What follows belongs to an exercise in optimizing a design on an open flow for small area and a short achievable clock period; a production flow would make more cautious choices. At most, simulation tests tie the RTL to the original design; equivalence was not proved. The series may have gaps, and a smaller design here may also do less where the tests do not look. For runs 1 to 3, 7 and 8, only the layout was checked, not whether the RTL still works. In runs 6 to 9 the design's own scripts or RTL, not TritonCTS, make the clock network. The flow treats the clock pin as an ideal source. Dropping or thinning the clock tree relies on that and would not hold on a real chip. Power figures rest on the tool's default switching activity, not on a simulated workload.

run_1/ff_map.png
Drawn at 8 px/um. Other sequential cells in the stronger grey, the rest of the logic in the fainter grey.
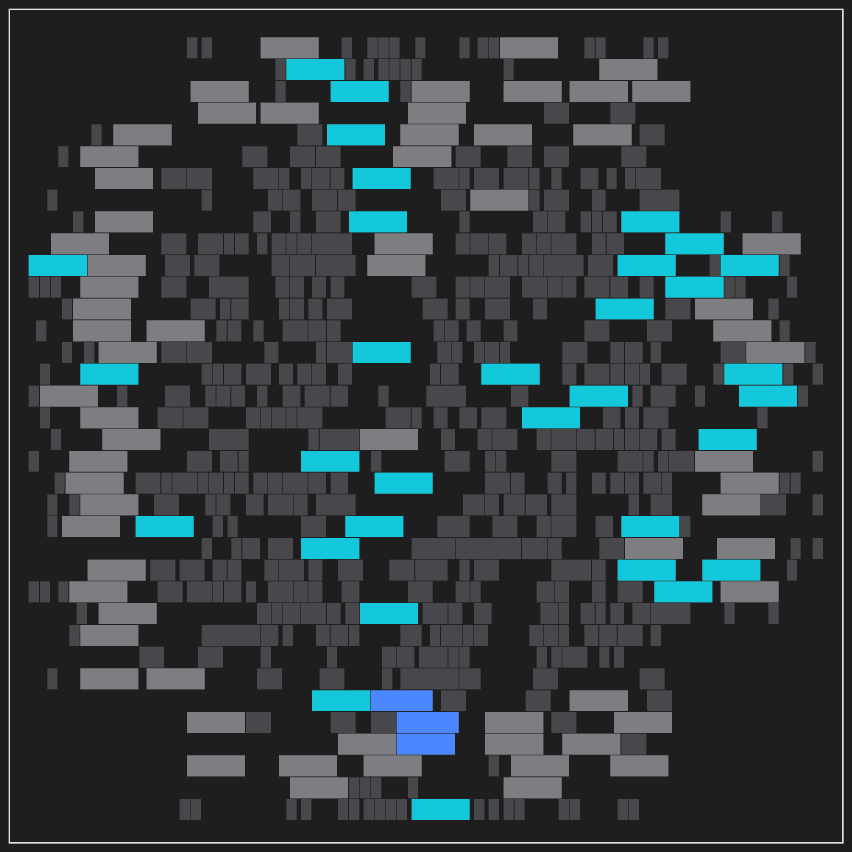
run_1/port_trees.png
Drawn at 4 px/um.
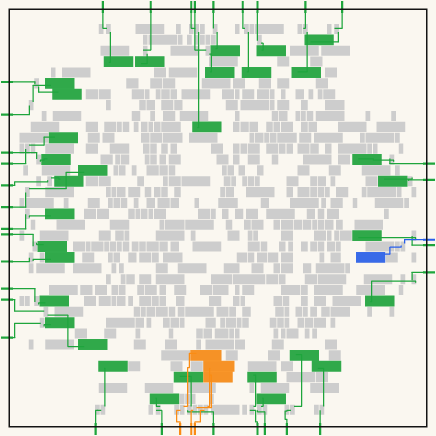
run_1/closeup.png
Region (42, 63) to (62, 83) um. Cells in grey, sequential cells in the stronger grey; small squares are vias.
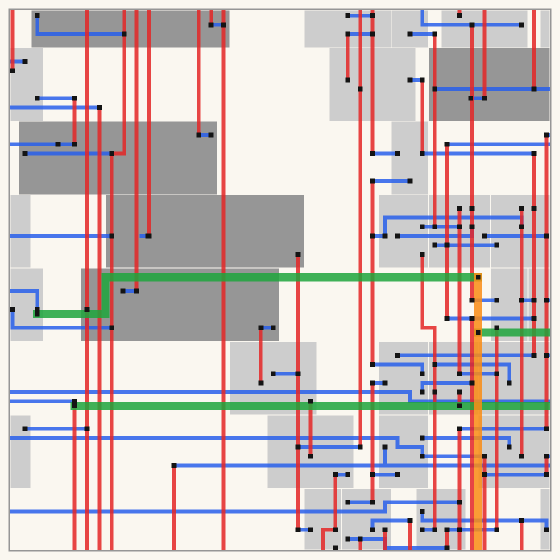
$ cat design/flow/flow/downsize.tcl
# Start placement from the smallest drive of every combinational cell that
# synthesis sized up; the timing repair later in the flow sizes up again only
# the cells on paths that need it. Flip-flops are left as synthesis made them.
set db [ord::get_db]
set n 0
foreach inst [[ord::get_db_block] getInsts] {
  set m [[$inst getMaster] getName]
  if {[regexp {^(sky130_fd_sc_hd__([a-z0-9]+))_([0-9]+)$} $m -> base kind sz] && $sz > 1
      && ![string match df* $kind] && ![string match sdf* $kind] && ![string match dl* $kind]} {
    set nm [$db findMaster ${base}_1]
    if {$nm ne "NULL"} {
      $inst swapMaster $nm
      incr n
    }
  }
}
puts "downsize.tcl: $n cells set to drive strength 1"
$ cat design/flow/standard.sh
#!/bin/bash
# synth_recipe.tcl (not shown) runs the flow's synth.tcl, then flattens the netlist and writes it again
# the make line also repeats each setting of config.mk as NAME=value (left out here)
make -C /OpenROAD-flow-scripts/flow DESIGN_CONFIG=/design/flow/config.mk WORK_HOME=/design/flow/orfs CLKGATE_MAP_FILE= SYNTH_SCRIPT=/design/flow/synth_recipe.tcl "${@:-finish}"
$ cat design/flow/design.v
module alu_top(clk, a, b, op, out, carry_out, over_flow, zero);
input clk;
input [31:0] a, b;
input [2:0] op;
output reg [31:0] out;
output reg carry_out, over_flow, zero;
reg [31:0] a_r, b_r;
reg [2:0] op_r;
wire [31:0] alu_out;
wire alu_carry_out, alu_over_flow, alu_zero;
ALU alu_core(a_r, b_r, op_r, alu_out, alu_carry_out, alu_over_flow, alu_zero);
always @(posedge clk) begin
	a_r <= a;
	b_r <= b;
	op_r <= op;
	out <= alu_out;
	carry_out <= alu_carry_out;
	over_flow <= alu_over_flow;
	zero <= alu_zero;
end
endmodule

module lf_aoi21(a, b, c, y);
input a, b, c;
output y;
assign y = ~((a & b) | c);
endmodule
module lf_inv(a, y);
input a;
output y;
assign y = ~a;
endmodule
module lf_mux2(s, a, b, y);
input s, a, b;
output y;
assign y = s ? b : a;
endmodule
module lf_mux2i(s, a, b, y);
input s, a, b;
output y;
assign y = ~(s ? b : a);
endmodule
module lf_nand2(a, b, y);
input a, b;
output y;
assign y = ~(a & b);
endmodule
module lf_nand4(a, b, c, d, y);
input a, b, c, d;
output y;
assign y = ~(a & b & c & d);
endmodule
module lf_nor2(a, b, y);
input a, b;
output y;
assign y = ~(a | b);
endmodule
module lf_nor4(a, b, c, d, y);
input a, b, c, d;
output y;
assign y = ~(a | b | c | d);
endmodule
module lf_oai21(a, b, c, y);
input a, b, c;
output y;
assign y = ~((a | b) & c);
endmodule
module lf_oai22(a, b, c, d, y);
input a, b, c, d;
output y;
assign y = ~((a | b) & (c | d));
endmodule
module lf_xnor2(a, b, y);
input a, b;
output y;
assign y = ~(a ^ b);
endmodule
module lf_xor2(a, b, y);
input a, b;
output y;
assign y = a ^ b;
endmodule
module ALU(a, b, addr, out, carry_out, over_flow, zero);
input [31:0] a, b;
input [2:0] addr;
output [31:0] out;
output carry_out, over_flow, zero;
wire op3 = (addr == 3'd3);
wire bi  = (addr == 3'd1) | op3;             
wire inv = (addr == 3'd5) | (addr == 3'd6);  
wire ci  = bi | inv;                         
wire cin_n = ~ci;
wire epn = (addr == 3'd3) | (addr == 3'd4) | (addr == 3'd5);  
wire egn = ~addr[2];                                           
wire ec  = (addr == 3'd0) | (addr == 3'd1);
wire ecn = ~ec;
wire q_1;
wire q_2;
wire q_3;
wire q_4;
wire q_5;
wire q_6;
wire q_7;
wire q_8;
wire q_9;
wire q_10;
wire q_11;
wire q_12;
wire q_13;
wire q_14;
wire q_15;
wire q_16;
wire q_17;
wire q_18;
wire q_19;
wire q_20;
wire q_21;
wire q_22;
wire q_23;
wire q_24;
wire q_25;
wire q_26;
wire q_27;
wire q_28;
wire q_29;
wire q_30;
wire q_31;
wire q_32;
wire pn_33;
wire pn_34;
wire pn_35;
wire pn_36;
wire pn_37;
wire pn_38;
wire pn_39;
wire pn_40;
wire pn_41;
wire pn_42;
wire pn_43;
wire pn_44;
wire pn_45;
wire pn_46;
wire pn_47;
wire pn_48;
wire pn_49;
wire pn_50;
wire pn_51;
wire pn_52;
wire pn_53;
wire pn_54;
wire pn_55;
wire pn_56;
wire pn_57;
wire pn_58;
wire pn_59;
wire pn_60;
wire pn_61;
wire pn_62;
wire pn_63;
wire pn_64;
wire gn_65;
wire gn_66;
wire gn_67;
wire gn_68;
wire gn_69;
wire gn_70;
wire gn_71;
wire gn_72;
wire gn_73;
wire gn_74;
wire gn_75;
wire gn_76;
wire gn_77;
wire gn_78;
wire gn_79;
wire gn_80;
wire gn_81;
wire gn_82;
wire gn_83;
wire gn_84;
wire gn_85;
wire gn_86;
wire gn_87;
wire gn_88;
wire gn_89;
wire gn_90;
wire gn_91;
wire gn_92;
wire gn_93;
wire gn_94;
wire gn_95;
wire gn_96;
wire G_97;
wire i_98;
wire G_99;
wire G_100;
wire P_101;
wire G_102;
wire P_103;
wire G_104;
wire P_105;
wire G_106;
wire P_107;
wire G_108;
wire P_109;
wire G_110;
wire P_111;
wire G_112;
wire P_113;
wire G_114;
wire P_115;
wire G_116;
wire P_117;
wire G_118;
wire P_119;
wire G_120;
wire P_121;
wire G_122;
wire P_123;
wire G_124;
wire P_125;
wire G_126;
wire P_127;
wire G_128;
wire P_129;
wire G_130;
wire G_131;
wire P_132;
wire G_133;
wire P_134;
wire G_135;
wire P_136;
wire G_137;
wire P_138;
wire G_139;
wire P_140;
wire G_141;
wire P_142;
wire G_143;
wire P_144;
wire G_145;
wire G_146;
wire P_147;
wire G_148;
wire P_149;
wire G_150;
wire P_151;
wire G_152;
wire G_153;
wire P_154;
wire G_155;
wire i_156;
wire G_157;
wire i_158;
wire G_159;
wire G_160;
wire G_161;
wire i_162;
wire G_163;
wire G_164;
wire G_165;
wire i_166;
wire G_167;
wire G_168;
wire i_169;
wire G_170;
wire G_171;
wire i_172;
wire G_173;
wire G_174;
wire G_175;
wire i_176;
wire G_177;
wire G_178;
wire i_179;
wire G_180;
wire G_181;
wire G_182;
wire G_183;
wire i_184;
wire G_185;
wire G_186;
wire G_187;
wire G_188;
wire i_189;
wire G_190;
wire G_191;
wire L_192;
wire L_193;
wire M_194;
wire L_195;
wire M_196;
wire L_197;
wire M_198;
wire L_199;
wire M_200;
wire L_201;
wire M_202;
wire L_203;
wire M_204;
wire L_205;
wire M_206;
wire L_207;
wire M_208;
wire L_209;
wire M_210;
wire L_211;
wire M_212;
wire L_213;
wire M_214;
wire L_215;
wire M_216;
wire L_217;
wire M_218;
wire L_219;
wire M_220;
wire L_221;
wire M_222;
wire L_223;
wire M_224;
wire L_225;
wire M_226;
wire L_227;
wire M_228;
wire L_229;
wire M_230;
wire L_231;
wire M_232;
wire L_233;
wire M_234;
wire L_235;
wire M_236;
wire L_237;
wire M_238;
wire L_239;
wire M_240;
wire L_241;
wire M_242;
wire L_243;
wire M_244;
wire L_245;
wire M_246;
wire L_247;
wire M_248;
wire L_249;
wire M_250;
wire L_251;
wire M_252;
wire L_253;
wire M_254;
wire z_255;
wire z_256;
wire z_257;
wire z_258;
wire z_259;
wire z_260;
wire z_261;
wire z_262;
wire z_263;
wire z_264;
wire k, kn, mb0;
wire c31 = G_191;
wire c32 = G_155;
wire p31 = ~pn_64;
wire k1 = (op3 & ~p31) | inv;
wire k0 = (op3 & p31) | inv;
wire m1 = (ec & ci) | k1;
wire m0 = (ec & ci) | k0;
assign carry_out = c32 ^ inv;
assign over_flow = c31 ^ c32;
  lf_xnor2 u0 (.a(a[0]), .b(b[0]), .y(q_1));
  lf_xnor2 u1 (.a(a[1]), .b(b[1]), .y(q_2));
  lf_xnor2 u2 (.a(a[2]), .b(b[2]), .y(q_3));
  lf_xnor2 u3 (.a(a[3]), .b(b[3]), .y(q_4));
  lf_xnor2 u4 (.a(a[4]), .b(b[4]), .y(q_5));
  lf_xnor2 u5 (.a(a[5]), .b(b[5]), .y(q_6));
  lf_xnor2 u6 (.a(a[6]), .b(b[6]), .y(q_7));
  lf_xnor2 u7 (.a(a[7]), .b(b[7]), .y(q_8));
  lf_xnor2 u8 (.a(a[8]), .b(b[8]), .y(q_9));
  lf_xnor2 u9 (.a(a[9]), .b(b[9]), .y(q_10));
  lf_xnor2 u10 (.a(a[10]), .b(b[10]), .y(q_11));
  lf_xnor2 u11 (.a(a[11]), .b(b[11]), .y(q_12));
  lf_xnor2 u12 (.a(a[12]), .b(b[12]), .y(q_13));
  lf_xnor2 u13 (.a(a[13]), .b(b[13]), .y(q_14));
  lf_xnor2 u14 (.a(a[14]), .b(b[14]), .y(q_15));
  lf_xnor2 u15 (.a(a[15]), .b(b[15]), .y(q_16));
  lf_xnor2 u16 (.a(a[16]), .b(b[16]), .y(q_17));
  lf_xnor2 u17 (.a(a[17]), .b(b[17]), .y(q_18));
  lf_xnor2 u18 (.a(a[18]), .b(b[18]), .y(q_19));
  lf_xnor2 u19 (.a(a[19]), .b(b[19]), .y(q_20));
  lf_xnor2 u20 (.a(a[20]), .b(b[20]), .y(q_21));
  lf_xnor2 u21 (.a(a[21]), .b(b[21]), .y(q_22));
  lf_xnor2 u22 (.a(a[22]), .b(b[22]), .y(q_23));
  lf_xnor2 u23 (.a(a[23]), .b(b[23]), .y(q_24));
  lf_xnor2 u24 (.a(a[24]), .b(b[24]), .y(q_25));
  lf_xnor2 u25 (.a(a[25]), .b(b[25]), .y(q_26));
  lf_xnor2 u26 (.a(a[26]), .b(b[26]), .y(q_27));
  lf_xnor2 u27 (.a(a[27]), .b(b[27]), .y(q_28));
  lf_xnor2 u28 (.a(a[28]), .b(b[28]), .y(q_29));
  lf_xnor2 u29 (.a(a[29]), .b(b[29]), .y(q_30));
  lf_xnor2 u30 (.a(a[30]), .b(b[30]), .y(q_31));
  lf_xnor2 u31 (.a(a[31]), .b(b[31]), .y(q_32));
  lf_xor2 u32 (.a(q_1), .b(bi), .y(pn_33));
  lf_xor2 u33 (.a(q_2), .b(bi), .y(pn_34));
  lf_xor2 u34 (.a(q_3), .b(bi), .y(pn_35));
  lf_xor2 u35 (.a(q_4), .b(bi), .y(pn_36));
  lf_xor2 u36 (.a(q_5), .b(bi), .y(pn_37));
  lf_xor2 u37 (.a(q_6), .b(bi), .y(pn_38));
  lf_xor2 u38 (.a(q_7), .b(bi), .y(pn_39));
  lf_xor2 u39 (.a(q_8), .b(bi), .y(pn_40));
  lf_xor2 u40 (.a(q_9), .b(bi), .y(pn_41));
  lf_xor2 u41 (.a(q_10), .b(bi), .y(pn_42));
  lf_xor2 u42 (.a(q_11), .b(bi), .y(pn_43));
  lf_xor2 u43 (.a(q_12), .b(bi), .y(pn_44));
  lf_xor2 u44 (.a(q_13), .b(bi), .y(pn_45));
  lf_xor2 u45 (.a(q_14), .b(bi), .y(pn_46));
  lf_xor2 u46 (.a(q_15), .b(bi), .y(pn_47));
  lf_xor2 u47 (.a(q_16), .b(bi), .y(pn_48));
  lf_xor2 u48 (.a(q_17), .b(bi), .y(pn_49));
  lf_xor2 u49 (.a(q_18), .b(bi), .y(pn_50));
  lf_xor2 u50 (.a(q_19), .b(bi), .y(pn_51));
  lf_xor2 u51 (.a(q_20), .b(bi), .y(pn_52));
  lf_xor2 u52 (.a(q_21), .b(bi), .y(pn_53));
  lf_xor2 u53 (.a(q_22), .b(bi), .y(pn_54));
  lf_xor2 u54 (.a(q_23), .b(bi), .y(pn_55));
  lf_xor2 u55 (.a(q_24), .b(bi), .y(pn_56));
  lf_xor2 u56 (.a(q_25), .b(bi), .y(pn_57));
  lf_xor2 u57 (.a(q_26), .b(bi), .y(pn_58));
  lf_xor2 u58 (.a(q_27), .b(bi), .y(pn_59));
  lf_xor2 u59 (.a(q_28), .b(bi), .y(pn_60));
  lf_xor2 u60 (.a(q_29), .b(bi), .y(pn_61));
  lf_xor2 u61 (.a(q_30), .b(bi), .y(pn_62));
  lf_xor2 u62 (.a(q_31), .b(bi), .y(pn_63));
  lf_xor2 u63 (.a(q_32), .b(bi), .y(pn_64));
  lf_nand2 u64 (.a(a[0]), .b(pn_33), .y(gn_65));
  lf_nand2 u65 (.a(a[1]), .b(pn_34), .y(gn_66));
  lf_nand2 u66 (.a(a[2]), .b(pn_35), .y(gn_67));
  lf_nand2 u67 (.a(a[3]), .b(pn_36), .y(gn_68));
  lf_nand2 u68 (.a(a[4]), .b(pn_37), .y(gn_69));
  lf_nand2 u69 (.a(a[5]), .b(pn_38), .y(gn_70));
  lf_nand2 u70 (.a(a[6]), .b(pn_39), .y(gn_71));
  lf_nand2 u71 (.a(a[7]), .b(pn_40), .y(gn_72));
  lf_nand2 u72 (.a(a[8]), .b(pn_41), .y(gn_73));
  lf_nand2 u73 (.a(a[9]), .b(pn_42), .y(gn_74));
  lf_nand2 u74 (.a(a[10]), .b(pn_43), .y(gn_75));
  lf_nand2 u75 (.a(a[11]), .b(pn_44), .y(gn_76));
  lf_nand2 u76 (.a(a[12]), .b(pn_45), .y(gn_77));
  lf_nand2 u77 (.a(a[13]), .b(pn_46), .y(gn_78));
  lf_nand2 u78 (.a(a[14]), .b(pn_47), .y(gn_79));
  lf_nand2 u79 (.a(a[15]), .b(pn_48), .y(gn_80));
  lf_nand2 u80 (.a(a[16]), .b(pn_49), .y(gn_81));
  lf_nand2 u81 (.a(a[17]), .b(pn_50), .y(gn_82));
  lf_nand2 u82 (.a(a[18]), .b(pn_51), .y(gn_83));
  lf_nand2 u83 (.a(a[19]), .b(pn_52), .y(gn_84));
  lf_nand2 u84 (.a(a[20]), .b(pn_53), .y(gn_85));
  lf_nand2 u85 (.a(a[21]), .b(pn_54), .y(gn_86));
  lf_nand2 u86 (.a(a[22]), .b(pn_55), .y(gn_87));
  lf_nand2 u87 (.a(a[23]), .b(pn_56), .y(gn_88));
  lf_nand2 u88 (.a(a[24]), .b(pn_57), .y(gn_89));
  lf_nand2 u89 (.a(a[25]), .b(pn_58), .y(gn_90));
  lf_nand2 u90 (.a(a[26]), .b(pn_59), .y(gn_91));
  lf_nand2 u91 (.a(a[27]), .b(pn_60), .y(gn_92));
  lf_nand2 u92 (.a(a[28]), .b(pn_61), .y(gn_93));
  lf_nand2 u93 (.a(a[29]), .b(pn_62), .y(gn_94));
  lf_nand2 u94 (.a(a[30]), .b(pn_63), .y(gn_95));
  lf_nand2 u95 (.a(a[31]), .b(pn_64), .y(gn_96));
  lf_oai21 u96 (.a(pn_33), .b(cin_n), .c(gn_65), .y(G_97));
  lf_inv u97 (.a(G_97), .y(i_98));
  lf_oai21 u98 (.a(pn_34), .b(i_98), .c(gn_66), .y(G_99));
  lf_oai21 u99 (.a(pn_36), .b(gn_67), .c(gn_68), .y(G_100));
  lf_nor2 u100 (.a(pn_36), .b(pn_35), .y(P_101));
  lf_oai21 u101 (.a(pn_38), .b(gn_69), .c(gn_70), .y(G_102));
  lf_nor2 u102 (.a(pn_38), .b(pn_37), .y(P_103));
  lf_oai21 u103 (.a(pn_40), .b(gn_71), .c(gn_72), .y(G_104));
  lf_nor2 u104 (.a(pn_40), .b(pn_39), .y(P_105));
  lf_oai21 u105 (.a(pn_42), .b(gn_73), .c(gn_74), .y(G_106));
  lf_nor2 u106 (.a(pn_42), .b(pn_41), .y(P_107));
  lf_oai21 u107 (.a(pn_44), .b(gn_75), .c(gn_76), .y(G_108));
  lf_nor2 u108 (.a(pn_44), .b(pn_43), .y(P_109));
  lf_oai21 u109 (.a(pn_46), .b(gn_77), .c(gn_78), .y(G_110));
  lf_nor2 u110 (.a(pn_46), .b(pn_45), .y(P_111));
  lf_oai21 u111 (.a(pn_48), .b(gn_79), .c(gn_80), .y(G_112));
  lf_nor2 u112 (.a(pn_48), .b(pn_47), .y(P_113));
  lf_oai21 u113 (.a(pn_50), .b(gn_81), .c(gn_82), .y(G_114));
  lf_nor2 u114 (.a(pn_50), .b(pn_49), .y(P_115));
  lf_oai21 u115 (.a(pn_52), .b(gn_83), .c(gn_84), .y(G_116));
  lf_nor2 u116 (.a(pn_52), .b(pn_51), .y(P_117));
  lf_oai21 u117 (.a(pn_54), .b(gn_85), .c(gn_86), .y(G_118));
  lf_nor2 u118 (.a(pn_54), .b(pn_53), .y(P_119));
  lf_oai21 u119 (.a(pn_56), .b(gn_87), .c(gn_88), .y(G_120));
  lf_nor2 u120 (.a(pn_56), .b(pn_55), .y(P_121));
  lf_oai21 u121 (.a(pn_58), .b(gn_89), .c(gn_90), .y(G_122));
  lf_nor2 u122 (.a(pn_58), .b(pn_57), .y(P_123));
  lf_oai21 u123 (.a(pn_60), .b(gn_91), .c(gn_92), .y(G_124));
  lf_nor2 u124 (.a(pn_60), .b(pn_59), .y(P_125));
  lf_oai21 u125 (.a(pn_62), .b(gn_93), .c(gn_94), .y(G_126));
  lf_nor2 u126 (.a(pn_62), .b(pn_61), .y(P_127));
  lf_oai21 u127 (.a(pn_64), .b(gn_95), .c(gn_96), .y(G_128));
  lf_nor2 u128 (.a(pn_64), .b(pn_63), .y(P_129));
  lf_aoi21 u129 (.a(P_101), .b(G_99), .c(G_100), .y(G_130));
  lf_aoi21 u130 (.a(P_105), .b(G_102), .c(G_104), .y(G_131));
  lf_nand2 u131 (.a(P_105), .b(P_103), .y(P_132));
  lf_aoi21 u132 (.a(P_109), .b(G_106), .c(G_108), .y(G_133));
  lf_nand2 u133 (.a(P_109), .b(P_107), .y(P_134));
  lf_aoi21 u134 (.a(P_113), .b(G_110), .c(G_112), .y(G_135));
  lf_nand2 u135 (.a(P_113), .b(P_111), .y(P_136));
  lf_aoi21 u136 (.a(P_117), .b(G_114), .c(G_116), .y(G_137));
  lf_nand2 u137 (.a(P_117), .b(P_115), .y(P_138));
  lf_aoi21 u138 (.a(P_121), .b(G_118), .c(G_120), .y(G_139));
  lf_nand2 u139 (.a(P_121), .b(P_119), .y(P_140));
  lf_aoi21 u140 (.a(P_125), .b(G_122), .c(G_124), .y(G_141));
  lf_nand2 u141 (.a(P_125), .b(P_123), .y(P_142));
  lf_aoi21 u142 (.a(P_129), .b(G_126), .c(G_128), .y(G_143));
  lf_nand2 u143 (.a(P_129), .b(P_127), .y(P_144));
  lf_oai21 u144 (.a(P_132), .b(G_130), .c(G_131), .y(G_145));
  lf_oai21 u145 (.a(P_136), .b(G_133), .c(G_135), .y(G_146));
  lf_nor2 u146 (.a(P_136), .b(P_134), .y(P_147));
  lf_oai21 u147 (.a(P_140), .b(G_137), .c(G_139), .y(G_148));
  lf_nor2 u148 (.a(P_140), .b(P_138), .y(P_149));
  lf_oai21 u149 (.a(P_144), .b(G_141), .c(G_143), .y(G_150));
  lf_nor2 u150 (.a(P_144), .b(P_142), .y(P_151));
  lf_aoi21 u151 (.a(P_147), .b(G_145), .c(G_146), .y(G_152));
  lf_aoi21 u152 (.a(P_151), .b(G_148), .c(G_150), .y(G_153));
  lf_nand2 u153 (.a(P_151), .b(P_149), .y(P_154));
  lf_oai21 u154 (.a(P_154), .b(G_152), .c(G_153), .y(G_155));
  lf_inv u155 (.a(G_152), .y(i_156));
  lf_aoi21 u156 (.a(P_149), .b(i_156), .c(G_148), .y(G_157));
  lf_inv u157 (.a(G_145), .y(i_158));
  lf_oai21 u158 (.a(P_134), .b(i_158), .c(G_133), .y(G_159));
  lf_oai21 u159 (.a(P_138), .b(G_152), .c(G_137), .y(G_160));
  lf_oai21 u160 (.a(P_142), .b(G_157), .c(G_141), .y(G_161));
  lf_inv u161 (.a(G_130), .y(i_162));
  lf_aoi21 u162 (.a(P_103), .b(i_162), .c(G_102), .y(G_163));
  lf_aoi21 u163 (.a(P_107), .b(G_145), .c(G_106), .y(G_164));
  lf_aoi21 u164 (.a(P_111), .b(G_159), .c(G_110), .y(G_165));
  lf_inv u165 (.a(G_152), .y(i_166));
  lf_aoi21 u166 (.a(P_115), .b(i_166), .c(G_114), .y(G_167));
  lf_aoi21 u167 (.a(P_119), .b(G_160), .c(G_118), .y(G_168));
  lf_inv u168 (.a(G_157), .y(i_169));
  lf_aoi21 u169 (.a(P_123), .b(i_169), .c(G_122), .y(G_170));
  lf_aoi21 u170 (.a(P_127), .b(G_161), .c(G_126), .y(G_171));
  lf_inv u171 (.a(G_99), .y(i_172));
  lf_oai21 u172 (.a(pn_35), .b(i_172), .c(gn_67), .y(G_173));
  lf_oai21 u173 (.a(pn_37), .b(G_130), .c(gn_69), .y(G_174));
  lf_oai21 u174 (.a(pn_39), .b(G_163), .c(gn_71), .y(G_175));
  lf_inv u175 (.a(G_145), .y(i_176));
  lf_oai21 u176 (.a(pn_41), .b(i_176), .c(gn_73), .y(G_177));
  lf_oai21 u177 (.a(pn_43), .b(G_164), .c(gn_75), .y(G_178));
  lf_inv u178 (.a(G_159), .y(i_179));
  lf_oai21 u179 (.a(pn_45), .b(i_179), .c(gn_77), .y(G_180));
  lf_oai21 u180 (.a(pn_47), .b(G_165), .c(gn_79), .y(G_181));
  lf_oai21 u181 (.a(pn_49), .b(G_152), .c(gn_81), .y(G_182));
  lf_oai21 u182 (.a(pn_51), .b(G_167), .c(gn_83), .y(G_183));
  lf_inv u183 (.a(G_160), .y(i_184));
  lf_oai21 u184 (.a(pn_53), .b(i_184), .c(gn_85), .y(G_185));
  lf_oai21 u185 (.a(pn_55), .b(G_168), .c(gn_87), .y(G_186));
  lf_oai21 u186 (.a(pn_57), .b(G_157), .c(gn_89), .y(G_187));
  lf_oai21 u187 (.a(pn_59), .b(G_170), .c(gn_91), .y(G_188));
  lf_inv u188 (.a(G_161), .y(i_189));
  lf_oai21 u189 (.a(pn_61), .b(i_189), .c(gn_93), .y(G_190));
  lf_oai21 u190 (.a(pn_63), .b(G_171), .c(gn_95), .y(G_191));
  lf_oai22 u191 (.a(pn_33), .b(epn), .c(gn_65), .d(egn), .y(L_192));
  lf_xor2 u192 (.a(L_192), .b(mb0), .y(out[0]));
  lf_oai22 u193 (.a(pn_34), .b(epn), .c(gn_66), .d(egn), .y(L_193));
  lf_aoi21 u194 (.a(G_97), .b(ec), .c(k), .y(M_194));
  lf_xnor2 u195 (.a(L_193), .b(M_194), .y(out[1]));
  lf_oai22 u196 (.a(pn_35), .b(epn), .c(gn_67), .d(egn), .y(L_195));
  lf_aoi21 u197 (.a(G_99), .b(ec), .c(k), .y(M_196));
  lf_xnor2 u198 (.a(L_195), .b(M_196), .y(out[2]));
  lf_oai22 u199 (.a(pn_36), .b(epn), .c(gn_68), .d(egn), .y(L_197));
  lf_aoi21 u200 (.a(G_173), .b(ec), .c(k), .y(M_198));
  lf_xnor2 u201 (.a(L_197), .b(M_198), .y(out[3]));
  lf_oai22 u202 (.a(pn_37), .b(epn), .c(gn_69), .d(egn), .y(L_199));
  lf_oai21 u203 (.a(G_130), .b(ecn), .c(kn), .y(M_200));
  lf_xor2 u204 (.a(L_199), .b(M_200), .y(out[4]));
  lf_oai22 u205 (.a(pn_38), .b(epn), .c(gn_70), .d(egn), .y(L_201));
  lf_aoi21 u206 (.a(G_174), .b(ec), .c(k), .y(M_202));
  lf_xnor2 u207 (.a(L_201), .b(M_202), .y(out[5]));
  lf_oai22 u208 (.a(pn_39), .b(epn), .c(gn_71), .d(egn), .y(L_203));
  lf_oai21 u209 (.a(G_163), .b(ecn), .c(kn), .y(M_204));
  lf_xor2 u210 (.a(L_203), .b(M_204), .y(out[6]));
  lf_oai22 u211 (.a(pn_40), .b(epn), .c(gn_72), .d(egn), .y(L_205));
  lf_aoi21 u212 (.a(G_175), .b(ec), .c(k), .y(M_206));
  lf_xnor2 u213 (.a(L_205), .b(M_206), .y(out[7]));
  lf_oai22 u214 (.a(pn_41), .b(epn), .c(gn_73), .d(egn), .y(L_207));
  lf_aoi21 u215 (.a(G_145), .b(ec), .c(k), .y(M_208));
  lf_xnor2 u216 (.a(L_207), .b(M_208), .y(out[8]));
  lf_oai22 u217 (.a(pn_42), .b(epn), .c(gn_74), .d(egn), .y(L_209));
  lf_aoi21 u218 (.a(G_177), .b(ec), .c(k), .y(M_210));
  lf_xnor2 u219 (.a(L_209), .b(M_210), .y(out[9]));
  lf_oai22 u220 (.a(pn_43), .b(epn), .c(gn_75), .d(egn), .y(L_211));
  lf_oai21 u221 (.a(G_164), .b(ecn), .c(kn), .y(M_212));
  lf_xor2 u222 (.a(L_211), .b(M_212), .y(out[10]));
  lf_oai22 u223 (.a(pn_44), .b(epn), .c(gn_76), .d(egn), .y(L_213));
  lf_aoi21 u224 (.a(G_178), .b(ec), .c(k), .y(M_214));
  lf_xnor2 u225 (.a(L_213), .b(M_214), .y(out[11]));
  lf_oai22 u226 (.a(pn_45), .b(epn), .c(gn_77), .d(egn), .y(L_215));
  lf_aoi21 u227 (.a(G_159), .b(ec), .c(k), .y(M_216));
  lf_xnor2 u228 (.a(L_215), .b(M_216), .y(out[12]));
  lf_oai22 u229 (.a(pn_46), .b(epn), .c(gn_78), .d(egn), .y(L_217));
  lf_aoi21 u230 (.a(G_180), .b(ec), .c(k), .y(M_218));
  lf_xnor2 u231 (.a(L_217), .b(M_218), .y(out[13]));
  lf_oai22 u232 (.a(pn_47), .b(epn), .c(gn_79), .d(egn), .y(L_219));
  lf_oai21 u233 (.a(G_165), .b(ecn), .c(kn), .y(M_220));
  lf_xor2 u234 (.a(L_219), .b(M_220), .y(out[14]));
  lf_oai22 u235 (.a(pn_48), .b(epn), .c(gn_80), .d(egn), .y(L_221));
  lf_aoi21 u236 (.a(G_181), .b(ec), .c(k), .y(M_222));
  lf_xnor2 u237 (.a(L_221), .b(M_222), .y(out[15]));
  lf_oai22 u238 (.a(pn_49), .b(epn), .c(gn_81), .d(egn), .y(L_223));
  lf_oai21 u239 (.a(G_152), .b(ecn), .c(kn), .y(M_224));
  lf_xor2 u240 (.a(L_223), .b(M_224), .y(out[16]));
  lf_oai22 u241 (.a(pn_50), .b(epn), .c(gn_82), .d(egn), .y(L_225));
  lf_aoi21 u242 (.a(G_182), .b(ec), .c(k), .y(M_226));
  lf_xnor2 u243 (.a(L_225), .b(M_226), .y(out[17]));
  lf_oai22 u244 (.a(pn_51), .b(epn), .c(gn_83), .d(egn), .y(L_227));
  lf_oai21 u245 (.a(G_167), .b(ecn), .c(kn), .y(M_228));
  lf_xor2 u246 (.a(L_227), .b(M_228), .y(out[18]));
  lf_oai22 u247 (.a(pn_52), .b(epn), .c(gn_84), .d(egn), .y(L_229));
  lf_aoi21 u248 (.a(G_183), .b(ec), .c(k), .y(M_230));
  lf_xnor2 u249 (.a(L_229), .b(M_230), .y(out[19]));
  lf_oai22 u250 (.a(pn_53), .b(epn), .c(gn_85), .d(egn), .y(L_231));
  lf_aoi21 u251 (.a(G_160), .b(ec), .c(k), .y(M_232));
  lf_xnor2 u252 (.a(L_231), .b(M_232), .y(out[20]));
  lf_oai22 u253 (.a(pn_54), .b(epn), .c(gn_86), .d(egn), .y(L_233));
  lf_aoi21 u254 (.a(G_185), .b(ec), .c(k), .y(M_234));
  lf_xnor2 u255 (.a(L_233), .b(M_234), .y(out[21]));
  lf_oai22 u256 (.a(pn_55), .b(epn), .c(gn_87), .d(egn), .y(L_235));
  lf_oai21 u257 (.a(G_168), .b(ecn), .c(kn), .y(M_236));
  lf_xor2 u258 (.a(L_235), .b(M_236), .y(out[22]));
  lf_oai22 u259 (.a(pn_56), .b(epn), .c(gn_88), .d(egn), .y(L_237));
  lf_aoi21 u260 (.a(G_186), .b(ec), .c(k), .y(M_238));
  lf_xnor2 u261 (.a(L_237), .b(M_238), .y(out[23]));
  lf_oai22 u262 (.a(pn_57), .b(epn), .c(gn_89), .d(egn), .y(L_239));
  lf_oai21 u263 (.a(G_157), .b(ecn), .c(kn), .y(M_240));
  lf_xor2 u264 (.a(L_239), .b(M_240), .y(out[24]));
  lf_oai22 u265 (.a(pn_58), .b(epn), .c(gn_90), .d(egn), .y(L_241));
  lf_aoi21 u266 (.a(G_187), .b(ec), .c(k), .y(M_242));
  lf_xnor2 u267 (.a(L_241), .b(M_242), .y(out[25]));
  lf_oai22 u268 (.a(pn_59), .b(epn), .c(gn_91), .d(egn), .y(L_243));
  lf_oai21 u269 (.a(G_170), .b(ecn), .c(kn), .y(M_244));
  lf_xor2 u270 (.a(L_243), .b(M_244), .y(out[26]));
  lf_oai22 u271 (.a(pn_60), .b(epn), .c(gn_92), .d(egn), .y(L_245));
  lf_aoi21 u272 (.a(G_188), .b(ec), .c(k), .y(M_246));
  lf_xnor2 u273 (.a(L_245), .b(M_246), .y(out[27]));
  lf_oai22 u274 (.a(pn_61), .b(epn), .c(gn_93), .d(egn), .y(L_247));
  lf_aoi21 u275 (.a(G_161), .b(ec), .c(k), .y(M_248));
  lf_xnor2 u276 (.a(L_247), .b(M_248), .y(out[28]));
  lf_oai22 u277 (.a(pn_62), .b(epn), .c(gn_94), .d(egn), .y(L_249));
  lf_aoi21 u278 (.a(G_190), .b(ec), .c(k), .y(M_250));
  lf_xnor2 u279 (.a(L_249), .b(M_250), .y(out[29]));
  lf_oai22 u280 (.a(pn_63), .b(epn), .c(gn_95), .d(egn), .y(L_251));
  lf_oai21 u281 (.a(G_171), .b(ecn), .c(kn), .y(M_252));
  lf_xor2 u282 (.a(L_251), .b(M_252), .y(out[30]));
  lf_oai22 u283 (.a(pn_64), .b(epn), .c(gn_96), .d(egn), .y(L_253));
  lf_aoi21 u284 (.a(G_191), .b(ec), .c(k), .y(M_254));
  lf_xnor2 u285 (.a(L_253), .b(M_254), .y(out[31]));
  lf_nor4 u286 (.a(out[0]), .b(out[1]), .c(out[2]), .d(out[3]), .y(z_255));
  lf_nor4 u287 (.a(out[4]), .b(out[5]), .c(out[6]), .d(out[7]), .y(z_256));
  lf_nor4 u288 (.a(out[8]), .b(out[9]), .c(out[10]), .d(out[11]), .y(z_257));
  lf_nor4 u289 (.a(out[12]), .b(out[13]), .c(out[14]), .d(out[15]), .y(z_258));
  lf_nor4 u290 (.a(out[16]), .b(out[17]), .c(out[18]), .d(out[19]), .y(z_259));
  lf_nor4 u291 (.a(out[20]), .b(out[21]), .c(out[22]), .d(out[23]), .y(z_260));
  lf_nor4 u292 (.a(out[24]), .b(out[25]), .c(out[26]), .d(out[27]), .y(z_261));
  lf_nor4 u293 (.a(out[28]), .b(out[29]), .c(out[30]), .d(out[31]), .y(z_262));
  lf_nand4 u294 (.a(z_255), .b(z_256), .c(z_257), .d(z_258), .y(z_263));
  lf_nand4 u295 (.a(z_259), .b(z_260), .c(z_261), .d(z_262), .y(z_264));
  lf_nor2 u296 (.a(z_263), .b(z_264), .y(zero));
lf_mux2 uk (.s(c32), .a(k0), .b(k1), .y(k));
lf_mux2i ukn (.s(c32), .a(k0), .b(k1), .y(kn));
lf_mux2 um (.s(c32), .a(m0), .b(m1), .y(mb0));   
endmodule
$ cat design/flow/constraint.sdc
create_clock -name core_clock -period 14.5 [get_ports {clk}]
set_input_delay 2.9000 -clock core_clock [delete_from_list [all_inputs] [get_ports {clk}]]
set_output_delay 2.9000 -clock core_clock [all_outputs]
set_load 0.01 [all_outputs]
$ cat design/flow/flow/run.sh
#!/bin/bash
# The standard layout (standard.sh) with three changes to how it is made:
#  - the port buffers are sky130 buf_1 rather than the resizer's default pick;
#  - before floorplanning every combinational cell is set to drive strength 1
#    (flow/downsize.tcl), so only the resizer's timing repair sizes cells up;
#  - the timing repair aims at a setup slack margin of SETUP_MARGIN ns.
# Each tool's output goes to ORFS's own per-step logs under orfs/logs; make's
# output goes to standard.log.
export BUFFER_PORTS_ARGS="-buffer_cell sky130_fd_sc_hd__buf_1"
export SETUP_SLACK_MARGIN=${SETUP_MARGIN:-10.3}
export PRE_FLOORPLAN_TCL=$PWD/flow/downsize.tcl
bash standard.sh > standard.log 2>&1
$ cat design/flow/config.mk
export PLATFORM = sky130hd
export DESIGN_NAME = alu_top
export DESIGN_NICKNAME = alu_top
export VERILOG_FILES = /design/flow/design.v
export SDC_FILE = /design/flow/constraint.sdc
export NUM_CORES = 4
export LEC_CHECK = 0
export CAP_MARGIN = 20
export CORE_MARGIN = 2
export CORE_UTILIZATION = 40
export SLEW_MARGIN = 20
export SYNTH_HIERARCHICAL = 1
==> out/qor.yml, run 1 <==
grt:
  gr-usage-met3: 0.0514
  grt_pass1_wl_um: 14500
  grt_use_met2: 0.281
  grt_most_used_layer: "met2"
  antenna_found_initial: 0
setup_path:
  critical_path.slowest_cell: "sky130_fd_sc_hd__nor4_1"
  worst-setup-path-type: "reg2reg"
  critPathMostFrequentCell: "sky130_fd_sc_hd__o21ai_1"
  cp_data_arrival_time_ns: 4.14
  critical_path_required_ns: 14.80
  cp_num_buf_inv: 2
yosys:
  synth_cells: 422
floorplanning:
  die_width_um: 104
  fp-row-count: 36
  core_area_mm2: 0.00973
  initial_core_util: 0.411
final_layout:
  seq_share: 0.420
  num-fill-cells: 992
  n_multi_input_combinational_cell: 307
  finish.instance_area_mm2: 0.00487
  sequential_cell_total: 102
  buf_share: 0.0961
  multi_input_area_mm2: 0.00195
  post_route_cells_drive_above_1_share: 0.0620
  mostFrequentLayoutCells: "sky130_fd_sc_hd__buf_1, sky130_fd_sc_hd__dfxtp_1, sky130_fd_sc_hd__xnor2_1, sky130_fd_sc_hd__o21ai_1, sky130_fd_sc_hd__xor2_1"
  multi_input_area_share: 0.401
  nNonClkBuffers: 109
  area_dominant_class: "flip-flops and latches"
  inv_count: 14
  mostFrequentLayoutCell: "sky130_fd_sc_hd__buf_1"
  clock_cell_area_share: 0.0380
clock_tree:
  clk_pin_slew_ns: 0.09
  clk_latency_ns: 0.36
  numCtsBuffers: 9
sta:
  min_period_ns: 3.84
  finalClockSkew_ns: 0.0108
  timing_hold_violations_final: 0
  post-route-period-util: 0.265
  report.final.slew_viol_count: 0
  maxClockFrequency_ghz: 0.261
  setup_viol: 0
  max-slew-margin-rel: 0.540
power:
  power_density_mw_per_mm2: 151
  combPwrFrac: 0.300
  p_switching_uw: 249
  sw_frac_of_total: 0.340
  worst_ir_drop_vdd_uv: 81.1
  pwr-share-seq: 0.474
placed_design:
  postPlaceCellArea_mm2: 0.00456
detailed_routing:
  drt_first_pass_iters: 4
  drtIter0Drc: 140
run_status:
  result_of_the_run: "finished clean"
## Picture notes: ff_map.png
signal	colour	flops
op_r	blue	3
out	cyan	32
not coloured	67

## Picture notes: port_trees.png
port	colour	bits	direction	edge	end cells	buffers	wire
op	orange	3	input	south	3	3	54.0 um
a	green	32	input	12 west, 9 north, 7 south, 4 east	32	32	487 um
carry_out	blue	1	output	east	1	1	11.9 um
top-level I/O count: 103
Port Buf Inserts: 102

## Picture notes: closeup.png
layer	colour
M3	green
M4	orange
M1	blue
M2	red
sequential cells in the window	5
most frequent	dfxtp_1 (5), xor2_1 (4)
netlist names of flops here include	b_r (2), out (2)
cells with their middle in the window	25

## run 1: layer usage
layer	vias to the layer above	wire, um
met5	-	0
met4	0	180
met3	15	611
met2	103	4260
met1	1516	3900
li1	1702	-
## run 1: worst reg2reg max path, cell delays in order, from the launching register on
cell and delay [ns]:
sky130_fd_sc_hd__dfxtp_2 0.37, sky130_fd_sc_hd__and2b_4 0.29, sky130_fd_sc_hd__xor2_1 0.24, sky130_fd_sc_hd__nand2_1 0.10, sky130_fd_sc_hd__o21ai_1 0.12, sky130_fd_sc_hd__inv_1 0.06, sky130_fd_sc_hd__o21ai_1 0.26, sky130_fd_sc_hd__a21oi_2 0.15
sky130_fd_sc_hd__o21ai_2 0.27, sky130_fd_sc_hd__a21oi_2 0.15, sky130_fd_sc_hd__o21ai_2 0.16, sky130_fd_sc_hd__buf_4 0.15, sky130_fd_sc_hd__mux2i_4 0.39, sky130_fd_sc_hd__o21ai_1 0.15, sky130_fd_sc_hd__xor2_1 0.21, sky130_fd_sc_hd__nor4_1 0.44
sky130_fd_sc_hd__nand4_1 0.14, sky130_fd_sc_hd__nor2_1 0.11
## run 1: path summary, 6_finish.rpt
path	start	endpoint	slack, ns	cells after the start
max	op_r[2]$_DFF_P_	zero$_DFF_P_	10.66	17
min reg2reg	op_r[2]$_DFF_P_	carry_out$_DFF_P_	0.65	2
min	op_r[2]$_DFF_P_	carry_out$_DFF_P_	0.65	2
max reg2reg	op_r[2]$_DFF_P_	zero$_DFF_P_	10.66	17
## run 1: sequential cells by signal, indices dropped and copies added (netlist names)
name and flops:
a_r 32, b_r 32, carry_out 1, op_r 3, out 32, over_flow 1, zero 1
## run 1: metrics by stage
step	hold WS, ns	power [uW]	instances	worst slack [ns]
5_1_grt	0.696	779	681	10.38
3_5_place_dp	0.625	566	658	9.34
6_report	0.654	734	681	10.66
4_1_cts	0.672	737	680	10.49
2_1_floorplan	0.528	497	422	10.41
3_3_place_gp	0.604	564	658	9.47
## run 1: power by group through the flow
stage                     Sequential, uW  Combinational (uW)  Clock [uW]
after floorplan                      370                 127           0
after global placement               355                 209           0
after detailed placement             355                 211           0
after CTS                            348                 219         170
after global routing                 353                 244         182
final                                348                 221         166
## run 1: repair_timing
action,CTS,global route
pin swaps,1,0
resized for setup,6,6
endpoints found under the setup margin,32,1
setup buffers,5,0
gates cloned,1,0
==> run 1 -> run 2 <==
--- a/design/flow/flow/run.sh
+++ b/design/flow/flow/run.sh
@@ -9,3 +9,3 @@
 export BUFFER_PORTS_ARGS="-buffer_cell sky130_fd_sc_hd__buf_1"
-export SETUP_SLACK_MARGIN=${SETUP_MARGIN:-10.3}
+export SETUP_SLACK_MARGIN=${SETUP_MARGIN:-10.0}
 export PRE_FLOORPLAN_TCL=$PWD/flow/downsize.tcl
==> run 2 against run 1 <==
First-iteration DRC count down 50%; clock power up 8%; setup slack worse by 0.33 ns; worst hold slack better by 0.022 ns; global-route usage up 0.85 points; utilization up 0.23 points; clock-buffer cell count down 2; critical path depth down 1.
==> out/qor.yml, run 2 <==
run_status:
  result_of_the_run: "finished clean"
setup_path:
  critPathMostFrequentCell: "sky130_fd_sc_hd__o21ai_1"
  cp_data_arrival_time_ns: 4.47
  critical_path_required_ns: 14.81
  worst-setup-path-type: "reg2reg"
  critical_path.slowest_cell: "sky130_fd_sc_hd__mux2_2"
  crit_start: "op_r[0]$_DFF_P_"
  setup.reg_to_reg.worst_slack_ns: 10.33
  cp_num_buf_inv: 1
  critical_r2r_launch: "op_r[0]$_DFF_P_"
  slowest_delay_ns: 0.56
final_layout:
  layout_top_registers: "a_r (32), b_r (32), out (32)"
  finish.instance_area_mm2: 0.00489
  mostFrequentLayoutCells: "sky130_fd_sc_hd__dfxtp_1, sky130_fd_sc_hd__buf_1, sky130_fd_sc_hd__xnor2_1, sky130_fd_sc_hd__o21ai_1, sky130_fd_sc_hd__xor2_1"
  antenna_cells_inserted: 0
  post_route_cells_drive_above_1_share: 0.0598
sta:
  timing_hold_violations_final: 0
  maxClockFrequency_ghz: 0.240
  report.final.slew_viol_count: 0
  setup_viol: 0
  post-route-worst-setup-slack_ns: 10.33
  max-slew-margin-rel: 0.380
  rsz_0062_raised_after_global_routing: "no"
  finalClockSkew_ns: 0.00899
  post-route-period-util: 0.287
  min_period_ns: 4.17
floorplanning:
  fp-row-count: 36
  die_width_um: 104
  io_pins: 103
  initial_core_util: 0.411
  core_area_mm2: 0.00973
grt:
  grt_pass1_wl_um: 15100
  overflow: 0
  grt_pass1_vias: 3262
  antenna_found_initial: 0
min_path:
  timing.hold.worst.class: "reg2reg"
  worst_hold_start: "a_r[15]$_DFF_P_"
power:
  overall_power_after_layout_uw: 748
  power.static_leakage_uw: 0.00190
  power_density_mw_per_mm2: 153
  worst_ir_drop_vdd_uv: 64.3
detailed_routing:
  routed_via_density: 4.85
  drc_errors: 0
  drtIter0Drc: 70
  drt_first_pass_iters: 4
  avgRoutedWirePerCell_um: 13.3
clock_tree:
  tritoncts_clock_tree: "yes"
  clk_path_buf_depth: 2
  clk_latency_ns: 0.36
  clk_pin_slew_ns: 0.09
  numCtsBuffers: 9
  clock_sink_count: 102
yosys:
  synth_cells: 422
placed_design:
  dp_hpwl_um: 6580
  detailedPlace.worstSlack_ns: 9.33
  numPortBuffers: 102
  postPlaceCellArea_mm2: 0.00456
[run 2: where the power goes]
group / total, uW / switching [uW] / internal, uW
Combinational: 221 / 137 / 83.6
Clock: 180 / 95.0 / 85.3
Sequential: 347 / 18.7 / 329
[run 2: final timing paths]
| path | end | cells past startpoint |
|---|---|---|
| worst max-delay path | zero$_DFF_P_ | 16 |
| worst min-delay path | out[15]$_DFF_P_ | 3 |
| worst max register to register | zero$_DFF_P_ | 16 |
| worst min register to register | out[15]$_DFF_P_ | 3 |
[run 2: worst min-delay path: cells and delay by family, from the launching register on]
kind	cells	cell delay, ns
DFF	1	0.33
xor gates and xnor gates	1	0.14
and+or+nand+nor	1	0.08
AOI/OAI and AO/OA	1	0.08
[run 2: area by class of cell]
class / count / area (um2)
fillers: 984 / 4840
flip-flops and latches: 102 / 2040
multi-input cells: 307 / 1940
repair buffers: 113 / 485
well taps: 133 / 166
clock buffers: 10 / 138
clock inverters: 6 / 67.6
inverters: 14 / 52.6
[run 2: repair_timing]
action                     4_1_cts  5_1_grt
resized for setup                4        2
pin swaps                        0        1
hold buffers                     0        0
buffers inserted                 0        9
setup endpoints to repair       15        1
cloned                           1        0
[run 2: metrics by stage]
step                 util  cells  hold slack, ns
finish              0.503    685           0.676
global route        0.503    685           0.716
CTS                 0.492    675           0.679
detailed placement  0.469    658           0.625
global placement    0.469    658           0.601
floorplan               -    422           0.528
[run 2: per-layer routing]
layer | wire length [um] | global-route usage
met1 | 3930 | 0.203
met2 | 4470 | 0.296
met3 | 603 | 0.0595
met4 | 136 | 0.0618
met5 | 0 | 0
run_2/port_trees.png
Drawn at 4 px/um.
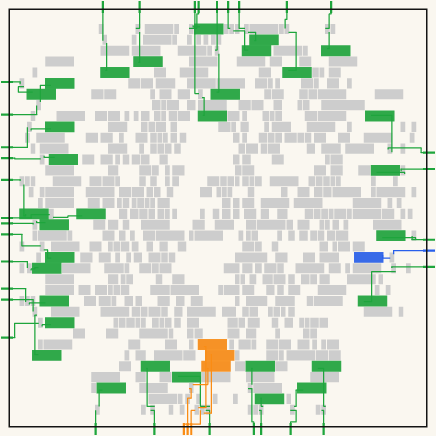
port	colour	bits	direction	edge	end cells	buffers	wire
carry_out	blue	1	output	east	1	1	11.0 um
a	green	32	input	12 west, 9 north, 7 south, 4 east	32	32	450 um
op	orange	3	input	south	3	3	64.5 um

run_2/clock_nets.png
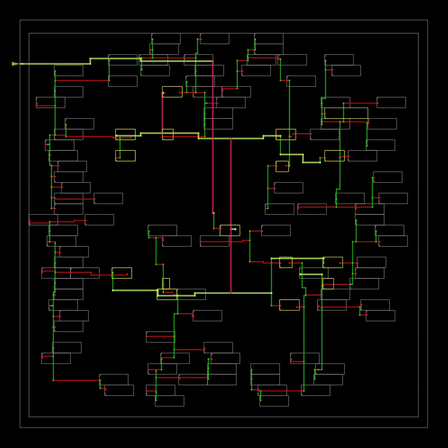
flip-flop and latch count: 102
count of clock buffers in the final design: 10

--- run 3 (changed files replaced; the others as in run 2) ---
==> design/flow/design.v <==
module alu_top(clk, a, b, op, out, carry_out, over_flow, zero);
input clk;
input [31:0] a, b;
input [2:0] op;
output reg [31:0] out;
output reg carry_out, over_flow, zero;
reg [31:0] a_r, b_r;
reg [2:0] op_r;
wire [31:0] alu_out;
wire alu_carry_out, alu_over_flow, alu_zero;
ALU alu_core(a_r, b_r, op_r, alu_out, alu_carry_out, alu_over_flow, alu_zero);
always @(posedge clk) begin
	a_r <= a;
	b_r <= b;
	op_r <= op;
	out <= alu_out;
	carry_out <= alu_carry_out;
	over_flow <= alu_over_flow;
	zero <= alu_zero;
end
endmodule

module lf_andn(a, b, y);
input a, b;
output y;
assign y = ~a & b;
endmodule
module lf_aoi21(a, b, c, y);
input a, b, c;
output y;
assign y = ~((a & b) | c);
endmodule
module lf_inv(a, y);
input a;
output y;
assign y = ~a;
endmodule
module lf_mux2(s, a, b, y);
input s, a, b;
output y;
assign y = s ? b : a;
endmodule
module lf_mux2i(s, a, b, y);
input s, a, b;
output y;
assign y = ~(s ? b : a);
endmodule
module lf_nand2(a, b, y);
input a, b;
output y;
assign y = ~(a & b);
endmodule
module lf_nand4(a, b, c, d, y);
input a, b, c, d;
output y;
assign y = ~(a & b & c & d);
endmodule
module lf_nor2(a, b, y);
input a, b;
output y;
assign y = ~(a | b);
endmodule
module lf_nor4(a, b, c, d, y);
input a, b, c, d;
output y;
assign y = ~(a | b | c | d);
endmodule
module lf_oai21(a, b, c, y);
input a, b, c;
output y;
assign y = ~((a | b) & c);
endmodule
module lf_oai22(a, b, c, d, y);
input a, b, c, d;
output y;
assign y = ~((a | b) & (c | d));
endmodule
module lf_xnor2(a, b, y);
input a, b;
output y;
assign y = ~(a ^ b);
endmodule
module lf_xor2(a, b, y);
input a, b;
output y;
assign y = a ^ b;
endmodule
module ALU(a, b, addr, out, carry_out, over_flow, zero);
input [31:0] a, b;
input [2:0] addr;
output [31:0] out;
output carry_out, over_flow, zero;
wire op3 = (addr == 3'd3);
wire bi  = (addr == 3'd1) | op3;             
wire inv = (addr == 3'd5) | (addr == 3'd6);  
wire ci  = bi | inv;                         
wire cin_n = ~ci;
wire epn = (addr == 3'd3) | (addr == 3'd4) | (addr == 3'd5);  
wire egn = ~addr[2];                                           
wire ec  = (addr == 3'd0) | (addr == 3'd1);
wire ecn = ~ec;
wire q_1;
wire q_2;
wire q_3;
wire q_4;
wire q_5;
wire q_6;
wire q_7;
wire q_8;
wire q_9;
wire q_10;
wire q_11;
wire q_12;
wire q_13;
wire q_14;
wire q_15;
wire q_16;
wire q_17;
wire q_18;
wire q_19;
wire q_20;
wire q_21;
wire q_22;
wire q_23;
wire q_24;
wire q_25;
wire q_26;
wire q_27;
wire q_28;
wire q_29;
wire q_30;
wire q_31;
wire q_32;
wire bi_33;
wire bi_34;
wire bi_35;
wire bi_36;
wire pn_37;
wire pn_38;
wire pn_39;
wire pn_40;
wire pn_41;
wire pn_42;
wire pn_43;
wire pn_44;
wire pn_45;
wire pn_46;
wire pn_47;
wire pn_48;
wire pn_49;
wire pn_50;
wire pn_51;
wire pn_52;
wire pn_53;
wire pn_54;
wire pn_55;
wire pn_56;
wire pn_57;
wire pn_58;
wire pn_59;
wire pn_60;
wire pn_61;
wire pn_62;
wire pn_63;
wire pn_64;
wire pn_65;
wire pn_66;
wire pn_67;
wire pn_68;
wire gn_69;
wire gn_70;
wire gn_71;
wire gn_72;
wire gn_73;
wire gn_74;
wire gn_75;
wire gn_76;
wire gn_77;
wire gn_78;
wire gn_79;
wire gn_80;
wire gn_81;
wire gn_82;
wire gn_83;
wire gn_84;
wire gn_85;
wire gn_86;
wire gn_87;
wire gn_88;
wire gn_89;
wire gn_90;
wire gn_91;
wire gn_92;
wire gn_93;
wire gn_94;
wire gn_95;
wire gn_96;
wire gn_97;
wire gn_98;
wire gn_99;
wire gn_100;
wire G_101;
wire i_102;
wire G_103;
wire G_104;
wire P_105;
wire G_106;
wire P_107;
wire G_108;
wire P_109;
wire G_110;
wire P_111;
wire G_112;
wire P_113;
wire G_114;
wire P_115;
wire G_116;
wire P_117;
wire G_118;
wire P_119;
wire G_120;
wire P_121;
wire G_122;
wire P_123;
wire G_124;
wire P_125;
wire G_126;
wire P_127;
wire G_128;
wire P_129;
wire G_130;
wire P_131;
wire G_132;
wire P_133;
wire G_134;
wire G_135;
wire P_136;
wire G_137;
wire P_138;
wire G_139;
wire P_140;
wire G_141;
wire P_142;
wire G_143;
wire P_144;
wire G_145;
wire P_146;
wire G_147;
wire P_148;
wire G_149;
wire G_150;
wire P_151;
wire G_152;
wire P_153;
wire G_154;
wire P_155;
wire G_156;
wire G_157;
wire P_158;
wire G_159;
wire i_160;
wire G_161;
wire i_162;
wire G_163;
wire G_164;
wire G_165;
wire i_166;
wire G_167;
wire G_168;
wire G_169;
wire i_170;
wire G_171;
wire G_172;
wire i_173;
wire G_174;
wire G_175;
wire i_176;
wire G_177;
wire G_178;
wire G_179;
wire i_180;
wire G_181;
wire G_182;
wire i_183;
wire G_184;
wire G_185;
wire G_186;
wire G_187;
wire i_188;
wire G_189;
wire G_190;
wire G_191;
wire G_192;
wire i_193;
wire G_194;
wire G_195;
wire L_196;
wire L_197;
wire k_198;
wire M_199;
wire L_200;
wire M_201;
wire L_202;
wire M_203;
wire L_204;
wire kn_205;
wire M_206;
wire L_207;
wire M_208;
wire L_209;
wire M_210;
wire L_211;
wire M_212;
wire L_213;
wire k_214;
wire M_215;
wire L_216;
wire M_217;
wire L_218;
wire kn_219;
wire M_220;
wire L_221;
wire M_222;
wire L_223;
wire M_224;
wire L_225;
wire M_226;
wire L_227;
wire M_228;
wire L_229;
wire M_230;
wire L_231;
wire kn_232;
wire M_233;
wire L_234;
wire k_235;
wire M_236;
wire L_237;
wire M_238;
wire L_239;
wire M_240;
wire L_241;
wire M_242;
wire L_243;
wire M_244;
wire L_245;
wire M_246;
wire L_247;
wire M_248;
wire L_249;
wire kn_250;
wire M_251;
wire L_252;
wire k_253;
wire M_254;
wire L_255;
wire M_256;
wire L_257;
wire M_258;
wire L_259;
wire M_260;
wire L_261;
wire M_262;
wire L_263;
wire M_264;
wire L_265;
wire M_266;
wire z_267;
wire z_268;
wire z_269;
wire z_270;
wire z_271;
wire z_272;
wire z_273;
wire z_274;
wire z_275;
wire z_276;
wire mb0;
wire c31 = G_195;
wire c32 = G_159;
wire p31 = ~pn_68;
wire k1 = (op3 & ~p31) | inv;
wire k0 = (op3 & p31) | inv;
wire m1 = (ec & ci) | k1;
wire m0 = (ec & ci) | k0;
assign carry_out = c32 ^ inv;
assign over_flow = c31 ^ c32;
  lf_xnor2 u0 (.a(a[0]), .b(b[0]), .y(q_1));
  lf_xnor2 u1 (.a(a[1]), .b(b[1]), .y(q_2));
  lf_xnor2 u2 (.a(a[2]), .b(b[2]), .y(q_3));
  lf_xnor2 u3 (.a(a[3]), .b(b[3]), .y(q_4));
  lf_xnor2 u4 (.a(a[4]), .b(b[4]), .y(q_5));
  lf_xnor2 u5 (.a(a[5]), .b(b[5]), .y(q_6));
  lf_xnor2 u6 (.a(a[6]), .b(b[6]), .y(q_7));
  lf_xnor2 u7 (.a(a[7]), .b(b[7]), .y(q_8));
  lf_xnor2 u8 (.a(a[8]), .b(b[8]), .y(q_9));
  lf_xnor2 u9 (.a(a[9]), .b(b[9]), .y(q_10));
  lf_xnor2 u10 (.a(a[10]), .b(b[10]), .y(q_11));
  lf_xnor2 u11 (.a(a[11]), .b(b[11]), .y(q_12));
  lf_xnor2 u12 (.a(a[12]), .b(b[12]), .y(q_13));
  lf_xnor2 u13 (.a(a[13]), .b(b[13]), .y(q_14));
  lf_xnor2 u14 (.a(a[14]), .b(b[14]), .y(q_15));
  lf_xnor2 u15 (.a(a[15]), .b(b[15]), .y(q_16));
  lf_xnor2 u16 (.a(a[16]), .b(b[16]), .y(q_17));
  lf_xnor2 u17 (.a(a[17]), .b(b[17]), .y(q_18));
  lf_xnor2 u18 (.a(a[18]), .b(b[18]), .y(q_19));
  lf_xnor2 u19 (.a(a[19]), .b(b[19]), .y(q_20));
  lf_xnor2 u20 (.a(a[20]), .b(b[20]), .y(q_21));
  lf_xnor2 u21 (.a(a[21]), .b(b[21]), .y(q_22));
  lf_xnor2 u22 (.a(a[22]), .b(b[22]), .y(q_23));
  lf_xnor2 u23 (.a(a[23]), .b(b[23]), .y(q_24));
  lf_xnor2 u24 (.a(a[24]), .b(b[24]), .y(q_25));
  lf_xnor2 u25 (.a(a[25]), .b(b[25]), .y(q_26));
  lf_xnor2 u26 (.a(a[26]), .b(b[26]), .y(q_27));
  lf_xnor2 u27 (.a(a[27]), .b(b[27]), .y(q_28));
  lf_xnor2 u28 (.a(a[28]), .b(b[28]), .y(q_29));
  lf_xnor2 u29 (.a(a[29]), .b(b[29]), .y(q_30));
  lf_xnor2 u30 (.a(a[30]), .b(b[30]), .y(q_31));
  lf_xnor2 u31 (.a(a[31]), .b(b[31]), .y(q_32));
  lf_andn u32 (.a(addr[2]), .b(addr[0]), .y(bi_33));
  lf_andn u33 (.a(addr[2]), .b(addr[0]), .y(bi_34));
  lf_andn u34 (.a(addr[2]), .b(addr[0]), .y(bi_35));
  lf_andn u35 (.a(addr[2]), .b(addr[0]), .y(bi_36));
  lf_xor2 u36 (.a(q_1), .b(bi_33), .y(pn_37));
  lf_xor2 u37 (.a(q_2), .b(bi_33), .y(pn_38));
  lf_xor2 u38 (.a(q_3), .b(bi_33), .y(pn_39));
  lf_xor2 u39 (.a(q_4), .b(bi_33), .y(pn_40));
  lf_xor2 u40 (.a(q_5), .b(bi_33), .y(pn_41));
  lf_xor2 u41 (.a(q_6), .b(bi_33), .y(pn_42));
  lf_xor2 u42 (.a(q_7), .b(bi_33), .y(pn_43));
  lf_xor2 u43 (.a(q_8), .b(bi_33), .y(pn_44));
  lf_xor2 u44 (.a(q_9), .b(bi_34), .y(pn_45));
  lf_xor2 u45 (.a(q_10), .b(bi_34), .y(pn_46));
  lf_xor2 u46 (.a(q_11), .b(bi_34), .y(pn_47));
  lf_xor2 u47 (.a(q_12), .b(bi_34), .y(pn_48));
  lf_xor2 u48 (.a(q_13), .b(bi_34), .y(pn_49));
  lf_xor2 u49 (.a(q_14), .b(bi_34), .y(pn_50));
  lf_xor2 u50 (.a(q_15), .b(bi_34), .y(pn_51));
  lf_xor2 u51 (.a(q_16), .b(bi_34), .y(pn_52));
  lf_xor2 u52 (.a(q_17), .b(bi_35), .y(pn_53));
  lf_xor2 u53 (.a(q_18), .b(bi_35), .y(pn_54));
  lf_xor2 u54 (.a(q_19), .b(bi_35), .y(pn_55));
  lf_xor2 u55 (.a(q_20), .b(bi_35), .y(pn_56));
  lf_xor2 u56 (.a(q_21), .b(bi_35), .y(pn_57));
  lf_xor2 u57 (.a(q_22), .b(bi_35), .y(pn_58));
  lf_xor2 u58 (.a(q_23), .b(bi_35), .y(pn_59));
  lf_xor2 u59 (.a(q_24), .b(bi_35), .y(pn_60));
  lf_xor2 u60 (.a(q_25), .b(bi_36), .y(pn_61));
  lf_xor2 u61 (.a(q_26), .b(bi_36), .y(pn_62));
  lf_xor2 u62 (.a(q_27), .b(bi_36), .y(pn_63));
  lf_xor2 u63 (.a(q_28), .b(bi_36), .y(pn_64));
  lf_xor2 u64 (.a(q_29), .b(bi_36), .y(pn_65));
  lf_xor2 u65 (.a(q_30), .b(bi_36), .y(pn_66));
  lf_xor2 u66 (.a(q_31), .b(bi_36), .y(pn_67));
  lf_xor2 u67 (.a(q_32), .b(bi_36), .y(pn_68));
  lf_nand2 u68 (.a(a[0]), .b(pn_37), .y(gn_69));
  lf_nand2 u69 (.a(a[1]), .b(pn_38), .y(gn_70));
  lf_nand2 u70 (.a(a[2]), .b(pn_39), .y(gn_71));
  lf_nand2 u71 (.a(a[3]), .b(pn_40), .y(gn_72));
  lf_nand2 u72 (.a(a[4]), .b(pn_41), .y(gn_73));
  lf_nand2 u73 (.a(a[5]), .b(pn_42), .y(gn_74));
  lf_nand2 u74 (.a(a[6]), .b(pn_43), .y(gn_75));
  lf_nand2 u75 (.a(a[7]), .b(pn_44), .y(gn_76));
  lf_nand2 u76 (.a(a[8]), .b(pn_45), .y(gn_77));
  lf_nand2 u77 (.a(a[9]), .b(pn_46), .y(gn_78));
  lf_nand2 u78 (.a(a[10]), .b(pn_47), .y(gn_79));
  lf_nand2 u79 (.a(a[11]), .b(pn_48), .y(gn_80));
  lf_nand2 u80 (.a(a[12]), .b(pn_49), .y(gn_81));
  lf_nand2 u81 (.a(a[13]), .b(pn_50), .y(gn_82));
  lf_nand2 u82 (.a(a[14]), .b(pn_51), .y(gn_83));
  lf_nand2 u83 (.a(a[15]), .b(pn_52), .y(gn_84));
  lf_nand2 u84 (.a(a[16]), .b(pn_53), .y(gn_85));
  lf_nand2 u85 (.a(a[17]), .b(pn_54), .y(gn_86));
  lf_nand2 u86 (.a(a[18]), .b(pn_55), .y(gn_87));
  lf_nand2 u87 (.a(a[19]), .b(pn_56), .y(gn_88));
  lf_nand2 u88 (.a(a[20]), .b(pn_57), .y(gn_89));
  lf_nand2 u89 (.a(a[21]), .b(pn_58), .y(gn_90));
  lf_nand2 u90 (.a(a[22]), .b(pn_59), .y(gn_91));
  lf_nand2 u91 (.a(a[23]), .b(pn_60), .y(gn_92));
  lf_nand2 u92 (.a(a[24]), .b(pn_61), .y(gn_93));
  lf_nand2 u93 (.a(a[25]), .b(pn_62), .y(gn_94));
  lf_nand2 u94 (.a(a[26]), .b(pn_63), .y(gn_95));
  lf_nand2 u95 (.a(a[27]), .b(pn_64), .y(gn_96));
  lf_nand2 u96 (.a(a[28]), .b(pn_65), .y(gn_97));
  lf_nand2 u97 (.a(a[29]), .b(pn_66), .y(gn_98));
  lf_nand2 u98 (.a(a[30]), .b(pn_67), .y(gn_99));
  lf_nand2 u99 (.a(a[31]), .b(pn_68), .y(gn_100));
  lf_oai21 u100 (.a(pn_37), .b(cin_n), .c(gn_69), .y(G_101));
  lf_inv u101 (.a(G_101), .y(i_102));
  lf_oai21 u102 (.a(pn_38), .b(i_102), .c(gn_70), .y(G_103));
  lf_oai21 u103 (.a(pn_40), .b(gn_71), .c(gn_72), .y(G_104));
  lf_nor2 u104 (.a(pn_40), .b(pn_39), .y(P_105));
  lf_oai21 u105 (.a(pn_42), .b(gn_73), .c(gn_74), .y(G_106));
  lf_nor2 u106 (.a(pn_42), .b(pn_41), .y(P_107));
  lf_oai21 u107 (.a(pn_44), .b(gn_75), .c(gn_76), .y(G_108));
  lf_nor2 u108 (.a(pn_44), .b(pn_43), .y(P_109));
  lf_oai21 u109 (.a(pn_46), .b(gn_77), .c(gn_78), .y(G_110));
  lf_nor2 u110 (.a(pn_46), .b(pn_45), .y(P_111));
  lf_oai21 u111 (.a(pn_48), .b(gn_79), .c(gn_80), .y(G_112));
  lf_nor2 u112 (.a(pn_48), .b(pn_47), .y(P_113));
  lf_oai21 u113 (.a(pn_50), .b(gn_81), .c(gn_82), .y(G_114));
  lf_nor2 u114 (.a(pn_50), .b(pn_49), .y(P_115));
  lf_oai21 u115 (.a(pn_52), .b(gn_83), .c(gn_84), .y(G_116));
  lf_nor2 u116 (.a(pn_52), .b(pn_51), .y(P_117));
  lf_oai21 u117 (.a(pn_54), .b(gn_85), .c(gn_86), .y(G_118));
  lf_nor2 u118 (.a(pn_54), .b(pn_53), .y(P_119));
  lf_oai21 u119 (.a(pn_56), .b(gn_87), .c(gn_88), .y(G_120));
  lf_nor2 u120 (.a(pn_56), .b(pn_55), .y(P_121));
  lf_oai21 u121 (.a(pn_58), .b(gn_89), .c(gn_90), .y(G_122));
  lf_nor2 u122 (.a(pn_58), .b(pn_57), .y(P_123));
  lf_oai21 u123 (.a(pn_60), .b(gn_91), .c(gn_92), .y(G_124));
  lf_nor2 u124 (.a(pn_60), .b(pn_59), .y(P_125));
  lf_oai21 u125 (.a(pn_62), .b(gn_93), .c(gn_94), .y(G_126));
  lf_nor2 u126 (.a(pn_62), .b(pn_61), .y(P_127));
  lf_oai21 u127 (.a(pn_64), .b(gn_95), .c(gn_96), .y(G_128));
  lf_nor2 u128 (.a(pn_64), .b(pn_63), .y(P_129));
  lf_oai21 u129 (.a(pn_66), .b(gn_97), .c(gn_98), .y(G_130));
  lf_nor2 u130 (.a(pn_66), .b(pn_65), .y(P_131));
  lf_oai21 u131 (.a(pn_68), .b(gn_99), .c(gn_100), .y(G_132));
  lf_nor2 u132 (.a(pn_68), .b(pn_67), .y(P_133));
  lf_aoi21 u133 (.a(P_105), .b(G_103), .c(G_104), .y(G_134));
  lf_aoi21 u134 (.a(P_109), .b(G_106), .c(G_108), .y(G_135));
  lf_nand2 u135 (.a(P_109), .b(P_107), .y(P_136));
  lf_aoi21 u136 (.a(P_113), .b(G_110), .c(G_112), .y(G_137));
  lf_nand2 u137 (.a(P_113), .b(P_111), .y(P_138));
  lf_aoi21 u138 (.a(P_117), .b(G_114), .c(G_116), .y(G_139));
  lf_nand2 u139 (.a(P_117), .b(P_115), .y(P_140));
  lf_aoi21 u140 (.a(P_121), .b(G_118), .c(G_120), .y(G_141));
  lf_nand2 u141 (.a(P_121), .b(P_119), .y(P_142));
  lf_aoi21 u142 (.a(P_125), .b(G_122), .c(G_124), .y(G_143));
  lf_nand2 u143 (.a(P_125), .b(P_123), .y(P_144));
  lf_aoi21 u144 (.a(P_129), .b(G_126), .c(G_128), .y(G_145));
  lf_nand2 u145 (.a(P_129), .b(P_127), .y(P_146));
  lf_aoi21 u146 (.a(P_133), .b(G_130), .c(G_132), .y(G_147));
  lf_nand2 u147 (.a(P_133), .b(P_131), .y(P_148));
  lf_oai21 u148 (.a(P_136), .b(G_134), .c(G_135), .y(G_149));
  lf_oai21 u149 (.a(P_140), .b(G_137), .c(G_139), .y(G_150));
  lf_nor2 u150 (.a(P_140), .b(P_138), .y(P_151));
  lf_oai21 u151 (.a(P_144), .b(G_141), .c(G_143), .y(G_152));
  lf_nor2 u152 (.a(P_144), .b(P_142), .y(P_153));
  lf_oai21 u153 (.a(P_148), .b(G_145), .c(G_147), .y(G_154));
  lf_nor2 u154 (.a(P_148), .b(P_146), .y(P_155));
  lf_aoi21 u155 (.a(P_151), .b(G_149), .c(G_150), .y(G_156));
  lf_aoi21 u156 (.a(P_155), .b(G_152), .c(G_154), .y(G_157));
  lf_nand2 u157 (.a(P_155), .b(P_153), .y(P_158));
  lf_oai21 u158 (.a(P_158), .b(G_156), .c(G_157), .y(G_159));
  lf_inv u159 (.a(G_156), .y(i_160));
  lf_aoi21 u160 (.a(P_153), .b(i_160), .c(G_152), .y(G_161));
  lf_inv u161 (.a(G_149), .y(i_162));
  lf_oai21 u162 (.a(P_138), .b(i_162), .c(G_137), .y(G_163));
  lf_oai21 u163 (.a(P_142), .b(G_156), .c(G_141), .y(G_164));
  lf_oai21 u164 (.a(P_146), .b(G_161), .c(G_145), .y(G_165));
  lf_inv u165 (.a(G_134), .y(i_166));
  lf_aoi21 u166 (.a(P_107), .b(i_166), .c(G_106), .y(G_167));
  lf_aoi21 u167 (.a(P_111), .b(G_149), .c(G_110), .y(G_168));
  lf_aoi21 u168 (.a(P_115), .b(G_163), .c(G_114), .y(G_169));
  lf_inv u169 (.a(G_156), .y(i_170));
  lf_aoi21 u170 (.a(P_119), .b(i_170), .c(G_118), .y(G_171));
  lf_aoi21 u171 (.a(P_123), .b(G_164), .c(G_122), .y(G_172));
  lf_inv u172 (.a(G_161), .y(i_173));
  lf_aoi21 u173 (.a(P_127), .b(i_173), .c(G_126), .y(G_174));
  lf_aoi21 u174 (.a(P_131), .b(G_165), .c(G_130), .y(G_175));
  lf_inv u175 (.a(G_103), .y(i_176));
  lf_oai21 u176 (.a(pn_39), .b(i_176), .c(gn_71), .y(G_177));
  lf_oai21 u177 (.a(pn_41), .b(G_134), .c(gn_73), .y(G_178));
  lf_oai21 u178 (.a(pn_43), .b(G_167), .c(gn_75), .y(G_179));
  lf_inv u179 (.a(G_149), .y(i_180));
  lf_oai21 u180 (.a(pn_45), .b(i_180), .c(gn_77), .y(G_181));
  lf_oai21 u181 (.a(pn_47), .b(G_168), .c(gn_79), .y(G_182));
  lf_inv u182 (.a(G_163), .y(i_183));
  lf_oai21 u183 (.a(pn_49), .b(i_183), .c(gn_81), .y(G_184));
  lf_oai21 u184 (.a(pn_51), .b(G_169), .c(gn_83), .y(G_185));
  lf_oai21 u185 (.a(pn_53), .b(G_156), .c(gn_85), .y(G_186));
  lf_oai21 u186 (.a(pn_55), .b(G_171), .c(gn_87), .y(G_187));
  lf_inv u187 (.a(G_164), .y(i_188));
  lf_oai21 u188 (.a(pn_57), .b(i_188), .c(gn_89), .y(G_189));
  lf_oai21 u189 (.a(pn_59), .b(G_172), .c(gn_91), .y(G_190));
  lf_oai21 u190 (.a(pn_61), .b(G_161), .c(gn_93), .y(G_191));
  lf_oai21 u191 (.a(pn_63), .b(G_174), .c(gn_95), .y(G_192));
  lf_inv u192 (.a(G_165), .y(i_193));
  lf_oai21 u193 (.a(pn_65), .b(i_193), .c(gn_97), .y(G_194));
  lf_oai21 u194 (.a(pn_67), .b(G_175), .c(gn_99), .y(G_195));
  lf_oai22 u195 (.a(pn_37), .b(epn), .c(gn_69), .d(egn), .y(L_196));
  lf_xor2 u196 (.a(L_196), .b(mb0), .y(out[0]));
  lf_oai22 u197 (.a(pn_38), .b(epn), .c(gn_70), .d(egn), .y(L_197));
  lf_mux2 u198 (.s(G_159), .a(k0), .b(k1), .y(k_198));
  lf_aoi21 u199 (.a(G_101), .b(ec), .c(k_198), .y(M_199));
  lf_xnor2 u200 (.a(L_197), .b(M_199), .y(out[1]));
  lf_oai22 u201 (.a(pn_39), .b(epn), .c(gn_71), .d(egn), .y(L_200));
  lf_aoi21 u202 (.a(G_103), .b(ec), .c(k_198), .y(M_201));
  lf_xnor2 u203 (.a(L_200), .b(M_201), .y(out[2]));
  lf_oai22 u204 (.a(pn_40), .b(epn), .c(gn_72), .d(egn), .y(L_202));
  lf_aoi21 u205 (.a(G_177), .b(ec), .c(k_198), .y(M_203));
  lf_xnor2 u206 (.a(L_202), .b(M_203), .y(out[3]));
  lf_oai22 u207 (.a(pn_41), .b(epn), .c(gn_73), .d(egn), .y(L_204));
  lf_mux2i u208 (.s(G_159), .a(k0), .b(k1), .y(kn_205));
  lf_oai21 u209 (.a(G_134), .b(ecn), .c(kn_205), .y(M_206));
  lf_xor2 u210 (.a(L_204), .b(M_206), .y(out[4]));
  lf_oai22 u211 (.a(pn_42), .b(epn), .c(gn_74), .d(egn), .y(L_207));
  lf_aoi21 u212 (.a(G_178), .b(ec), .c(k_198), .y(M_208));
  lf_xnor2 u213 (.a(L_207), .b(M_208), .y(out[5]));
  lf_oai22 u214 (.a(pn_43), .b(epn), .c(gn_75), .d(egn), .y(L_209));
  lf_oai21 u215 (.a(G_167), .b(ecn), .c(kn_205), .y(M_210));
  lf_xor2 u216 (.a(L_209), .b(M_210), .y(out[6]));
  lf_oai22 u217 (.a(pn_44), .b(epn), .c(gn_76), .d(egn), .y(L_211));
  lf_aoi21 u218 (.a(G_179), .b(ec), .c(k_198), .y(M_212));
  lf_xnor2 u219 (.a(L_211), .b(M_212), .y(out[7]));
  lf_oai22 u220 (.a(pn_45), .b(epn), .c(gn_77), .d(egn), .y(L_213));
  lf_mux2 u221 (.s(G_159), .a(k0), .b(k1), .y(k_214));
  lf_aoi21 u222 (.a(G_149), .b(ec), .c(k_214), .y(M_215));
  lf_xnor2 u223 (.a(L_213), .b(M_215), .y(out[8]));
  lf_oai22 u224 (.a(pn_46), .b(epn), .c(gn_78), .d(egn), .y(L_216));
  lf_aoi21 u225 (.a(G_181), .b(ec), .c(k_214), .y(M_217));
  lf_xnor2 u226 (.a(L_216), .b(M_217), .y(out[9]));
  lf_oai22 u227 (.a(pn_47), .b(epn), .c(gn_79), .d(egn), .y(L_218));
  lf_mux2i u228 (.s(G_159), .a(k0), .b(k1), .y(kn_219));
  lf_oai21 u229 (.a(G_168), .b(ecn), .c(kn_219), .y(M_220));
  lf_xor2 u230 (.a(L_218), .b(M_220), .y(out[10]));
  lf_oai22 u231 (.a(pn_48), .b(epn), .c(gn_80), .d(egn), .y(L_221));
  lf_aoi21 u232 (.a(G_182), .b(ec), .c(k_214), .y(M_222));
  lf_xnor2 u233 (.a(L_221), .b(M_222), .y(out[11]));
  lf_oai22 u234 (.a(pn_49), .b(epn), .c(gn_81), .d(egn), .y(L_223));
  lf_aoi21 u235 (.a(G_163), .b(ec), .c(k_214), .y(M_224));
  lf_xnor2 u236 (.a(L_223), .b(M_224), .y(out[12]));
  lf_oai22 u237 (.a(pn_50), .b(epn), .c(gn_82), .d(egn), .y(L_225));
  lf_aoi21 u238 (.a(G_184), .b(ec), .c(k_214), .y(M_226));
  lf_xnor2 u239 (.a(L_225), .b(M_226), .y(out[13]));
  lf_oai22 u240 (.a(pn_51), .b(epn), .c(gn_83), .d(egn), .y(L_227));
  lf_oai21 u241 (.a(G_169), .b(ecn), .c(kn_219), .y(M_228));
  lf_xor2 u242 (.a(L_227), .b(M_228), .y(out[14]));
  lf_oai22 u243 (.a(pn_52), .b(epn), .c(gn_84), .d(egn), .y(L_229));
  lf_aoi21 u244 (.a(G_185), .b(ec), .c(k_214), .y(M_230));
  lf_xnor2 u245 (.a(L_229), .b(M_230), .y(out[15]));
  lf_oai22 u246 (.a(pn_53), .b(epn), .c(gn_85), .d(egn), .y(L_231));
  lf_mux2i u247 (.s(G_159), .a(k0), .b(k1), .y(kn_232));
  lf_oai21 u248 (.a(G_156), .b(ecn), .c(kn_232), .y(M_233));
  lf_xor2 u249 (.a(L_231), .b(M_233), .y(out[16]));
  lf_oai22 u250 (.a(pn_54), .b(epn), .c(gn_86), .d(egn), .y(L_234));
  lf_mux2 u251 (.s(G_159), .a(k0), .b(k1), .y(k_235));
  lf_aoi21 u252 (.a(G_186), .b(ec), .c(k_235), .y(M_236));
  lf_xnor2 u253 (.a(L_234), .b(M_236), .y(out[17]));
  lf_oai22 u254 (.a(pn_55), .b(epn), .c(gn_87), .d(egn), .y(L_237));
  lf_oai21 u255 (.a(G_171), .b(ecn), .c(kn_232), .y(M_238));
  lf_xor2 u256 (.a(L_237), .b(M_238), .y(out[18]));
  lf_oai22 u257 (.a(pn_56), .b(epn), .c(gn_88), .d(egn), .y(L_239));
  lf_aoi21 u258 (.a(G_187), .b(ec), .c(k_235), .y(M_240));
  lf_xnor2 u259 (.a(L_239), .b(M_240), .y(out[19]));
  lf_oai22 u260 (.a(pn_57), .b(epn), .c(gn_89), .d(egn), .y(L_241));
  lf_aoi21 u261 (.a(G_164), .b(ec), .c(k_235), .y(M_242));
  lf_xnor2 u262 (.a(L_241), .b(M_242), .y(out[20]));
  lf_oai22 u263 (.a(pn_58), .b(epn), .c(gn_90), .d(egn), .y(L_243));
  lf_aoi21 u264 (.a(G_189), .b(ec), .c(k_235), .y(M_244));
  lf_xnor2 u265 (.a(L_243), .b(M_244), .y(out[21]));
  lf_oai22 u266 (.a(pn_59), .b(epn), .c(gn_91), .d(egn), .y(L_245));
  lf_oai21 u267 (.a(G_172), .b(ecn), .c(kn_232), .y(M_246));
  lf_xor2 u268 (.a(L_245), .b(M_246), .y(out[22]));
  lf_oai22 u269 (.a(pn_60), .b(epn), .c(gn_92), .d(egn), .y(L_247));
  lf_aoi21 u270 (.a(G_190), .b(ec), .c(k_235), .y(M_248));
  lf_xnor2 u271 (.a(L_247), .b(M_248), .y(out[23]));
  lf_oai22 u272 (.a(pn_61), .b(epn), .c(gn_93), .d(egn), .y(L_249));
  lf_mux2i u273 (.s(G_159), .a(k0), .b(k1), .y(kn_250));
  lf_oai21 u274 (.a(G_161), .b(ecn), .c(kn_250), .y(M_251));
  lf_xor2 u275 (.a(L_249), .b(M_251), .y(out[24]));
  lf_oai22 u276 (.a(pn_62), .b(epn), .c(gn_94), .d(egn), .y(L_252));
  lf_mux2 u277 (.s(G_159), .a(k0), .b(k1), .y(k_253));
  lf_aoi21 u278 (.a(G_191), .b(ec), .c(k_253), .y(M_254));
  lf_xnor2 u279 (.a(L_252), .b(M_254), .y(out[25]));
  lf_oai22 u280 (.a(pn_63), .b(epn), .c(gn_95), .d(egn), .y(L_255));
  lf_oai21 u281 (.a(G_174), .b(ecn), .c(kn_250), .y(M_256));
  lf_xor2 u282 (.a(L_255), .b(M_256), .y(out[26]));
  lf_oai22 u283 (.a(pn_64), .b(epn), .c(gn_96), .d(egn), .y(L_257));
  lf_aoi21 u284 (.a(G_192), .b(ec), .c(k_253), .y(M_258));
  lf_xnor2 u285 (.a(L_257), .b(M_258), .y(out[27]));
  lf_oai22 u286 (.a(pn_65), .b(epn), .c(gn_97), .d(egn), .y(L_259));
  lf_aoi21 u287 (.a(G_165), .b(ec), .c(k_253), .y(M_260));
  lf_xnor2 u288 (.a(L_259), .b(M_260), .y(out[28]));
  lf_oai22 u289 (.a(pn_66), .b(epn), .c(gn_98), .d(egn), .y(L_261));
  lf_aoi21 u290 (.a(G_194), .b(ec), .c(k_253), .y(M_262));
  lf_xnor2 u291 (.a(L_261), .b(M_262), .y(out[29]));
  lf_oai22 u292 (.a(pn_67), .b(epn), .c(gn_99), .d(egn), .y(L_263));
  lf_oai21 u293 (.a(G_175), .b(ecn), .c(kn_250), .y(M_264));
  lf_xor2 u294 (.a(L_263), .b(M_264), .y(out[30]));
  lf_oai22 u295 (.a(pn_68), .b(epn), .c(gn_100), .d(egn), .y(L_265));
  lf_aoi21 u296 (.a(G_195), .b(ec), .c(k_253), .y(M_266));
  lf_xnor2 u297 (.a(L_265), .b(M_266), .y(out[31]));
  lf_nor4 u298 (.a(out[0]), .b(out[1]), .c(out[2]), .d(out[3]), .y(z_267));
  lf_nor4 u299 (.a(out[4]), .b(out[5]), .c(out[6]), .d(out[7]), .y(z_268));
  lf_nor4 u300 (.a(out[8]), .b(out[9]), .c(out[10]), .d(out[11]), .y(z_269));
  lf_nor4 u301 (.a(out[12]), .b(out[13]), .c(out[14]), .d(out[15]), .y(z_270));
  lf_nor4 u302 (.a(out[16]), .b(out[17]), .c(out[18]), .d(out[19]), .y(z_271));
  lf_nor4 u303 (.a(out[20]), .b(out[21]), .c(out[22]), .d(out[23]), .y(z_272));
  lf_nor4 u304 (.a(out[24]), .b(out[25]), .c(out[26]), .d(out[27]), .y(z_273));
  lf_nor4 u305 (.a(out[28]), .b(out[29]), .c(out[30]), .d(out[31]), .y(z_274));
  lf_nand4 u306 (.a(z_267), .b(z_268), .c(z_269), .d(z_270), .y(z_275));
  lf_nand4 u307 (.a(z_271), .b(z_272), .c(z_273), .d(z_274), .y(z_276));
  lf_nor2 u308 (.a(z_275), .b(z_276), .y(zero));
lf_mux2 um (.s(c32), .a(m0), .b(m1), .y(mb0));   
endmodule
==> design/flow/flow/run.sh <==
#!/bin/bash
# The standard layout (standard.sh) with three changes to how it is made:
#  - the port buffers are sky130 buf_1 rather than the resizer's default pick;
#  - before floorplanning every combinational cell is set to drive strength 1
#    (flow/downsize.tcl), so only the resizer's timing repair sizes cells up;
#  - the timing repair aims at a setup slack margin of SETUP_MARGIN ns.
# Each tool's output goes to ORFS's own per-step logs under orfs/logs; make's
# output goes to standard.log.
export BUFFER_PORTS_ARGS="-buffer_cell sky130_fd_sc_hd__buf_1"
export SETUP_SLACK_MARGIN=${SETUP_MARGIN:-10.5}
export PRE_FLOORPLAN_TCL=$PWD/flow/downsize.tcl
bash standard.sh > standard.log 2>&1
==> run 3 against run 2 <==
Critical path depth decreased by 15; sequential power about the same; clock skew increased by 0.0037 ns; sequential share of layout area decreased by 0.86 points; fmax increased by 10%; highest routed layer unchanged; largest power group unchanged; wire length decreased by 2.5%; die area increased by 2.3%; critical path type is now reg2out; worst hold slack improved by 0.0027 ns; global-route usage decreased by 1.1 points; largest cell class is now multi-input combinational cells.
==> out/qor.yml, run 3 <==
detailed_routing:
  avgRoutedWirePerCell_um: 12.9
  drc_errors: 0
  drt_first_pass_iters: 4
sta:
  fin_hold_ws_ns: 0.678
  finalClockSkew_ns: 0.0126
  report.final.slew_viol_count: 0
  max-slew-margin-rel: 0.411
  post-route-period-util: 0.261
  timing_hold_violations_final: 0
  rsz_0062_raised_after_global_routing: "no"
  min_period_ns: 3.79
floorplanning:
  initial_core_util: 0.415
  die_width_um: 105
clock_tree:
  numCtsBuffers: 9
  tritoncts_clock_tree: "yes"
  clk_latency_ns: 0.37
final_layout:
  mostFrequentLayoutCell: "sky130_fd_sc_hd__buf_1"
  num-fill-cells: 971
  post_route_cells_drive_above_1_share: 0.0789
  mostFrequentLayoutCells: "sky130_fd_sc_hd__buf_1, sky130_fd_sc_hd__dfxtp_1, sky130_fd_sc_hd__xnor2_1, sky130_fd_sc_hd__o21ai_1, sky130_fd_sc_hd__nand2_1"
  antenna_cells_inserted: 0
grt:
  antenna_found_initial: 0
  grt_pass1_wl_um: 14700
  grt_pass1_vias: 3284
setup_path:
  worst-setup-path-type: "reg2out"
  critical_path_required_ns: 11.60
  critical_path.slowest_cell: "sky130_fd_sc_hd__dfxtp_1"
power:
  intPower_uw: 481
  worst_ir_drop_vdd_uv: 59.4
  combPwrFrac: 0.312
  sw_frac_of_total: 0.346
  p_switching_uw: 255
placed_design:
  numPortBuffers: 102
min_path:
  timing.hold.worst.class: "reg2reg"
run_status:
  result_of_the_run: "finished clean"
==> run 3: path summary, 6_finish.rpt <==
check | to | cells past startpoint | slack [ns] | start
max | out[7] | 1 | 10.71 | out[7]$_DFF_P_
min | out[7]$_DFF_P_ | 3 | 0.68 | a_r[7]$_DFF_P_
max reg2reg | zero$_DFF_P_ | 17 | 10.92 | op_r[0]$_DFF_P_
min reg2reg | out[7]$_DFF_P_ | 3 | 0.68 | a_r[7]$_DFF_P_
==> run 3: metal layers <==
layer | up-vias | routed length [um] | GRT usage
li1 | 1737 | - | -
met1 | 1520 | 4190 | 0.211
met2 | 82 | 4150 | 0.267
met3 | 13 | 446 | 0.0418
met4 | 0 | 120 | 0.0495
met5 | - | 0 | 0
==> run 3: cell type report <==
type	instances	area share
tap	133	0.0332
sequential	102	0.409
multi-input combinational	316	0.423
clock buffer	10	0.0255
timing repair buffer	111	0.0900
clock inverter	6	0.00875
inverter	13	0.0105
==> run 3: power by group through the flow <==
stage | logic, uW | clock network, uW | registers (uW)
after detailed placement | 215 | 0 | 354
after floorplan | 133 | 0 | 370
after CTS | 223 | 164 | 348
after global routing | 254 | 175 | 352
after global placement | 213 | 0 | 354
final | 230 | 158 | 348
==> run 3: worst min-delay path, delay by kind of cell, from the launching register on <==
| kind | cells | cell delay, ns |
|---|---|---|
| AO/OA/AOI/OAI | 1 | 0.08 |
| XOR/XNOR | 1 | 0.14 |
| flip-flops | 1 | 0.33 |
| AND/OR/NAND/NOR | 1 | 0.08 |
==> run 3: timing repair <==
action                                  4_1_cts  5_1_grt
gates resized for setup                       8       18
pin swaps                                     2        1
endpoints found under the setup margin       34        1
buffers inserted                              8        0
==> run 3: metrics by stage <==
step	cell area, um2	setup WS, ns	std cells	total power, uW
after floorplan	4100	10.64	432	502
after global placement	4660	9.89	667	567
after detailed placement	4660	9.60	667	569
after CTS	4920	10.56	691	736
after global routing	5010	10.48	691	782
final	5010	10.71	691	736
run_3/port_trees.png
Drawn at 4 px/um.
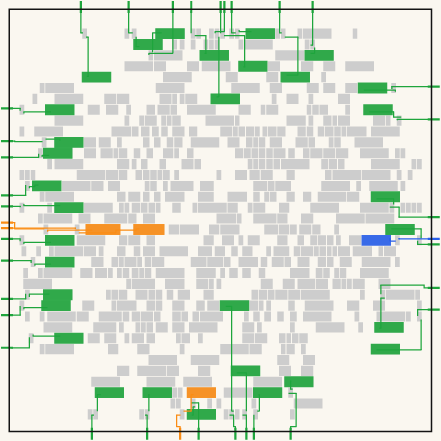
port	colour	bits	direction	edge	end cells	buffers	wire
a	green	32	input	10 west, 9 north, 7 south, 6 east	32	32	464 um
op	orange	3	input	2 west, 1 south	3	3	64.9 um
carry_out	blue	1	output	east	1	1	9.40 um

run_3/clock_wires.png
Drawn at 4 px/um.
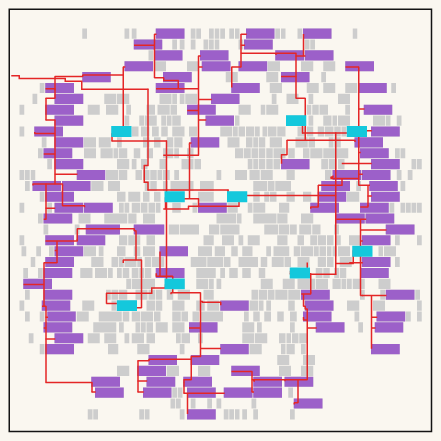
[clock wires] red | length: 1030 um
[clock-net drivers] cyan | count: 9
[flip-flops] purple | count: 102
routed clock nets	10
Clock net power: 158 uW
clock network fraction of design power: 0.215

==> run 3 -> run 4 <==
--- a/design/flow/design.v
+++ b/design/flow/design.v
@@ -22,2 +22,7 @@
 
+module lf_and2(a, b, y);
+input a, b;
+output y;
+assign y = a & b;
+endmodule
 module lf_andn(a, b, y);
@@ -62,7 +67,2 @@
 endmodule
-module lf_nor4(a, b, c, d, y);
-input a, b, c, d;
-output y;
-assign y = ~(a | b | c | d);
-endmodule
 module lf_oai21(a, b, c, y);
@@ -377,2 +377,14 @@
 wire z_276;
+wire z_277;
+wire z_278;
+wire z_279;
+wire z_280;
+wire z_281;
+wire z_282;
+wire z_283;
+wire z_284;
+wire z_285;
+wire z_286;
+wire z_287;
+wire z_288;
 wire mb0;
@@ -685,13 +697,25 @@
   lf_xnor2 u297 (.a(L_265), .b(M_266), .y(out[31]));
-  lf_nor4 u298 (.a(out[0]), .b(out[1]), .c(out[2]), .d(out[3]), .y(z_267));
-  lf_nor4 u299 (.a(out[4]), .b(out[5]), .c(out[6]), .d(out[7]), .y(z_268));
-  lf_nor4 u300 (.a(out[8]), .b(out[9]), .c(out[10]), .d(out[11]), .y(z_269));
-  lf_nor4 u301 (.a(out[12]), .b(out[13]), .c(out[14]), .d(out[15]), .y(z_270));
-  lf_nor4 u302 (.a(out[16]), .b(out[17]), .c(out[18]), .d(out[19]), .y(z_271));
-  lf_nor4 u303 (.a(out[20]), .b(out[21]), .c(out[22]), .d(out[23]), .y(z_272));
-  lf_nor4 u304 (.a(out[24]), .b(out[25]), .c(out[26]), .d(out[27]), .y(z_273));
-  lf_nor4 u305 (.a(out[28]), .b(out[29]), .c(out[30]), .d(out[31]), .y(z_274));
-  lf_nand4 u306 (.a(z_267), .b(z_268), .c(z_269), .d(z_270), .y(z_275));
-  lf_nand4 u307 (.a(z_271), .b(z_272), .c(z_273), .d(z_274), .y(z_276));
-  lf_nor2 u308 (.a(z_275), .b(z_276), .y(zero));
+  lf_nor2 u298 (.a(out[0]), .b(out[1]), .y(z_267));
+  lf_nor2 u299 (.a(out[2]), .b(out[3]), .y(z_268));
+  lf_nor2 u300 (.a(out[4]), .b(out[5]), .y(z_269));
+  lf_nor2 u301 (.a(out[6]), .b(out[7]), .y(z_270));
+  lf_nor2 u302 (.a(out[8]), .b(out[9]), .y(z_271));
+  lf_nor2 u303 (.a(out[10]), .b(out[11]), .y(z_272));
+  lf_nor2 u304 (.a(out[12]), .b(out[13]), .y(z_273));
+  lf_nor2 u305 (.a(out[14]), .b(out[15]), .y(z_274));
+  lf_nor2 u306 (.a(out[16]), .b(out[17]), .y(z_275));
+  lf_nor2 u307 (.a(out[18]), .b(out[19]), .y(z_276));
+  lf_nor2 u308 (.a(out[20]), .b(out[21]), .y(z_277));
+  lf_nor2 u309 (.a(out[22]), .b(out[23]), .y(z_278));
+  lf_nor2 u310 (.a(out[24]), .b(out[25]), .y(z_279));
+  lf_nor2 u311 (.a(out[26]), .b(out[27]), .y(z_280));
+  lf_nor2 u312 (.a(out[28]), .b(out[29]), .y(z_281));
+  lf_nor2 u313 (.a(out[30]), .b(out[31]), .y(z_282));
+  lf_nand4 u314 (.a(z_267), .b(z_268), .c(z_269), .d(z_270), .y(z_283));
+  lf_nand4 u315 (.a(z_271), .b(z_272), .c(z_273), .d(z_274), .y(z_284));
+  lf_nand4 u316 (.a(z_275), .b(z_276), .c(z_277), .d(z_278), .y(z_285));
+  lf_nand4 u317 (.a(z_279), .b(z_280), .c(z_281), .d(z_282), .y(z_286));
+  lf_nor2 u318 (.a(z_283), .b(z_284), .y(z_287));
+  lf_nor2 u319 (.a(z_285), .b(z_286), .y(z_288));
+  lf_and2 u320 (.a(z_287), .b(z_288), .y(zero));
 lf_mux2 um (.s(c32), .a(m0), .b(m1), .y(mb0));   
--- a/design/flow/flow/run.sh
+++ b/design/flow/flow/run.sh
@@ -11,2 +11,3 @@
 export PRE_FLOORPLAN_TCL=$PWD/flow/downsize.tcl
+export CTS_ARGS="-sink_clustering_enable -repair_clock_nets -dont_use_dummy_load -sink_clustering_size 40 -sink_clustering_max_diameter 150"
 bash standard.sh > standard.log 2>&1
--- a/design/flow/config.mk
+++ b/design/flow/config.mk
@@ -10,2 +10,4 @@
 export CORE_UTILIZATION = 40
+export CTS_CLUSTER_DIAMETER = 150
+export CTS_CLUSTER_SIZE = 40
 export SLEW_MARGIN = 20
==> run 4 against run 3 <==
Still clean on timing, DRC and antenna; fmax rose by 0.84%; clock power is 13% lower; via count increased by 0.84%; first-iteration DRC count down 6.7%; sequential share of layout area grew 0.49 points; clock skew increased by 0.0098 ns; critical endpoint is now out[5]; largest cell class unchanged; highest routed layer unchanged.
==> out/qor.yml, run 4 <==
power:
  power.static_leakage_uw: 0.00192
  overall_power_after_layout_uw: 717
  power_density_mw_per_mm2: 145
grt:
  groute.layer.met1.usage: 0.201
  gr-usage-met3: 0.0371
  grt_pass1_vias: 3306
  overflow: 0
  grt_use_met2: 0.274
  grt_pass1_wl_um: 14500
setup_path:
  worst-setup-path-type: "reg2out"
  setup.reg_to_reg.worst_slack_ns: 10.88
  critical_r2r_launch: "op_r[0]$_DFF_P_"
  slowest_delay_ns: 0.35
  cp_num_buf_inv: 1
  crit-reg2reg-capture: "zero$_DFF_P_"
  critical_path.slowest_cell: "sky130_fd_sc_hd__dfxtp_1"
  critical_path_required_ns: 11.60
  cp_data_arrival_time_ns: 0.86
min_path:
  worst_hold_start: "a_r[19]$_DFF_P_"
  timing.hold.worst_path_depth: 3
final_layout:
  antenna_cells_inserted: 0
  mostFrequentLayoutCells: "sky130_fd_sc_hd__buf_1, sky130_fd_sc_hd__dfxtp_1, sky130_fd_sc_hd__xnor2_1, sky130_fd_sc_hd__o21ai_1, sky130_fd_sc_hd__xor2_1"
  layout_top_registers: "a_r (32), b_r (32), out (32)"
  mostFrequentLayoutCell: "sky130_fd_sc_hd__buf_1"
  num-fill-cells: 1027
  finish.instance_area_mm2: 0.00494
yosys:
  synth_cells: 444
sta:
  maxClockFrequency_ghz: 0.266
  post-route-worst-setup-slack_ns: 10.74
  setup_viol: 0
  min_period_ns: 3.76
  report.final.slew_viol_count: 0
  max-slew-margin-rel: 0.319
  post-route-period-util: 0.259
placed_design:
  dp_hpwl_um: 6510
clock_tree:
  clock_sink_count: 102
  clk_pin_slew_ns: 0.08
  clk_latency_ns: 0.36
run_status:
  result_of_the_run: "finished clean"
detailed_routing:
  drtIter0Drc: 83
  drt_first_pass_iters: 4
floorplanning:
  io_pins: 103
run 4: what timing repair did:
action	CTS	global route
hold endpoints to repair	0	0
resized for setup	5	9
setup buffers	5	1
pin swaps	1	1
endpoints found under the setup margin	34	1
hold buffers	0	0
run 4: cell type report:
type                    instances  area (um2)  share of cell area
well taps                     136         170              0.0344
repair buffers                109         460              0.0932
clock buffers                   9         124              0.0251
flip-flops and latches        102        2040               0.414
multi-input cells             328        2090               0.424
inverters                      13        48.8             0.00987
run 4: power breakdown:
part           leakage, uW  total [uW]  switching [uW]  internal, uW
sequential        0.000860         347            18.8           329
clock            0.0000647         138            82.0          55.8
combinational     0.000997         232             141          90.7
run 4: worst max path at each step:
stage	from	to	slack, ns	depth (start not counted)
floorplan	op_r[2]$_DFF_P_	zero$_DFF_P_	10.68	17
global placement	op_r[0]$_DFF_P_	zero$_DFF_P_	9.92	17
detailed placement	op_r[0]$_DFF_P_	zero$_DFF_P_	9.73	17
CTS	op_r[0]$_DFF_P_	zero$_DFF_P_	10.52	19
global route	op_r[0]$_DFF_P_	zero$_DFF_P_	10.50	18
finish	out[5]$_DFF_P_	out[5]	10.74	1
run 4: metal layers:
metal,vias to the layer above,share of wire
met1,1523,0.44
met3,17,0.049
met4,0,0.019
li1,1750,-
met2,90,0.49
met5,-,0
run 4: metrics by stage:
step                       util  hold WS [ns]
after floorplan               -         0.585
after global placement    0.461         0.655
after detailed placement  0.461         0.655
after CTS                 0.481         0.670
after global routing      0.485         0.709
final                     0.485         0.672
run_4/clock_wires.png
Drawn at 4 px/um.
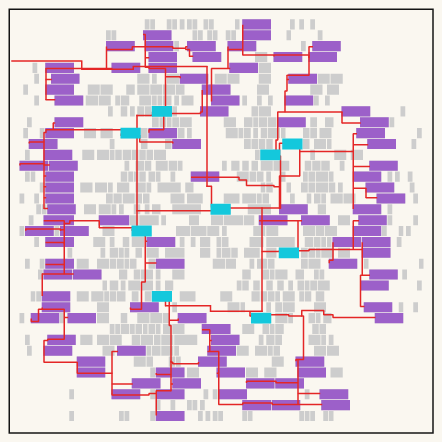
[flip-flops] purple | count: 102
[clock wires] red | length: 1060 um
[clock-net drivers] cyan | count: 9
flops lie	spread over the die
routed clock nets	10

run_4/ff_map.png
Drawn at 8 px/um. Other sequential cells in the stronger grey, the rest of the logic in the fainter grey.
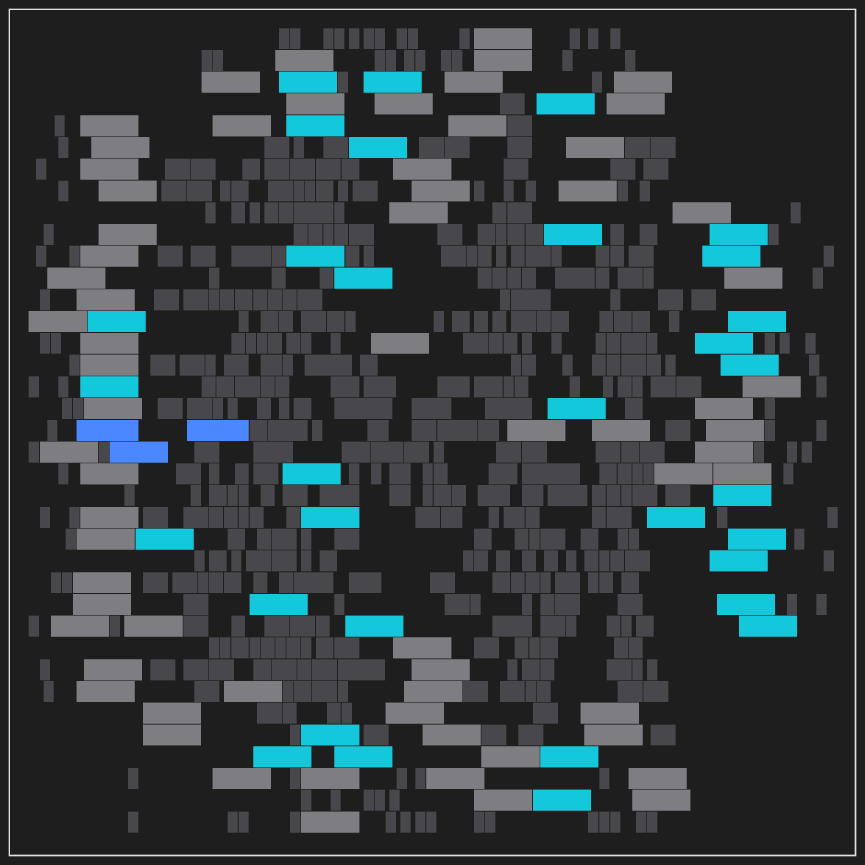
signal	colour	flops
op_r	blue	3
out	cyan	32
not coloured	67

==> run 4 -> run 5 <==
--- a/design/flow/flow/run.sh
+++ b/design/flow/flow/run.sh
@@ -11,3 +11,2 @@
 export PRE_FLOORPLAN_TCL=$PWD/flow/downsize.tcl
-export CTS_ARGS="-sink_clustering_enable -repair_clock_nets -dont_use_dummy_load -sink_clustering_size 40 -sink_clustering_max_diameter 150"
 bash standard.sh > standard.log 2>&1
--- a/design/flow/config.mk
+++ b/design/flow/config.mk
@@ -10,4 +10,2 @@
 export CORE_UTILIZATION = 40
-export CTS_CLUSTER_DIAMETER = 150
-export CTS_CLUSTER_SIZE = 40
 export SLEW_MARGIN = 20
==> run 5 against run 4 <==
Fmax is 0.35% lower; clock power is 28% higher; clock-buffer cell count is 1 higher; worst hold slack worse by 0.00057 ns; sequential share of layout area is 0.63 points lower; via count is 0.86% higher; still clean on timing, DRC and antenna; power is 5.5% higher; critical path depth stayed put.
==> out/qor.yml, run 5 <==
placed_design:
  postPlaceCellArea_mm2: 0.00469
  numPortBuffers: 102
  detailedPlace.worstSlack_ns: 9.73
run_status:
  result_of_the_run: "finished clean"
setup_path:
  cp_num_buf_inv: 1
  worst-setup-path-type: "reg2out"
  critical_r2r_launch: "op_r[0]$_DFF_P_"
  critical_path.slowest_cell: "sky130_fd_sc_hd__dfxtp_1"
  cp_data_arrival_time_ns: 0.87
power:
  overall_power_after_layout_uw: 757
  power_density_mw_per_mm2: 151
clock_tree:
  cts_hold_buf: 0
  tritoncts_clock_tree: "yes"
grt:
  overflow: 0
  antenna_found_initial: 0
  grt_pass1_vias: 3343
min_path:
  worst_hold_start: "op_r[2]$_DFF_P_"
detailed_routing:
  drtIter0Drc: 97
  drt_first_pass_iters: 4
yosys:
  synth_cells: 444
sta:
  rsz_0062_raised_after_global_routing: "no"
  post-route-worst-setup-slack_ns: 10.73
  setup_viol: 0
  maxClockFrequency_ghz: 0.265
  max-slew-margin-rel: 0.319
  fin_hold_ws_ns: 0.672
  post-route-period-util: 0.260
floorplanning:
  io_pins: 103
  fp-row-count: 37
  die_width_um: 106
final_layout:
  fin_cells: 703
  post_route_cells_drive_above_1_share: 0.0617
  finish.instance_area_mm2: 0.00502
[run 5: cell types whose count changed in the layout (fill, tap and decap cells not counted)]
cell                         change
sky130_fd_sc_hd__clkinvlp_4      +2
sky130_fd_sc_hd__a21oi_1         -1
sky130_fd_sc_hd__a21oi_2         +1
sky130_fd_sc_hd__bufinv_16       +1
sky130_fd_sc_hd__clkbuf_8        +1
sky130_fd_sc_hd__clkinv_2        +1
sky130_fd_sc_hd__inv_6           +1
[run 5: area by class of cell]
type	count	area share
tap	136	0.0339
sequential	102	0.407
multi-input combinational	328	0.418
clock buffer	10	0.0274
timing repair buffer	109	0.0917
clock inverter	5	0.0117
inverter	13	0.00972
[run 5: per-layer routing]
layer,global-route usage,vias to the layer above,routed length (um)
met5,0,-,0
met4,0.0630,0,173
met3,0.0353,17,425
met2,0.276,93,4330
met1,0.203,1545,4080
li1,-,1754,-
[run 5: worst register-to-register path, stage by stage (launching register included)]
cell                      delay [ns]
sky130_fd_sc_hd__dfxtp_2        0.44
sky130_fd_sc_hd__nor2b_2        0.52
sky130_fd_sc_hd__xor2_1         0.33
sky130_fd_sc_hd__nand2_1        0.14
sky130_fd_sc_hd__o21ai_1        0.19
sky130_fd_sc_hd__a21oi_1        0.11
sky130_fd_sc_hd__o21ai_1        0.21
sky130_fd_sc_hd__a21oi_1        0.14
sky130_fd_sc_hd__o21ai_4        0.10
sky130_fd_sc_hd__buf_12         0.14
sky130_fd_sc_hd__mux2_1         0.41
sky130_fd_sc_hd__a21oi_1        0.19
sky130_fd_sc_hd__xnor2_1        0.11
sky130_fd_sc_hd__nor2_1         0.15
sky130_fd_sc_hd__nand4_1        0.12
sky130_fd_sc_hd__nor2_1         0.13
sky130_fd_sc_hd__and2_1         0.13
[run 5: report_power, final]
part | switching (uW) | internal [uW] | total (uW) | leakage, uW
Clock | 93.2 | 83.9 | 177 | 0.0000948
Combinational | 142 | 90.9 | 232 | 0.000997
Sequential | 18.9 | 329 | 347 | 0.000860
[run 5: worst paths after layout]
kind | slack [ns] | end | depth (start not counted)
worst max-delay path | 10.73 | out[5] | 1
worst min-delay path | 0.67 | carry_out$_DFF_P_ | 2
worst max register to register | 10.90 | zero$_DFF_P_ | 16
worst min register to register | 0.67 | carry_out$_DFF_P_ | 2
run_5/clock_nets.png
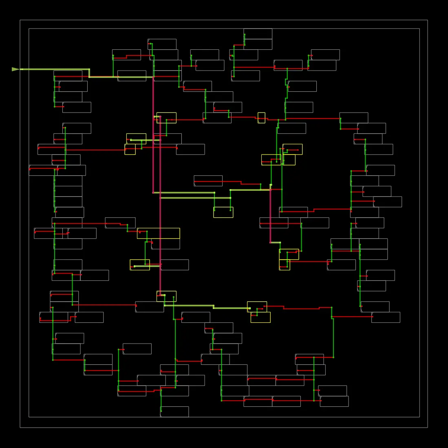
Clock net power: 177 uW
cts bufs inserted: 9
insertion delay of the later-clocked pin in the worst-skew pair: 0.36 ns
number of sinks driven by the clock tree: 102
clock tree skew after final layout: 0.0138 ns

run_5/port_trees.png
Drawn at 4 px/um.
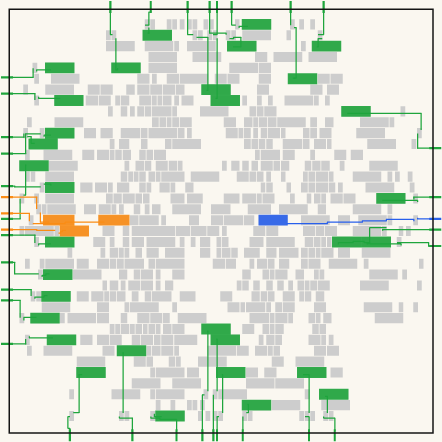
port	colour	bits	direction	edge	end cells	buffers	wire
a	green	32	input	11 west, 9 south, 8 north, 4 east	32	32	477 um
op	orange	3	input	west	3	3	51.4 um
carry_out	blue	1	output	east	1	1	36.7 um

==> run 5 -> run 6 <==
--- a/design/flow/flow/run.sh
+++ b/design/flow/flow/run.sh
@@ -5,3 +5,5 @@
 #    (flow/downsize.tcl), so only the resizer's timing repair sizes cells up;
-#  - the timing repair aims at a setup slack margin of SETUP_MARGIN ns.
+#  - the timing repair aims at a setup slack margin of SETUP_MARGIN ns;
+#  - the clock port drives MCTS_K buffers that each drive the flip-flops of
+#    one region (flow/cts_hook.tcl), instead of TritonCTS's two-level tree.
 # Each tool's output goes to ORFS's own per-step logs under orfs/logs; make's
@@ -11,2 +13,5 @@
 export PRE_FLOORPLAN_TCL=$PWD/flow/downsize.tcl
+export MCTS_K=${MCTS_K:-4}
+export MCTS_CELL=${MCTS_CELL:-sky130_fd_sc_hd__buf_12}
+export PRE_CTS_TCL=$PWD/flow/cts_hook.tcl
 bash standard.sh > standard.log 2>&1
==> design/flow/flow/cts_hook.tcl (new file) <==
# Clock distribution with one level of buffers: the clock port drives
# K buffer cells, each driving the flip-flops of one region of the
# core (the flip-flops split into K groups of equal size by position).
proc manual_cts {K {cell sky130_fd_sc_hd__clkbuf_16}} {
  set block [ord::get_db_block]
  set clknet [$block findNet clk]
  set master [[ord::get_db] findMaster $cell]
  set sinks {}
  foreach it [$clknet getITerms] {
    set inst [$it getInst]
    set xy [$inst getLocation]
    lappend sinks [list $it [lindex $xy 0] [lindex $xy 1]]
  }
  # split along the longer side of the sinks' bounding box
  set xs [lsort -integer [lmap s $sinks {lindex $s 1}]]
  set ys [lsort -integer [lmap s $sinks {lindex $s 2}]]
  set idx [expr {([lindex $xs end] - [lindex $xs 0]) >= ([lindex $ys end] - [lindex $ys 0]) ? 1 : 2}]
  set sinks [lsort -integer -index $idx $sinks]
  set n [llength $sinks]
  for {set g 0} {$g < $K} {incr g} {
    set lo [expr {$g * $n / $K}]
    set hi [expr {($g + 1) * $n / $K - 1}]
    set grp [lrange $sinks $lo $hi]
    set inst [odb::dbInst_create $block $master "clkbuf_m_$g"]
    set net [odb::dbNet_create $block "clk_m_$g"]
    $net setSigType CLOCK
    [$inst findITerm A] connect $clknet
    [$inst findITerm X] connect $net
    set sx 0; set sy 0
    foreach s $grp {
      set it [lindex $s 0]
      $it disconnect
      $it connect $net
      incr sx [lindex $s 1]; incr sy [lindex $s 2]
    }
    set m [llength $grp]
    $inst setLocation [expr {$sx / $m}] [expr {$sy / $m}]
    $inst setPlacementStatus PLACED
  }
}

# Used as the PRE_CTS hook of the standard flow: build the one-level clock
# distribution here, then let cts.tcl go on (detailed placement, timing
# repair) with TritonCTS's own tree building turned into a no-op.
manual_cts $::env(MCTS_K) $::env(MCTS_CELL)
set_propagated_clock [all_clocks]
rename clock_tree_synthesis tritoncts_clock_tree_synthesis
proc clock_tree_synthesis {args} {
  puts "cts_hook.tcl: clock_tree_synthesis skipped (one-level clock buffers built in the PRE_CTS hook)"
}
==> run 6 against run 5 <==
Still clean; clock power is 36% lower; utilization is 1.2 points lower; power is 8.6% lower; via count is 2.1% lower; worst hold slack worse by 0.0057 ns; clock skew is 0.0030 ns higher; critical path depth is 17 higher; combinational power hardly changed; register-to-register slack worse by 0.02 ns; wire length is 2.4% lower; cell count is 1.6% lower; critical endpoint is now zero$_DFF_P_; largest power group unchanged; highest routed layer unchanged.
==> out/qor.yml, run 6 <==
run_status:
  result_of_the_run: "finished clean"
detailed_routing:
  drc_errors: 0
  drtIter0Drc: 90
  routed_via_density: 4.83
  drt_first_pass_iters: 4
placed_design:
  postPlaceCellArea_mm2: 0.00469
  numPortBuffers: 102
setup_path:
  slowest_delay_ns: 0.46
  worstRegToRegCells: 18
  critical_path_required_ns: 14.58
  worst-setup-path-type: "reg2reg"
sta:
  maxClockFrequency_ghz: 0.276
  fin_hold_ws_ns: 0.666
  post-route-period-util: 0.250
  min_period_ns: 3.62
  timing_hold_violations_final: 0
  report.final.slew_viol_count: 0
  max-slew-margin-rel: 0.296
  rsz_0062_raised_after_global_routing: "no"
power:
  power_density_mw_per_mm2: 141
  worst_ir_drop_vdd_uv: 59.3
  power.static_leakage_uw: 0.00189
grt:
  grt_pass1_vias: 3253
clock_tree:
  clk_pin_slew_ns: 0.11
min_path:
  timing.hold.worst.class: "reg2reg"
final_layout:
  mostFrequentLayoutCell: "sky130_fd_sc_hd__buf_1"
  multi_input_area_mm2: 0.00209
floorplanning:
  die_width_um: 106
run 6: final cells by class:
cell class / count / area share
flip-flops and latches: 102 / 0.417
inverters: 13 / 0.00996
plain buffers: 4 / 0.0163
multi-input cells: 328 / 0.428
well taps: 136 / 0.0347
repair buffers: 109 / 0.0940
run 6: metal layers:
layer,track usage,vias to the layer above,part of all wire
met4,0.0226,0,0.013
met3,0.00989,9,0.055
met1,0.204,1479,0.45
met5,0,-,0
li1,-,1744,-
met2,0.271,107,0.48
run 6: how the worst max path moves through the flow:
stage | start | to | slack (ns) | depth (start not counted)
final | op_r[0]$_DFF_P_ | zero$_DFF_P_ | 10.88 | 18
after global placement | op_r[0]$_DFF_P_ | zero$_DFF_P_ | 9.92 | 17
after detailed placement | op_r[0]$_DFF_P_ | zero$_DFF_P_ | 9.73 | 17
after floorplan | op_r[2]$_DFF_P_ | zero$_DFF_P_ | 10.68 | 17
after CTS | op_r[0]$_DFF_P_ | zero$_DFF_P_ | 10.50 | 19
after global routing | op_r[0]$_DFF_P_ | zero$_DFF_P_ | 10.48 | 18
run 6: what timing repair did:
item                       4_1_cts  5_1_grt
pin swaps                        1        1
gates cloned                     0        0
setup endpoints to repair       34        1
resized for setup                5        9
buffers inserted                 5        1
run 6: report_power, final:
| group | switching [uW] | total, uW | internal [uW] |
|---|---|---|---|
| Combinational | 141 | 232 | 90.7 |
| Clock | 67.7 | 113 | 45.0 |
| Sequential | 18.8 | 347 | 329 |
| Total | 228 | 692 | 464 |
run 6: per-stage QoR:
stage	worst slack (ns)	total power [uW]	util	instances
3_5_place_dp	9.73	574	0.461	682
4_1_cts	10.50	693	0.477	691
3_3_place_gp	9.92	572	0.461	682
5_1_grt	10.48	737	0.481	692
2_1_floorplan	10.68	507	-	444
6_report	10.88	692	0.481	692
run 6: critical path: cells and delay by family, from the launching register on:
family          cells  cell delay, ns
simple gates        5            0.77
buf+inv             2            0.22
compound gates      9            1.77
xor+xnor            2            0.34
flops               1            0.46
run_6/clock_nets.png
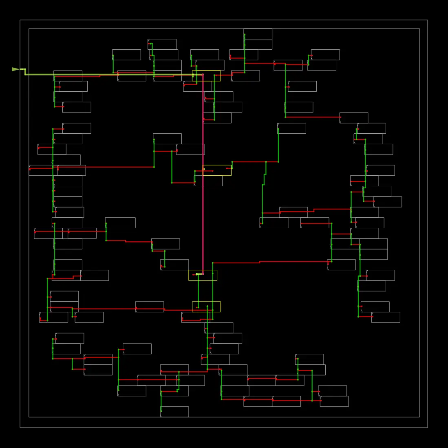
insertion delay of the later-clocked pin in the worst-skew pair: 0.14 ns
clock tree skew after final layout: 0.0168 ns
Clock net power: 113 uW

run_6/closeup.png
Region (43, 64) to (63, 84) um. Cells in grey, sequential cells in the stronger grey; small squares are vias.
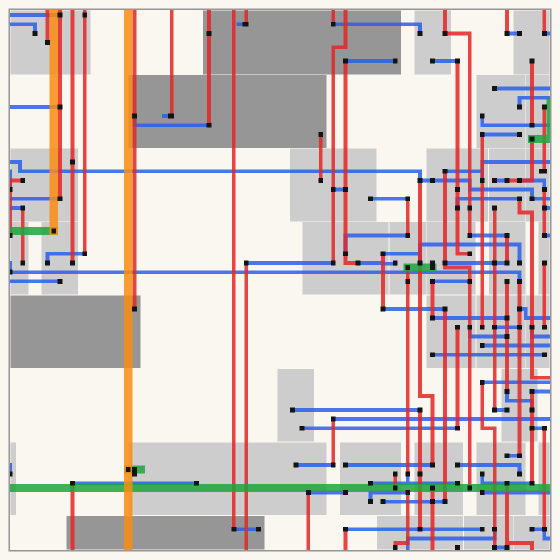
layer	colour
M1	blue
M2	red
M3	green
M4	orange
most frequent	nand2_1 (4)
cells with their middle in the window	24
sequential cells in the window	3

## Run 7: large edit since run 6, in outline
design/flow/design.v: 722 -> 768 lines; modules unchanged: 13
  lf_nor4: new, 5 lines
  ALU: edited, 635 -> 681 lines
  removed: lf_and2
==> module lf_nor4 as of run 7 <==
module lf_nor4(a, b, c, d, y);
input a, b, c, d;
output y;
assign y = ~(a | b | c | d);
endmodule
--- a/design/flow/flow/run.sh
+++ b/design/flow/flow/run.sh
@@ -10,5 +10,5 @@
 # output goes to standard.log.
 export BUFFER_PORTS_ARGS="-buffer_cell sky130_fd_sc_hd__buf_1"
-export SETUP_SLACK_MARGIN=${SETUP_MARGIN:-10.5}
+export SETUP_SLACK_MARGIN=${SETUP_MARGIN:-10.8}
 export PRE_FLOORPLAN_TCL=$PWD/flow/downsize.tcl
 export MCTS_K=${MCTS_K:-4}
==> run 7 against run 6 <==
Still clean; clock skew shrank 0.0087 ns; global-route usage rose by 0.054 points; critical path depth shrank 17; fmax grew 1.6%; combinational power rose by 8%; setup slack better by 0.058 ns; register-to-register slack gained 0.16 ns; power grew 2.5%; utilization up 2.6 points; first-iteration DRC count is 71% higher; sequential power is essentially flat.
==> out/qor.yml, run 7 <==
min_path:
  timing.hold.worst.class: "reg2reg"
  timing.hold.worst_path_depth: 3
final_layout:
  antenna_cells_inserted: 0
  mostFrequentLayoutCell: "sky130_fd_sc_hd__buf_1"
  num-fill-cells: 1020
  post_route_cells_drive_above_1_share: 0.0815
  layout_top_registers: "a_r (32), b_r (32), out (32)"
  finish.instance_area_mm2: 0.00522
setup_path:
  path_delay_family: "flip-flops"
  crit_cells: 1
  worst-setup-path-type: "reg2out"
  critical_path_required_ns: 11.60
  cp_num_buf_inv: 1
sta:
  max-slew-margin-rel: 0.431
  maxClockFrequency_ghz: 0.281
  min_period_ns: 3.57
  timing_hold_violations_final: 0
  rsz_0062_raised_after_global_routing: "no"
  report.final.slew_viol_count: 0
floorplanning:
  io_pins: 103
  fp-row-count: 37
  initial_core_util: 0.411
  die_width_um: 107
  core_area_mm2: 0.0103
placed_design:
  dp_hpwl_um: 6840
  postPlaceCellArea_mm2: 0.00480
  numPortBuffers: 102
detailed_routing:
  drt_first_pass_iters: 4
  drc_errors: 0
  drtIter0Drc: 154
grt:
  antenna_found_initial: 0
  overflow: 0
  grt_pass1_vias: 3219
  grt_pass1_wl_um: 14500
yosys:
  synth_cells: 467
power:
  power.static_leakage_uw: 0.00205
  power_density_mw_per_mm2: 136
  worst_ir_drop_vdd_uv: 57.9
run_status:
  result_of_the_run: "finished clean"
clock_tree:
  clk_pin_slew_ns: 0.10
run 7: cell types whose count changed in the layout (fill, tap and decap cells not counted), sizes merged, moves of 2 or more:
cell / change
xnor2: +2
xor2: -2
nand2: +4
inv: +14
buf: +10
o21ai: +2
a21oi: +3
run 7: metal layers:
| layer | share of wire | global-route usage | up-vias |
|---|---|---|---|
| li1 | - | - | 1823 |
| met5 | 0 | 0 | - |
| met2 | 0.48 | 0.279 | 98 |
| met1 | 0.45 | 0.204 | 1594 |
| met4 | 0.0096 | 0.0121 | 0 |
| met3 | 0.053 | 0.00912 | 6 |
run 7: path summary, 6_finish.rpt:
| kind | start | to | slack, ns |
|---|---|---|---|
| worst max-delay path | zero$_DFF_P_ | zero | 10.93 |
| worst min-delay path | a_r[7]$_DFF_P_ | out[7]$_DFF_P_ | 0.66 |
| worst max register to register | op_r[0]$_DFF_P_ | zero$_DFF_P_ | 11.04 |
| worst min register to register | a_r[7]$_DFF_P_ | out[7]$_DFF_P_ | 0.66 |
run 7: timing repair:
item,4_1_cts,5_1_grt
gates resized for setup,14,21
setup buffers,7,9
hold buffers,0,0
pin swaps,2,3
endpoints found under the setup margin,33,1
run 7: through the flow:
stage / setup WS, ns / cells / hold WS [ns] / util / total power (uW)
finish: 10.93 / 725 / 0.663 / 0.507 / 709
global route: 10.78 / 725 / 0.707 / 0.507 / 752
CTS: 10.81 / 716 / 0.668 / 0.485 / 701
detailed placement: 9.85 / 705 / 0.655 / 0.467 / 581
global placement: 9.99 / 705 / 0.659 / 0.467 / 579
floorplan: 10.85 / 467 / 0.595 / - / 512
run 7: cell type report:
cell class,instances,area [um2],area share
multi-input combinational,338,2270,0.435
sequential,102,2050,0.393
timing repair buffer,119,552,0.106
tap,136,170,0.0326
inverter,26,97.6,0.0187
buffer,4,80.1,0.0154
run 7: report_power, final:
group | switching (uW) | leakage [uW] | internal [uW]
Sequential | 18.0 | 0.000861 | 328
Combinational | 150 | 0.00116 | 99.5
Clock | 68.0 | 0.0000376 | 45.0
Total | 236 | 0.00205 | 473
run_7/clock_nets.png
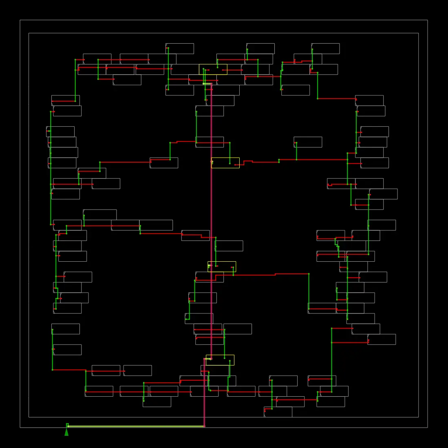
clock tree skew after final layout: 0.00811 ns
insertion delay of the later-clocked pin in the worst-skew pair: 0.13 ns

run_7/port_trees.png
Drawn at 4 px/um.
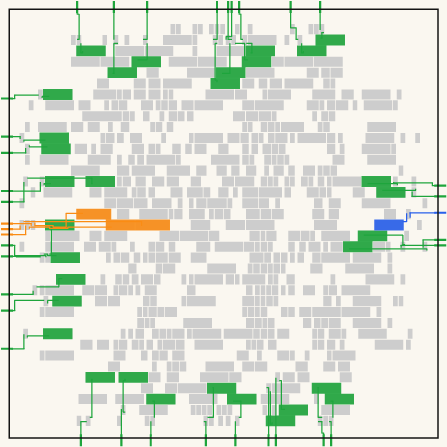
port	colour	bits	direction	edge	end cells	buffers	wire
op	orange	3	input	west	3	3	82.3 um
carry_out	blue	1	output	east	1	1	10.4 um
a	green	32	input	10 west, 9 north, 9 south, 4 east	32	32	465 um

==> run 8: too many edits to list; what changed since run 7 <==
design/flow/design.v: 768 -> 760 lines; modules unchanged: 14
  ALU: edited, 681 -> 673 lines
--- a/design/flow/flow/run.sh
+++ b/design/flow/flow/run.sh
@@ -1,4 +1,4 @@
 #!/bin/bash
-# The standard layout (standard.sh) with three changes to how it is made:
+# The standard layout (standard.sh) with these changes to how it is made:
 #  - the port buffers are sky130 buf_1 rather than the resizer's default pick;
 #  - before floorplanning every combinational cell is set to drive strength 1
==> run 8 against run 7 <==
Still clean on timing, DRC and antenna; sequential share of layout area is 0.89 points higher; sequential power hardly changed; clock power hardly changed; first-iteration DRC count is 34% lower; cell count is 0.83% lower; synthesized cell count is 0.86% lower; utilization is 0.90 points lower; worst hold slack better by 0.0035 ns; register-to-register slack better by 0.06 ns; via count is 2.2% lower; critical path depth stayed put.
==> out/qor.yml, run 8 <==
sta:
  post-route-period-util: 0.247
  report.final.slew_viol_count: 0
  maxClockFrequency_ghz: 0.279
  rsz_0062_raised_after_global_routing: "no"
  fin_hold_ws_ns: 0.666
  min_period_ns: 3.59
  max_slew.worst_pin.slew_ns: 0.981
  max-slew-margin-rel: 0.333
  timing_hold_violations_final: 0
  setup_viol: 0
grt:
  grt_pass1_vias: 3255
  overflow: 0
  grt_pass1_wl_um: 14600
  antenna_found_initial: 0
run_status:
  result_of_the_run: "finished clean"
setup_path:
  worst-setup-path-type: "reg2out"
  critical_path_required_ns: 11.60
  path_delay_family: "flip-flops"
  cp_data_arrival_time_ns: 0.69
  start_kind: "register"
  critical_path.max_fanout: 1
  critical_path.cell_chain: "buf_1"
  cp_num_buf_inv: 1
  critical_path.slowest_cell: "sky130_fd_sc_hd__dfxtp_1"
  slowest_delay_ns: 0.39
  critical_path.endpoint_type: "output port"
final_layout:
  layout.nets: 653
  mostFrequentLayoutCells: "sky130_fd_sc_hd__buf_1, sky130_fd_sc_hd__dfxtp_1, sky130_fd_sc_hd__xnor2_1, sky130_fd_sc_hd__o21ai_1, sky130_fd_sc_hd__nand2_1"
  antenna_cells_inserted: 0
  fin_cells: 719
  post_route_cells_drive_above_1_share: 0.0755
  mostFrequentLayoutCell: "sky130_fd_sc_hd__buf_1"
  layout_top_registers: "a_r (32), b_r (32), out (32)"
  finish.instance_area_mm2: 0.00510
placed_design:
  postPlaceCellArea_mm2: 0.00475
  dp_hpwl_um: 6920
  finalWeightedCongestion: 0.822
  numPortBuffers: 102
  placedCellCount: 701
detailed_routing:
  detailroute.via_count: 3445
  avgRoutedWirePerCell_um: 12.7
  drtIter0Drc: 102
  routed_via_density: 4.79
  drc_errors: 0
  drt_first_pass_iters: 4
clock_tree:
  clk_pin_slew_ns: 0.10
  clk_latency_ns: 0.13
  cts_hold_buf: 0
floorplanning:
  core_area_mm2: 0.0102
  die_width_um: 106
  io_pins: 103
  fp-row-count: 37
  initial_core_util: 0.409
power:
  worst_ir_drop_vdd_uv: 54.6
  power_density_mw_per_mm2: 138
  power.static_leakage_uw: 0.00201
job:
  max_cap_violations: 0
yosys:
  synth_cells: 463
min_path:
  timing.hold.worst.class: "reg2reg"
run 8: final cells by class:
type	count	area, um2
buffer	4	80.1
fill	1025	5130
inverter	26	97.6
multi-input combinational	334	2190
sequential	102	2050
tap	136	170
timing repair buffer	117	508
run 8: power by group:
group,switching [uW],internal (uW),total [uW]
Combinational,146,96.0,242
Clock,67.5,45.0,112
Sequential,18.8,328,347
Total,232,469,701
run 8: worst paths after layout:
| kind | start | to | slack, ns | cells past startpoint |
|---|---|---|---|---|
| worst min register to register | a_r[27]$_DFF_P_ | out[27]$_DFF_P_ | 0.67 | 3 |
| worst max-delay path | zero$_DFF_P_ | zero | 10.91 | 1 |
| worst min-delay path | a_r[27]$_DFF_P_ | out[27]$_DFF_P_ | 0.67 | 3 |
| worst max register to register | op_r[2]$_DFF_P_ | zero$_DFF_P_ | 11.10 | 17 |
run 8: per-stage QoR:
step | worst slack [ns] | util | power (uW)
after floorplan | 10.93 | - | 509
after global placement | 10.0 | 0.465 | 576
after detailed placement | 9.88 | 0.465 | 579
after CTS | 10.81 | 0.484 | 697
after global routing | 10.79 | 0.498 | 747
final | 10.91 | 0.498 | 701
run 8: layer usage:
layer,global-route usage,up-vias,part of all wire
met2,0.276,83,0.49
li1,-,1799,-
met1,0.207,1555,0.46
met5,0,-,0
met3,0.00613,8,0.044
met4,0.0197,0,0.014
run 8: repair_timing:
item | 4_1_cts | 5_1_grt
buffers inserted | 6 | 8
resized for setup | 16 | 16
pin swaps | 2 | 3
hold endpoints to repair | 0 | 0
setup endpoints to repair | 33 | 1
run_8/closeup.png
Region (43, 64) to (63, 84) um. Cells in grey, sequential cells in the stronger grey; small squares are vias.
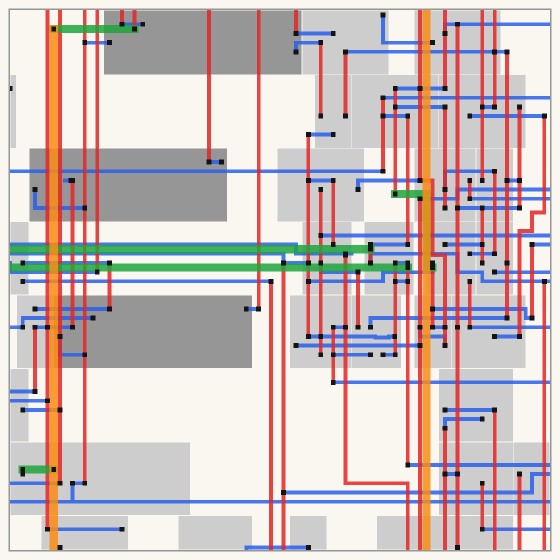
layer	colour
M1	blue
M3	green
M4	orange
M2	red
cells with their middle in the window	24
sequential cells in the window	3
most frequent	nor2_1 (4)
netlist names of flops here include	out (2), a_r (1)

run_8/clock_nets.png
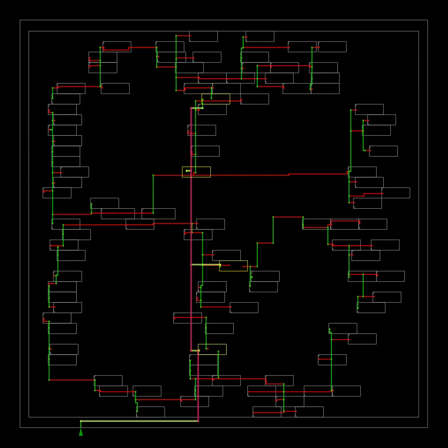
clock tree skew after final layout: 0.00987 ns
Clock net power: 112 uW

## Run 9: large edit since run 8, in outline
design/flow/design.v: 760 -> 716 lines; modules unchanged: 14
  ALU: edited, 673 -> 629 lines
--- a/design/flow/flow/run.sh
+++ b/design/flow/flow/run.sh
@@ -1,4 +1,4 @@
 #!/bin/bash
-# The standard layout (standard.sh) with these changes to how it is made:
+# The standard layout (standard.sh) with three changes to how it is made:
 #  - the port buffers are sky130 buf_1 rather than the resizer's default pick;
 #  - before floorplanning every combinational cell is set to drive strength 1
@@ -10,5 +10,5 @@
 # output goes to standard.log.
 export BUFFER_PORTS_ARGS="-buffer_cell sky130_fd_sc_hd__buf_1"
-export SETUP_SLACK_MARGIN=${SETUP_MARGIN:-10.8}
+export SETUP_SLACK_MARGIN=${SETUP_MARGIN:-10.65}
 export PRE_FLOORPLAN_TCL=$PWD/flow/downsize.tcl
 export MCTS_K=${MCTS_K:-4}
==> run 9 against run 8 <==
Power decreased by 0.30%; cell count decreased by 2.8%; critical path type is now reg2reg; largest cell class unchanged; sequential share of layout area rose by 0.41 points; setup slack improved by 0.0077 ns; still clean; largest power group unchanged.
==> out/qor.yml, run 9 <==
detailed_routing:
  drt_first_pass_iters: 4
  routed_via_density: 4.79
  drtIter0Drc: 142
  drc_errors: 0
run_status:
  result_of_the_run: "finished clean"
grt:
  grt_pass1_wl_um: 14900
  grt_pass1_vias: 3345
  antenna_found_initial: 0
setup_path:
  critical_path.endpoint_type: "register"
  start_kind: "register"
min_path:
  timing.hold.worst.class: "reg2reg"
floorplanning:
  fp-row-count: 37
  io_pins: 103
  die_width_um: 106
  core_area_mm2: 0.0102
sta:
  maxClockFrequency_ghz: 0.279
  report.final.slew_viol_count: 0
  max-slew-margin-rel: 0.438
  timing_hold_violations_final: 0
clock_tree:
  postCtsResizedCells: 13
  clk_pin_slew_ns: 0.10
final_layout:
  post_route_cells_drive_above_1_share: 0.0746
  layout_top_registers: "a_r (32), b_r (32), out (32)"
power:
  power.static_leakage_uw: 0.00196
  power_density_mw_per_mm2: 139
placed_design:
  detailedPlace.worstSlack_ns: 9.63
==> run 9: per-stage QoR <==
stage / total power [uW] / util / instance area [um2]
after floorplan: 506 / - / 4130
after global placement: 573 / 0.460 / 4690
after detailed placement: 575 / 0.460 / 4690
after CTS: 692 / 0.476 / 4850
after global routing: 746 / 0.496 / 5050
final: 699 / 0.496 / 5050
==> run 9: metal layers <==
metal / vias to the layer above / global-route usage / share of wire
met2: 72 / 0.286 / 0.49
met1: 1524 / 0.210 / 0.46
met3: 3 / 0.0148 / 0.044
li1: 1751 / - / -
met5: - / 0 / 0
met4: 0 / 0.0216 / 0.0054
==> run 9: cell type report <==
| type | count | area, um2 |
|---|---|---|
| plain buffers | 4 | 80.1 |
| fillers | 1022 | 5140 |
| inverters | 12 | 48.8 |
| multi-input cells | 326 | 2160 |
| flip-flops and latches | 102 | 2050 |
| well taps | 136 | 170 |
| repair buffers | 119 | 536 |
==> run 9: where the power goes <==
group          internal, uW  switching (uW)  leakage, uW
Clock                  44.9            68.2    0.0000376
Combinational          94.8             143      0.00106
Sequential              328            19.7     0.000861
==> run 9: critical path, stage by stage (launching register included) <==
cell	delay [ns]
sky130_fd_sc_hd__dfxtp_4	0.42
sky130_fd_sc_hd__nor2b_4	0.30
sky130_fd_sc_hd__xor2_1	0.31
sky130_fd_sc_hd__nand2_1	0.14
sky130_fd_sc_hd__o21ai_1	0.20
sky130_fd_sc_hd__a21oi_1	0.11
sky130_fd_sc_hd__o21ai_1	0.24
sky130_fd_sc_hd__a21oi_4	0.09
sky130_fd_sc_hd__o21ai_4	0.27
sky130_fd_sc_hd__buf_4	0.16
sky130_fd_sc_hd__mux2_1	0.39
sky130_fd_sc_hd__a21oi_1	0.18
sky130_fd_sc_hd__xnor2_1	0.12
sky130_fd_sc_hd__nor2_1	0.13
sky130_fd_sc_hd__nand4_1	0.16
sky130_fd_sc_hd__nor4_2	0.26
==> run 9: path summary, 6_finish.rpt <==
| check | start | slack (ns) | endpoint |
|---|---|---|---|
| max | op_r[0]$_DFF_P_ | 10.92 | zero$_DFF_P_ |
| min | a_r[17]$_DFF_P_ | 0.66 | out[17]$_DFF_P_ |
| max reg2reg | op_r[0]$_DFF_P_ | 10.92 | zero$_DFF_P_ |
| min reg2reg | a_r[17]$_DFF_P_ | 0.66 | out[17]$_DFF_P_ |
run_9/clock_wires.png
Drawn at 4 px/um.
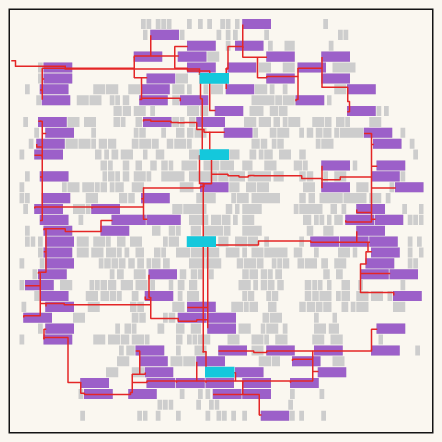
[clock-net drivers] cyan | count: 4
[flip-flops] purple | count: 102
[clock wires] red | length: 934 um
routed clock nets	5
flops lie	spread over the die
clock tree skew after final layout: 0.0127 ns
clock network fraction of design power: 0.162
insertion delay of the later-clocked pin in the worst-skew pair: 0.14 ns

run_9/port_trees.png
Drawn at 4 px/um.
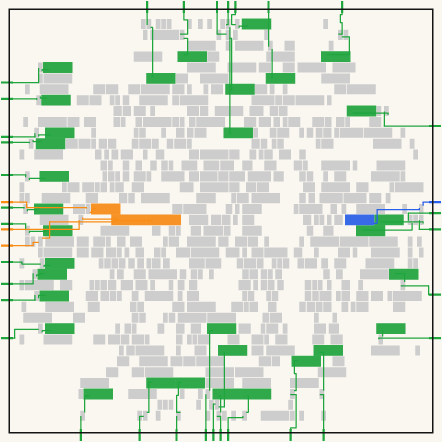
port	colour	bits	direction	edge	end cells	buffers	wire
carry_out	blue	1	output	east	1	1	18.2 um
op	orange	3	input	west	3	3	90.5 um
a	green	32	input	11 west, 9 south, 7 north, 5 east	32	32	465 um

-- static timing again, ports no longer ideal --
No port has a modelled driver above. Below, the same layouts with a new extraction and two added sets of constraints. Step 1 sets driving cells, clkbuf_16 on the clock port and buf_2 on the other inputs (assumed; they add their load-dependent delay and slew). Step 2 also shifts input and output timing later by t, the mid clock arrival at the registers, as if the neighbouring blocks saw the same clock. Slacks: ideal ports / drivers / drivers and shift; pairs: ideal ports / drivers.
| run | t (ns) | slack for setup (ns) | worst setup path at the end | cell pins on the clock port's net |
|---|---|---|---|---|
| run 1 | 0.389 | 10.664 / 10.664 / 10.664 | register to register | 1 |
| run 2 | 0.392 | 10.332 / 10.332 / 10.332 | register to register | 1 |
| run 3 | 0.397 | 10.709 / 10.677 / 10.921 | register to register | 1 |
| run 4 | 0.379 | 10.741 / 10.711 / 10.883 | register to register | 1 |
| run 5 | 0.386 | 10.727 / 10.696 / 10.900 | register to register | 1 |
| run 6 | 0.206 | 10.877 / 10.863 / 10.877 | register to register | 4 |
| run 7 | 0.207 | 10.935 / 10.858 / 11.044 | register to register | 4 |
| run 8 | 0.207 | 10.914 / 10.836 / 11.043 | register to output | 4 |
| run 9 | 0.210 | 10.922 / 10.849 / 10.922 | register to register | 4 |
After both steps every run listed still meets setup and hold.
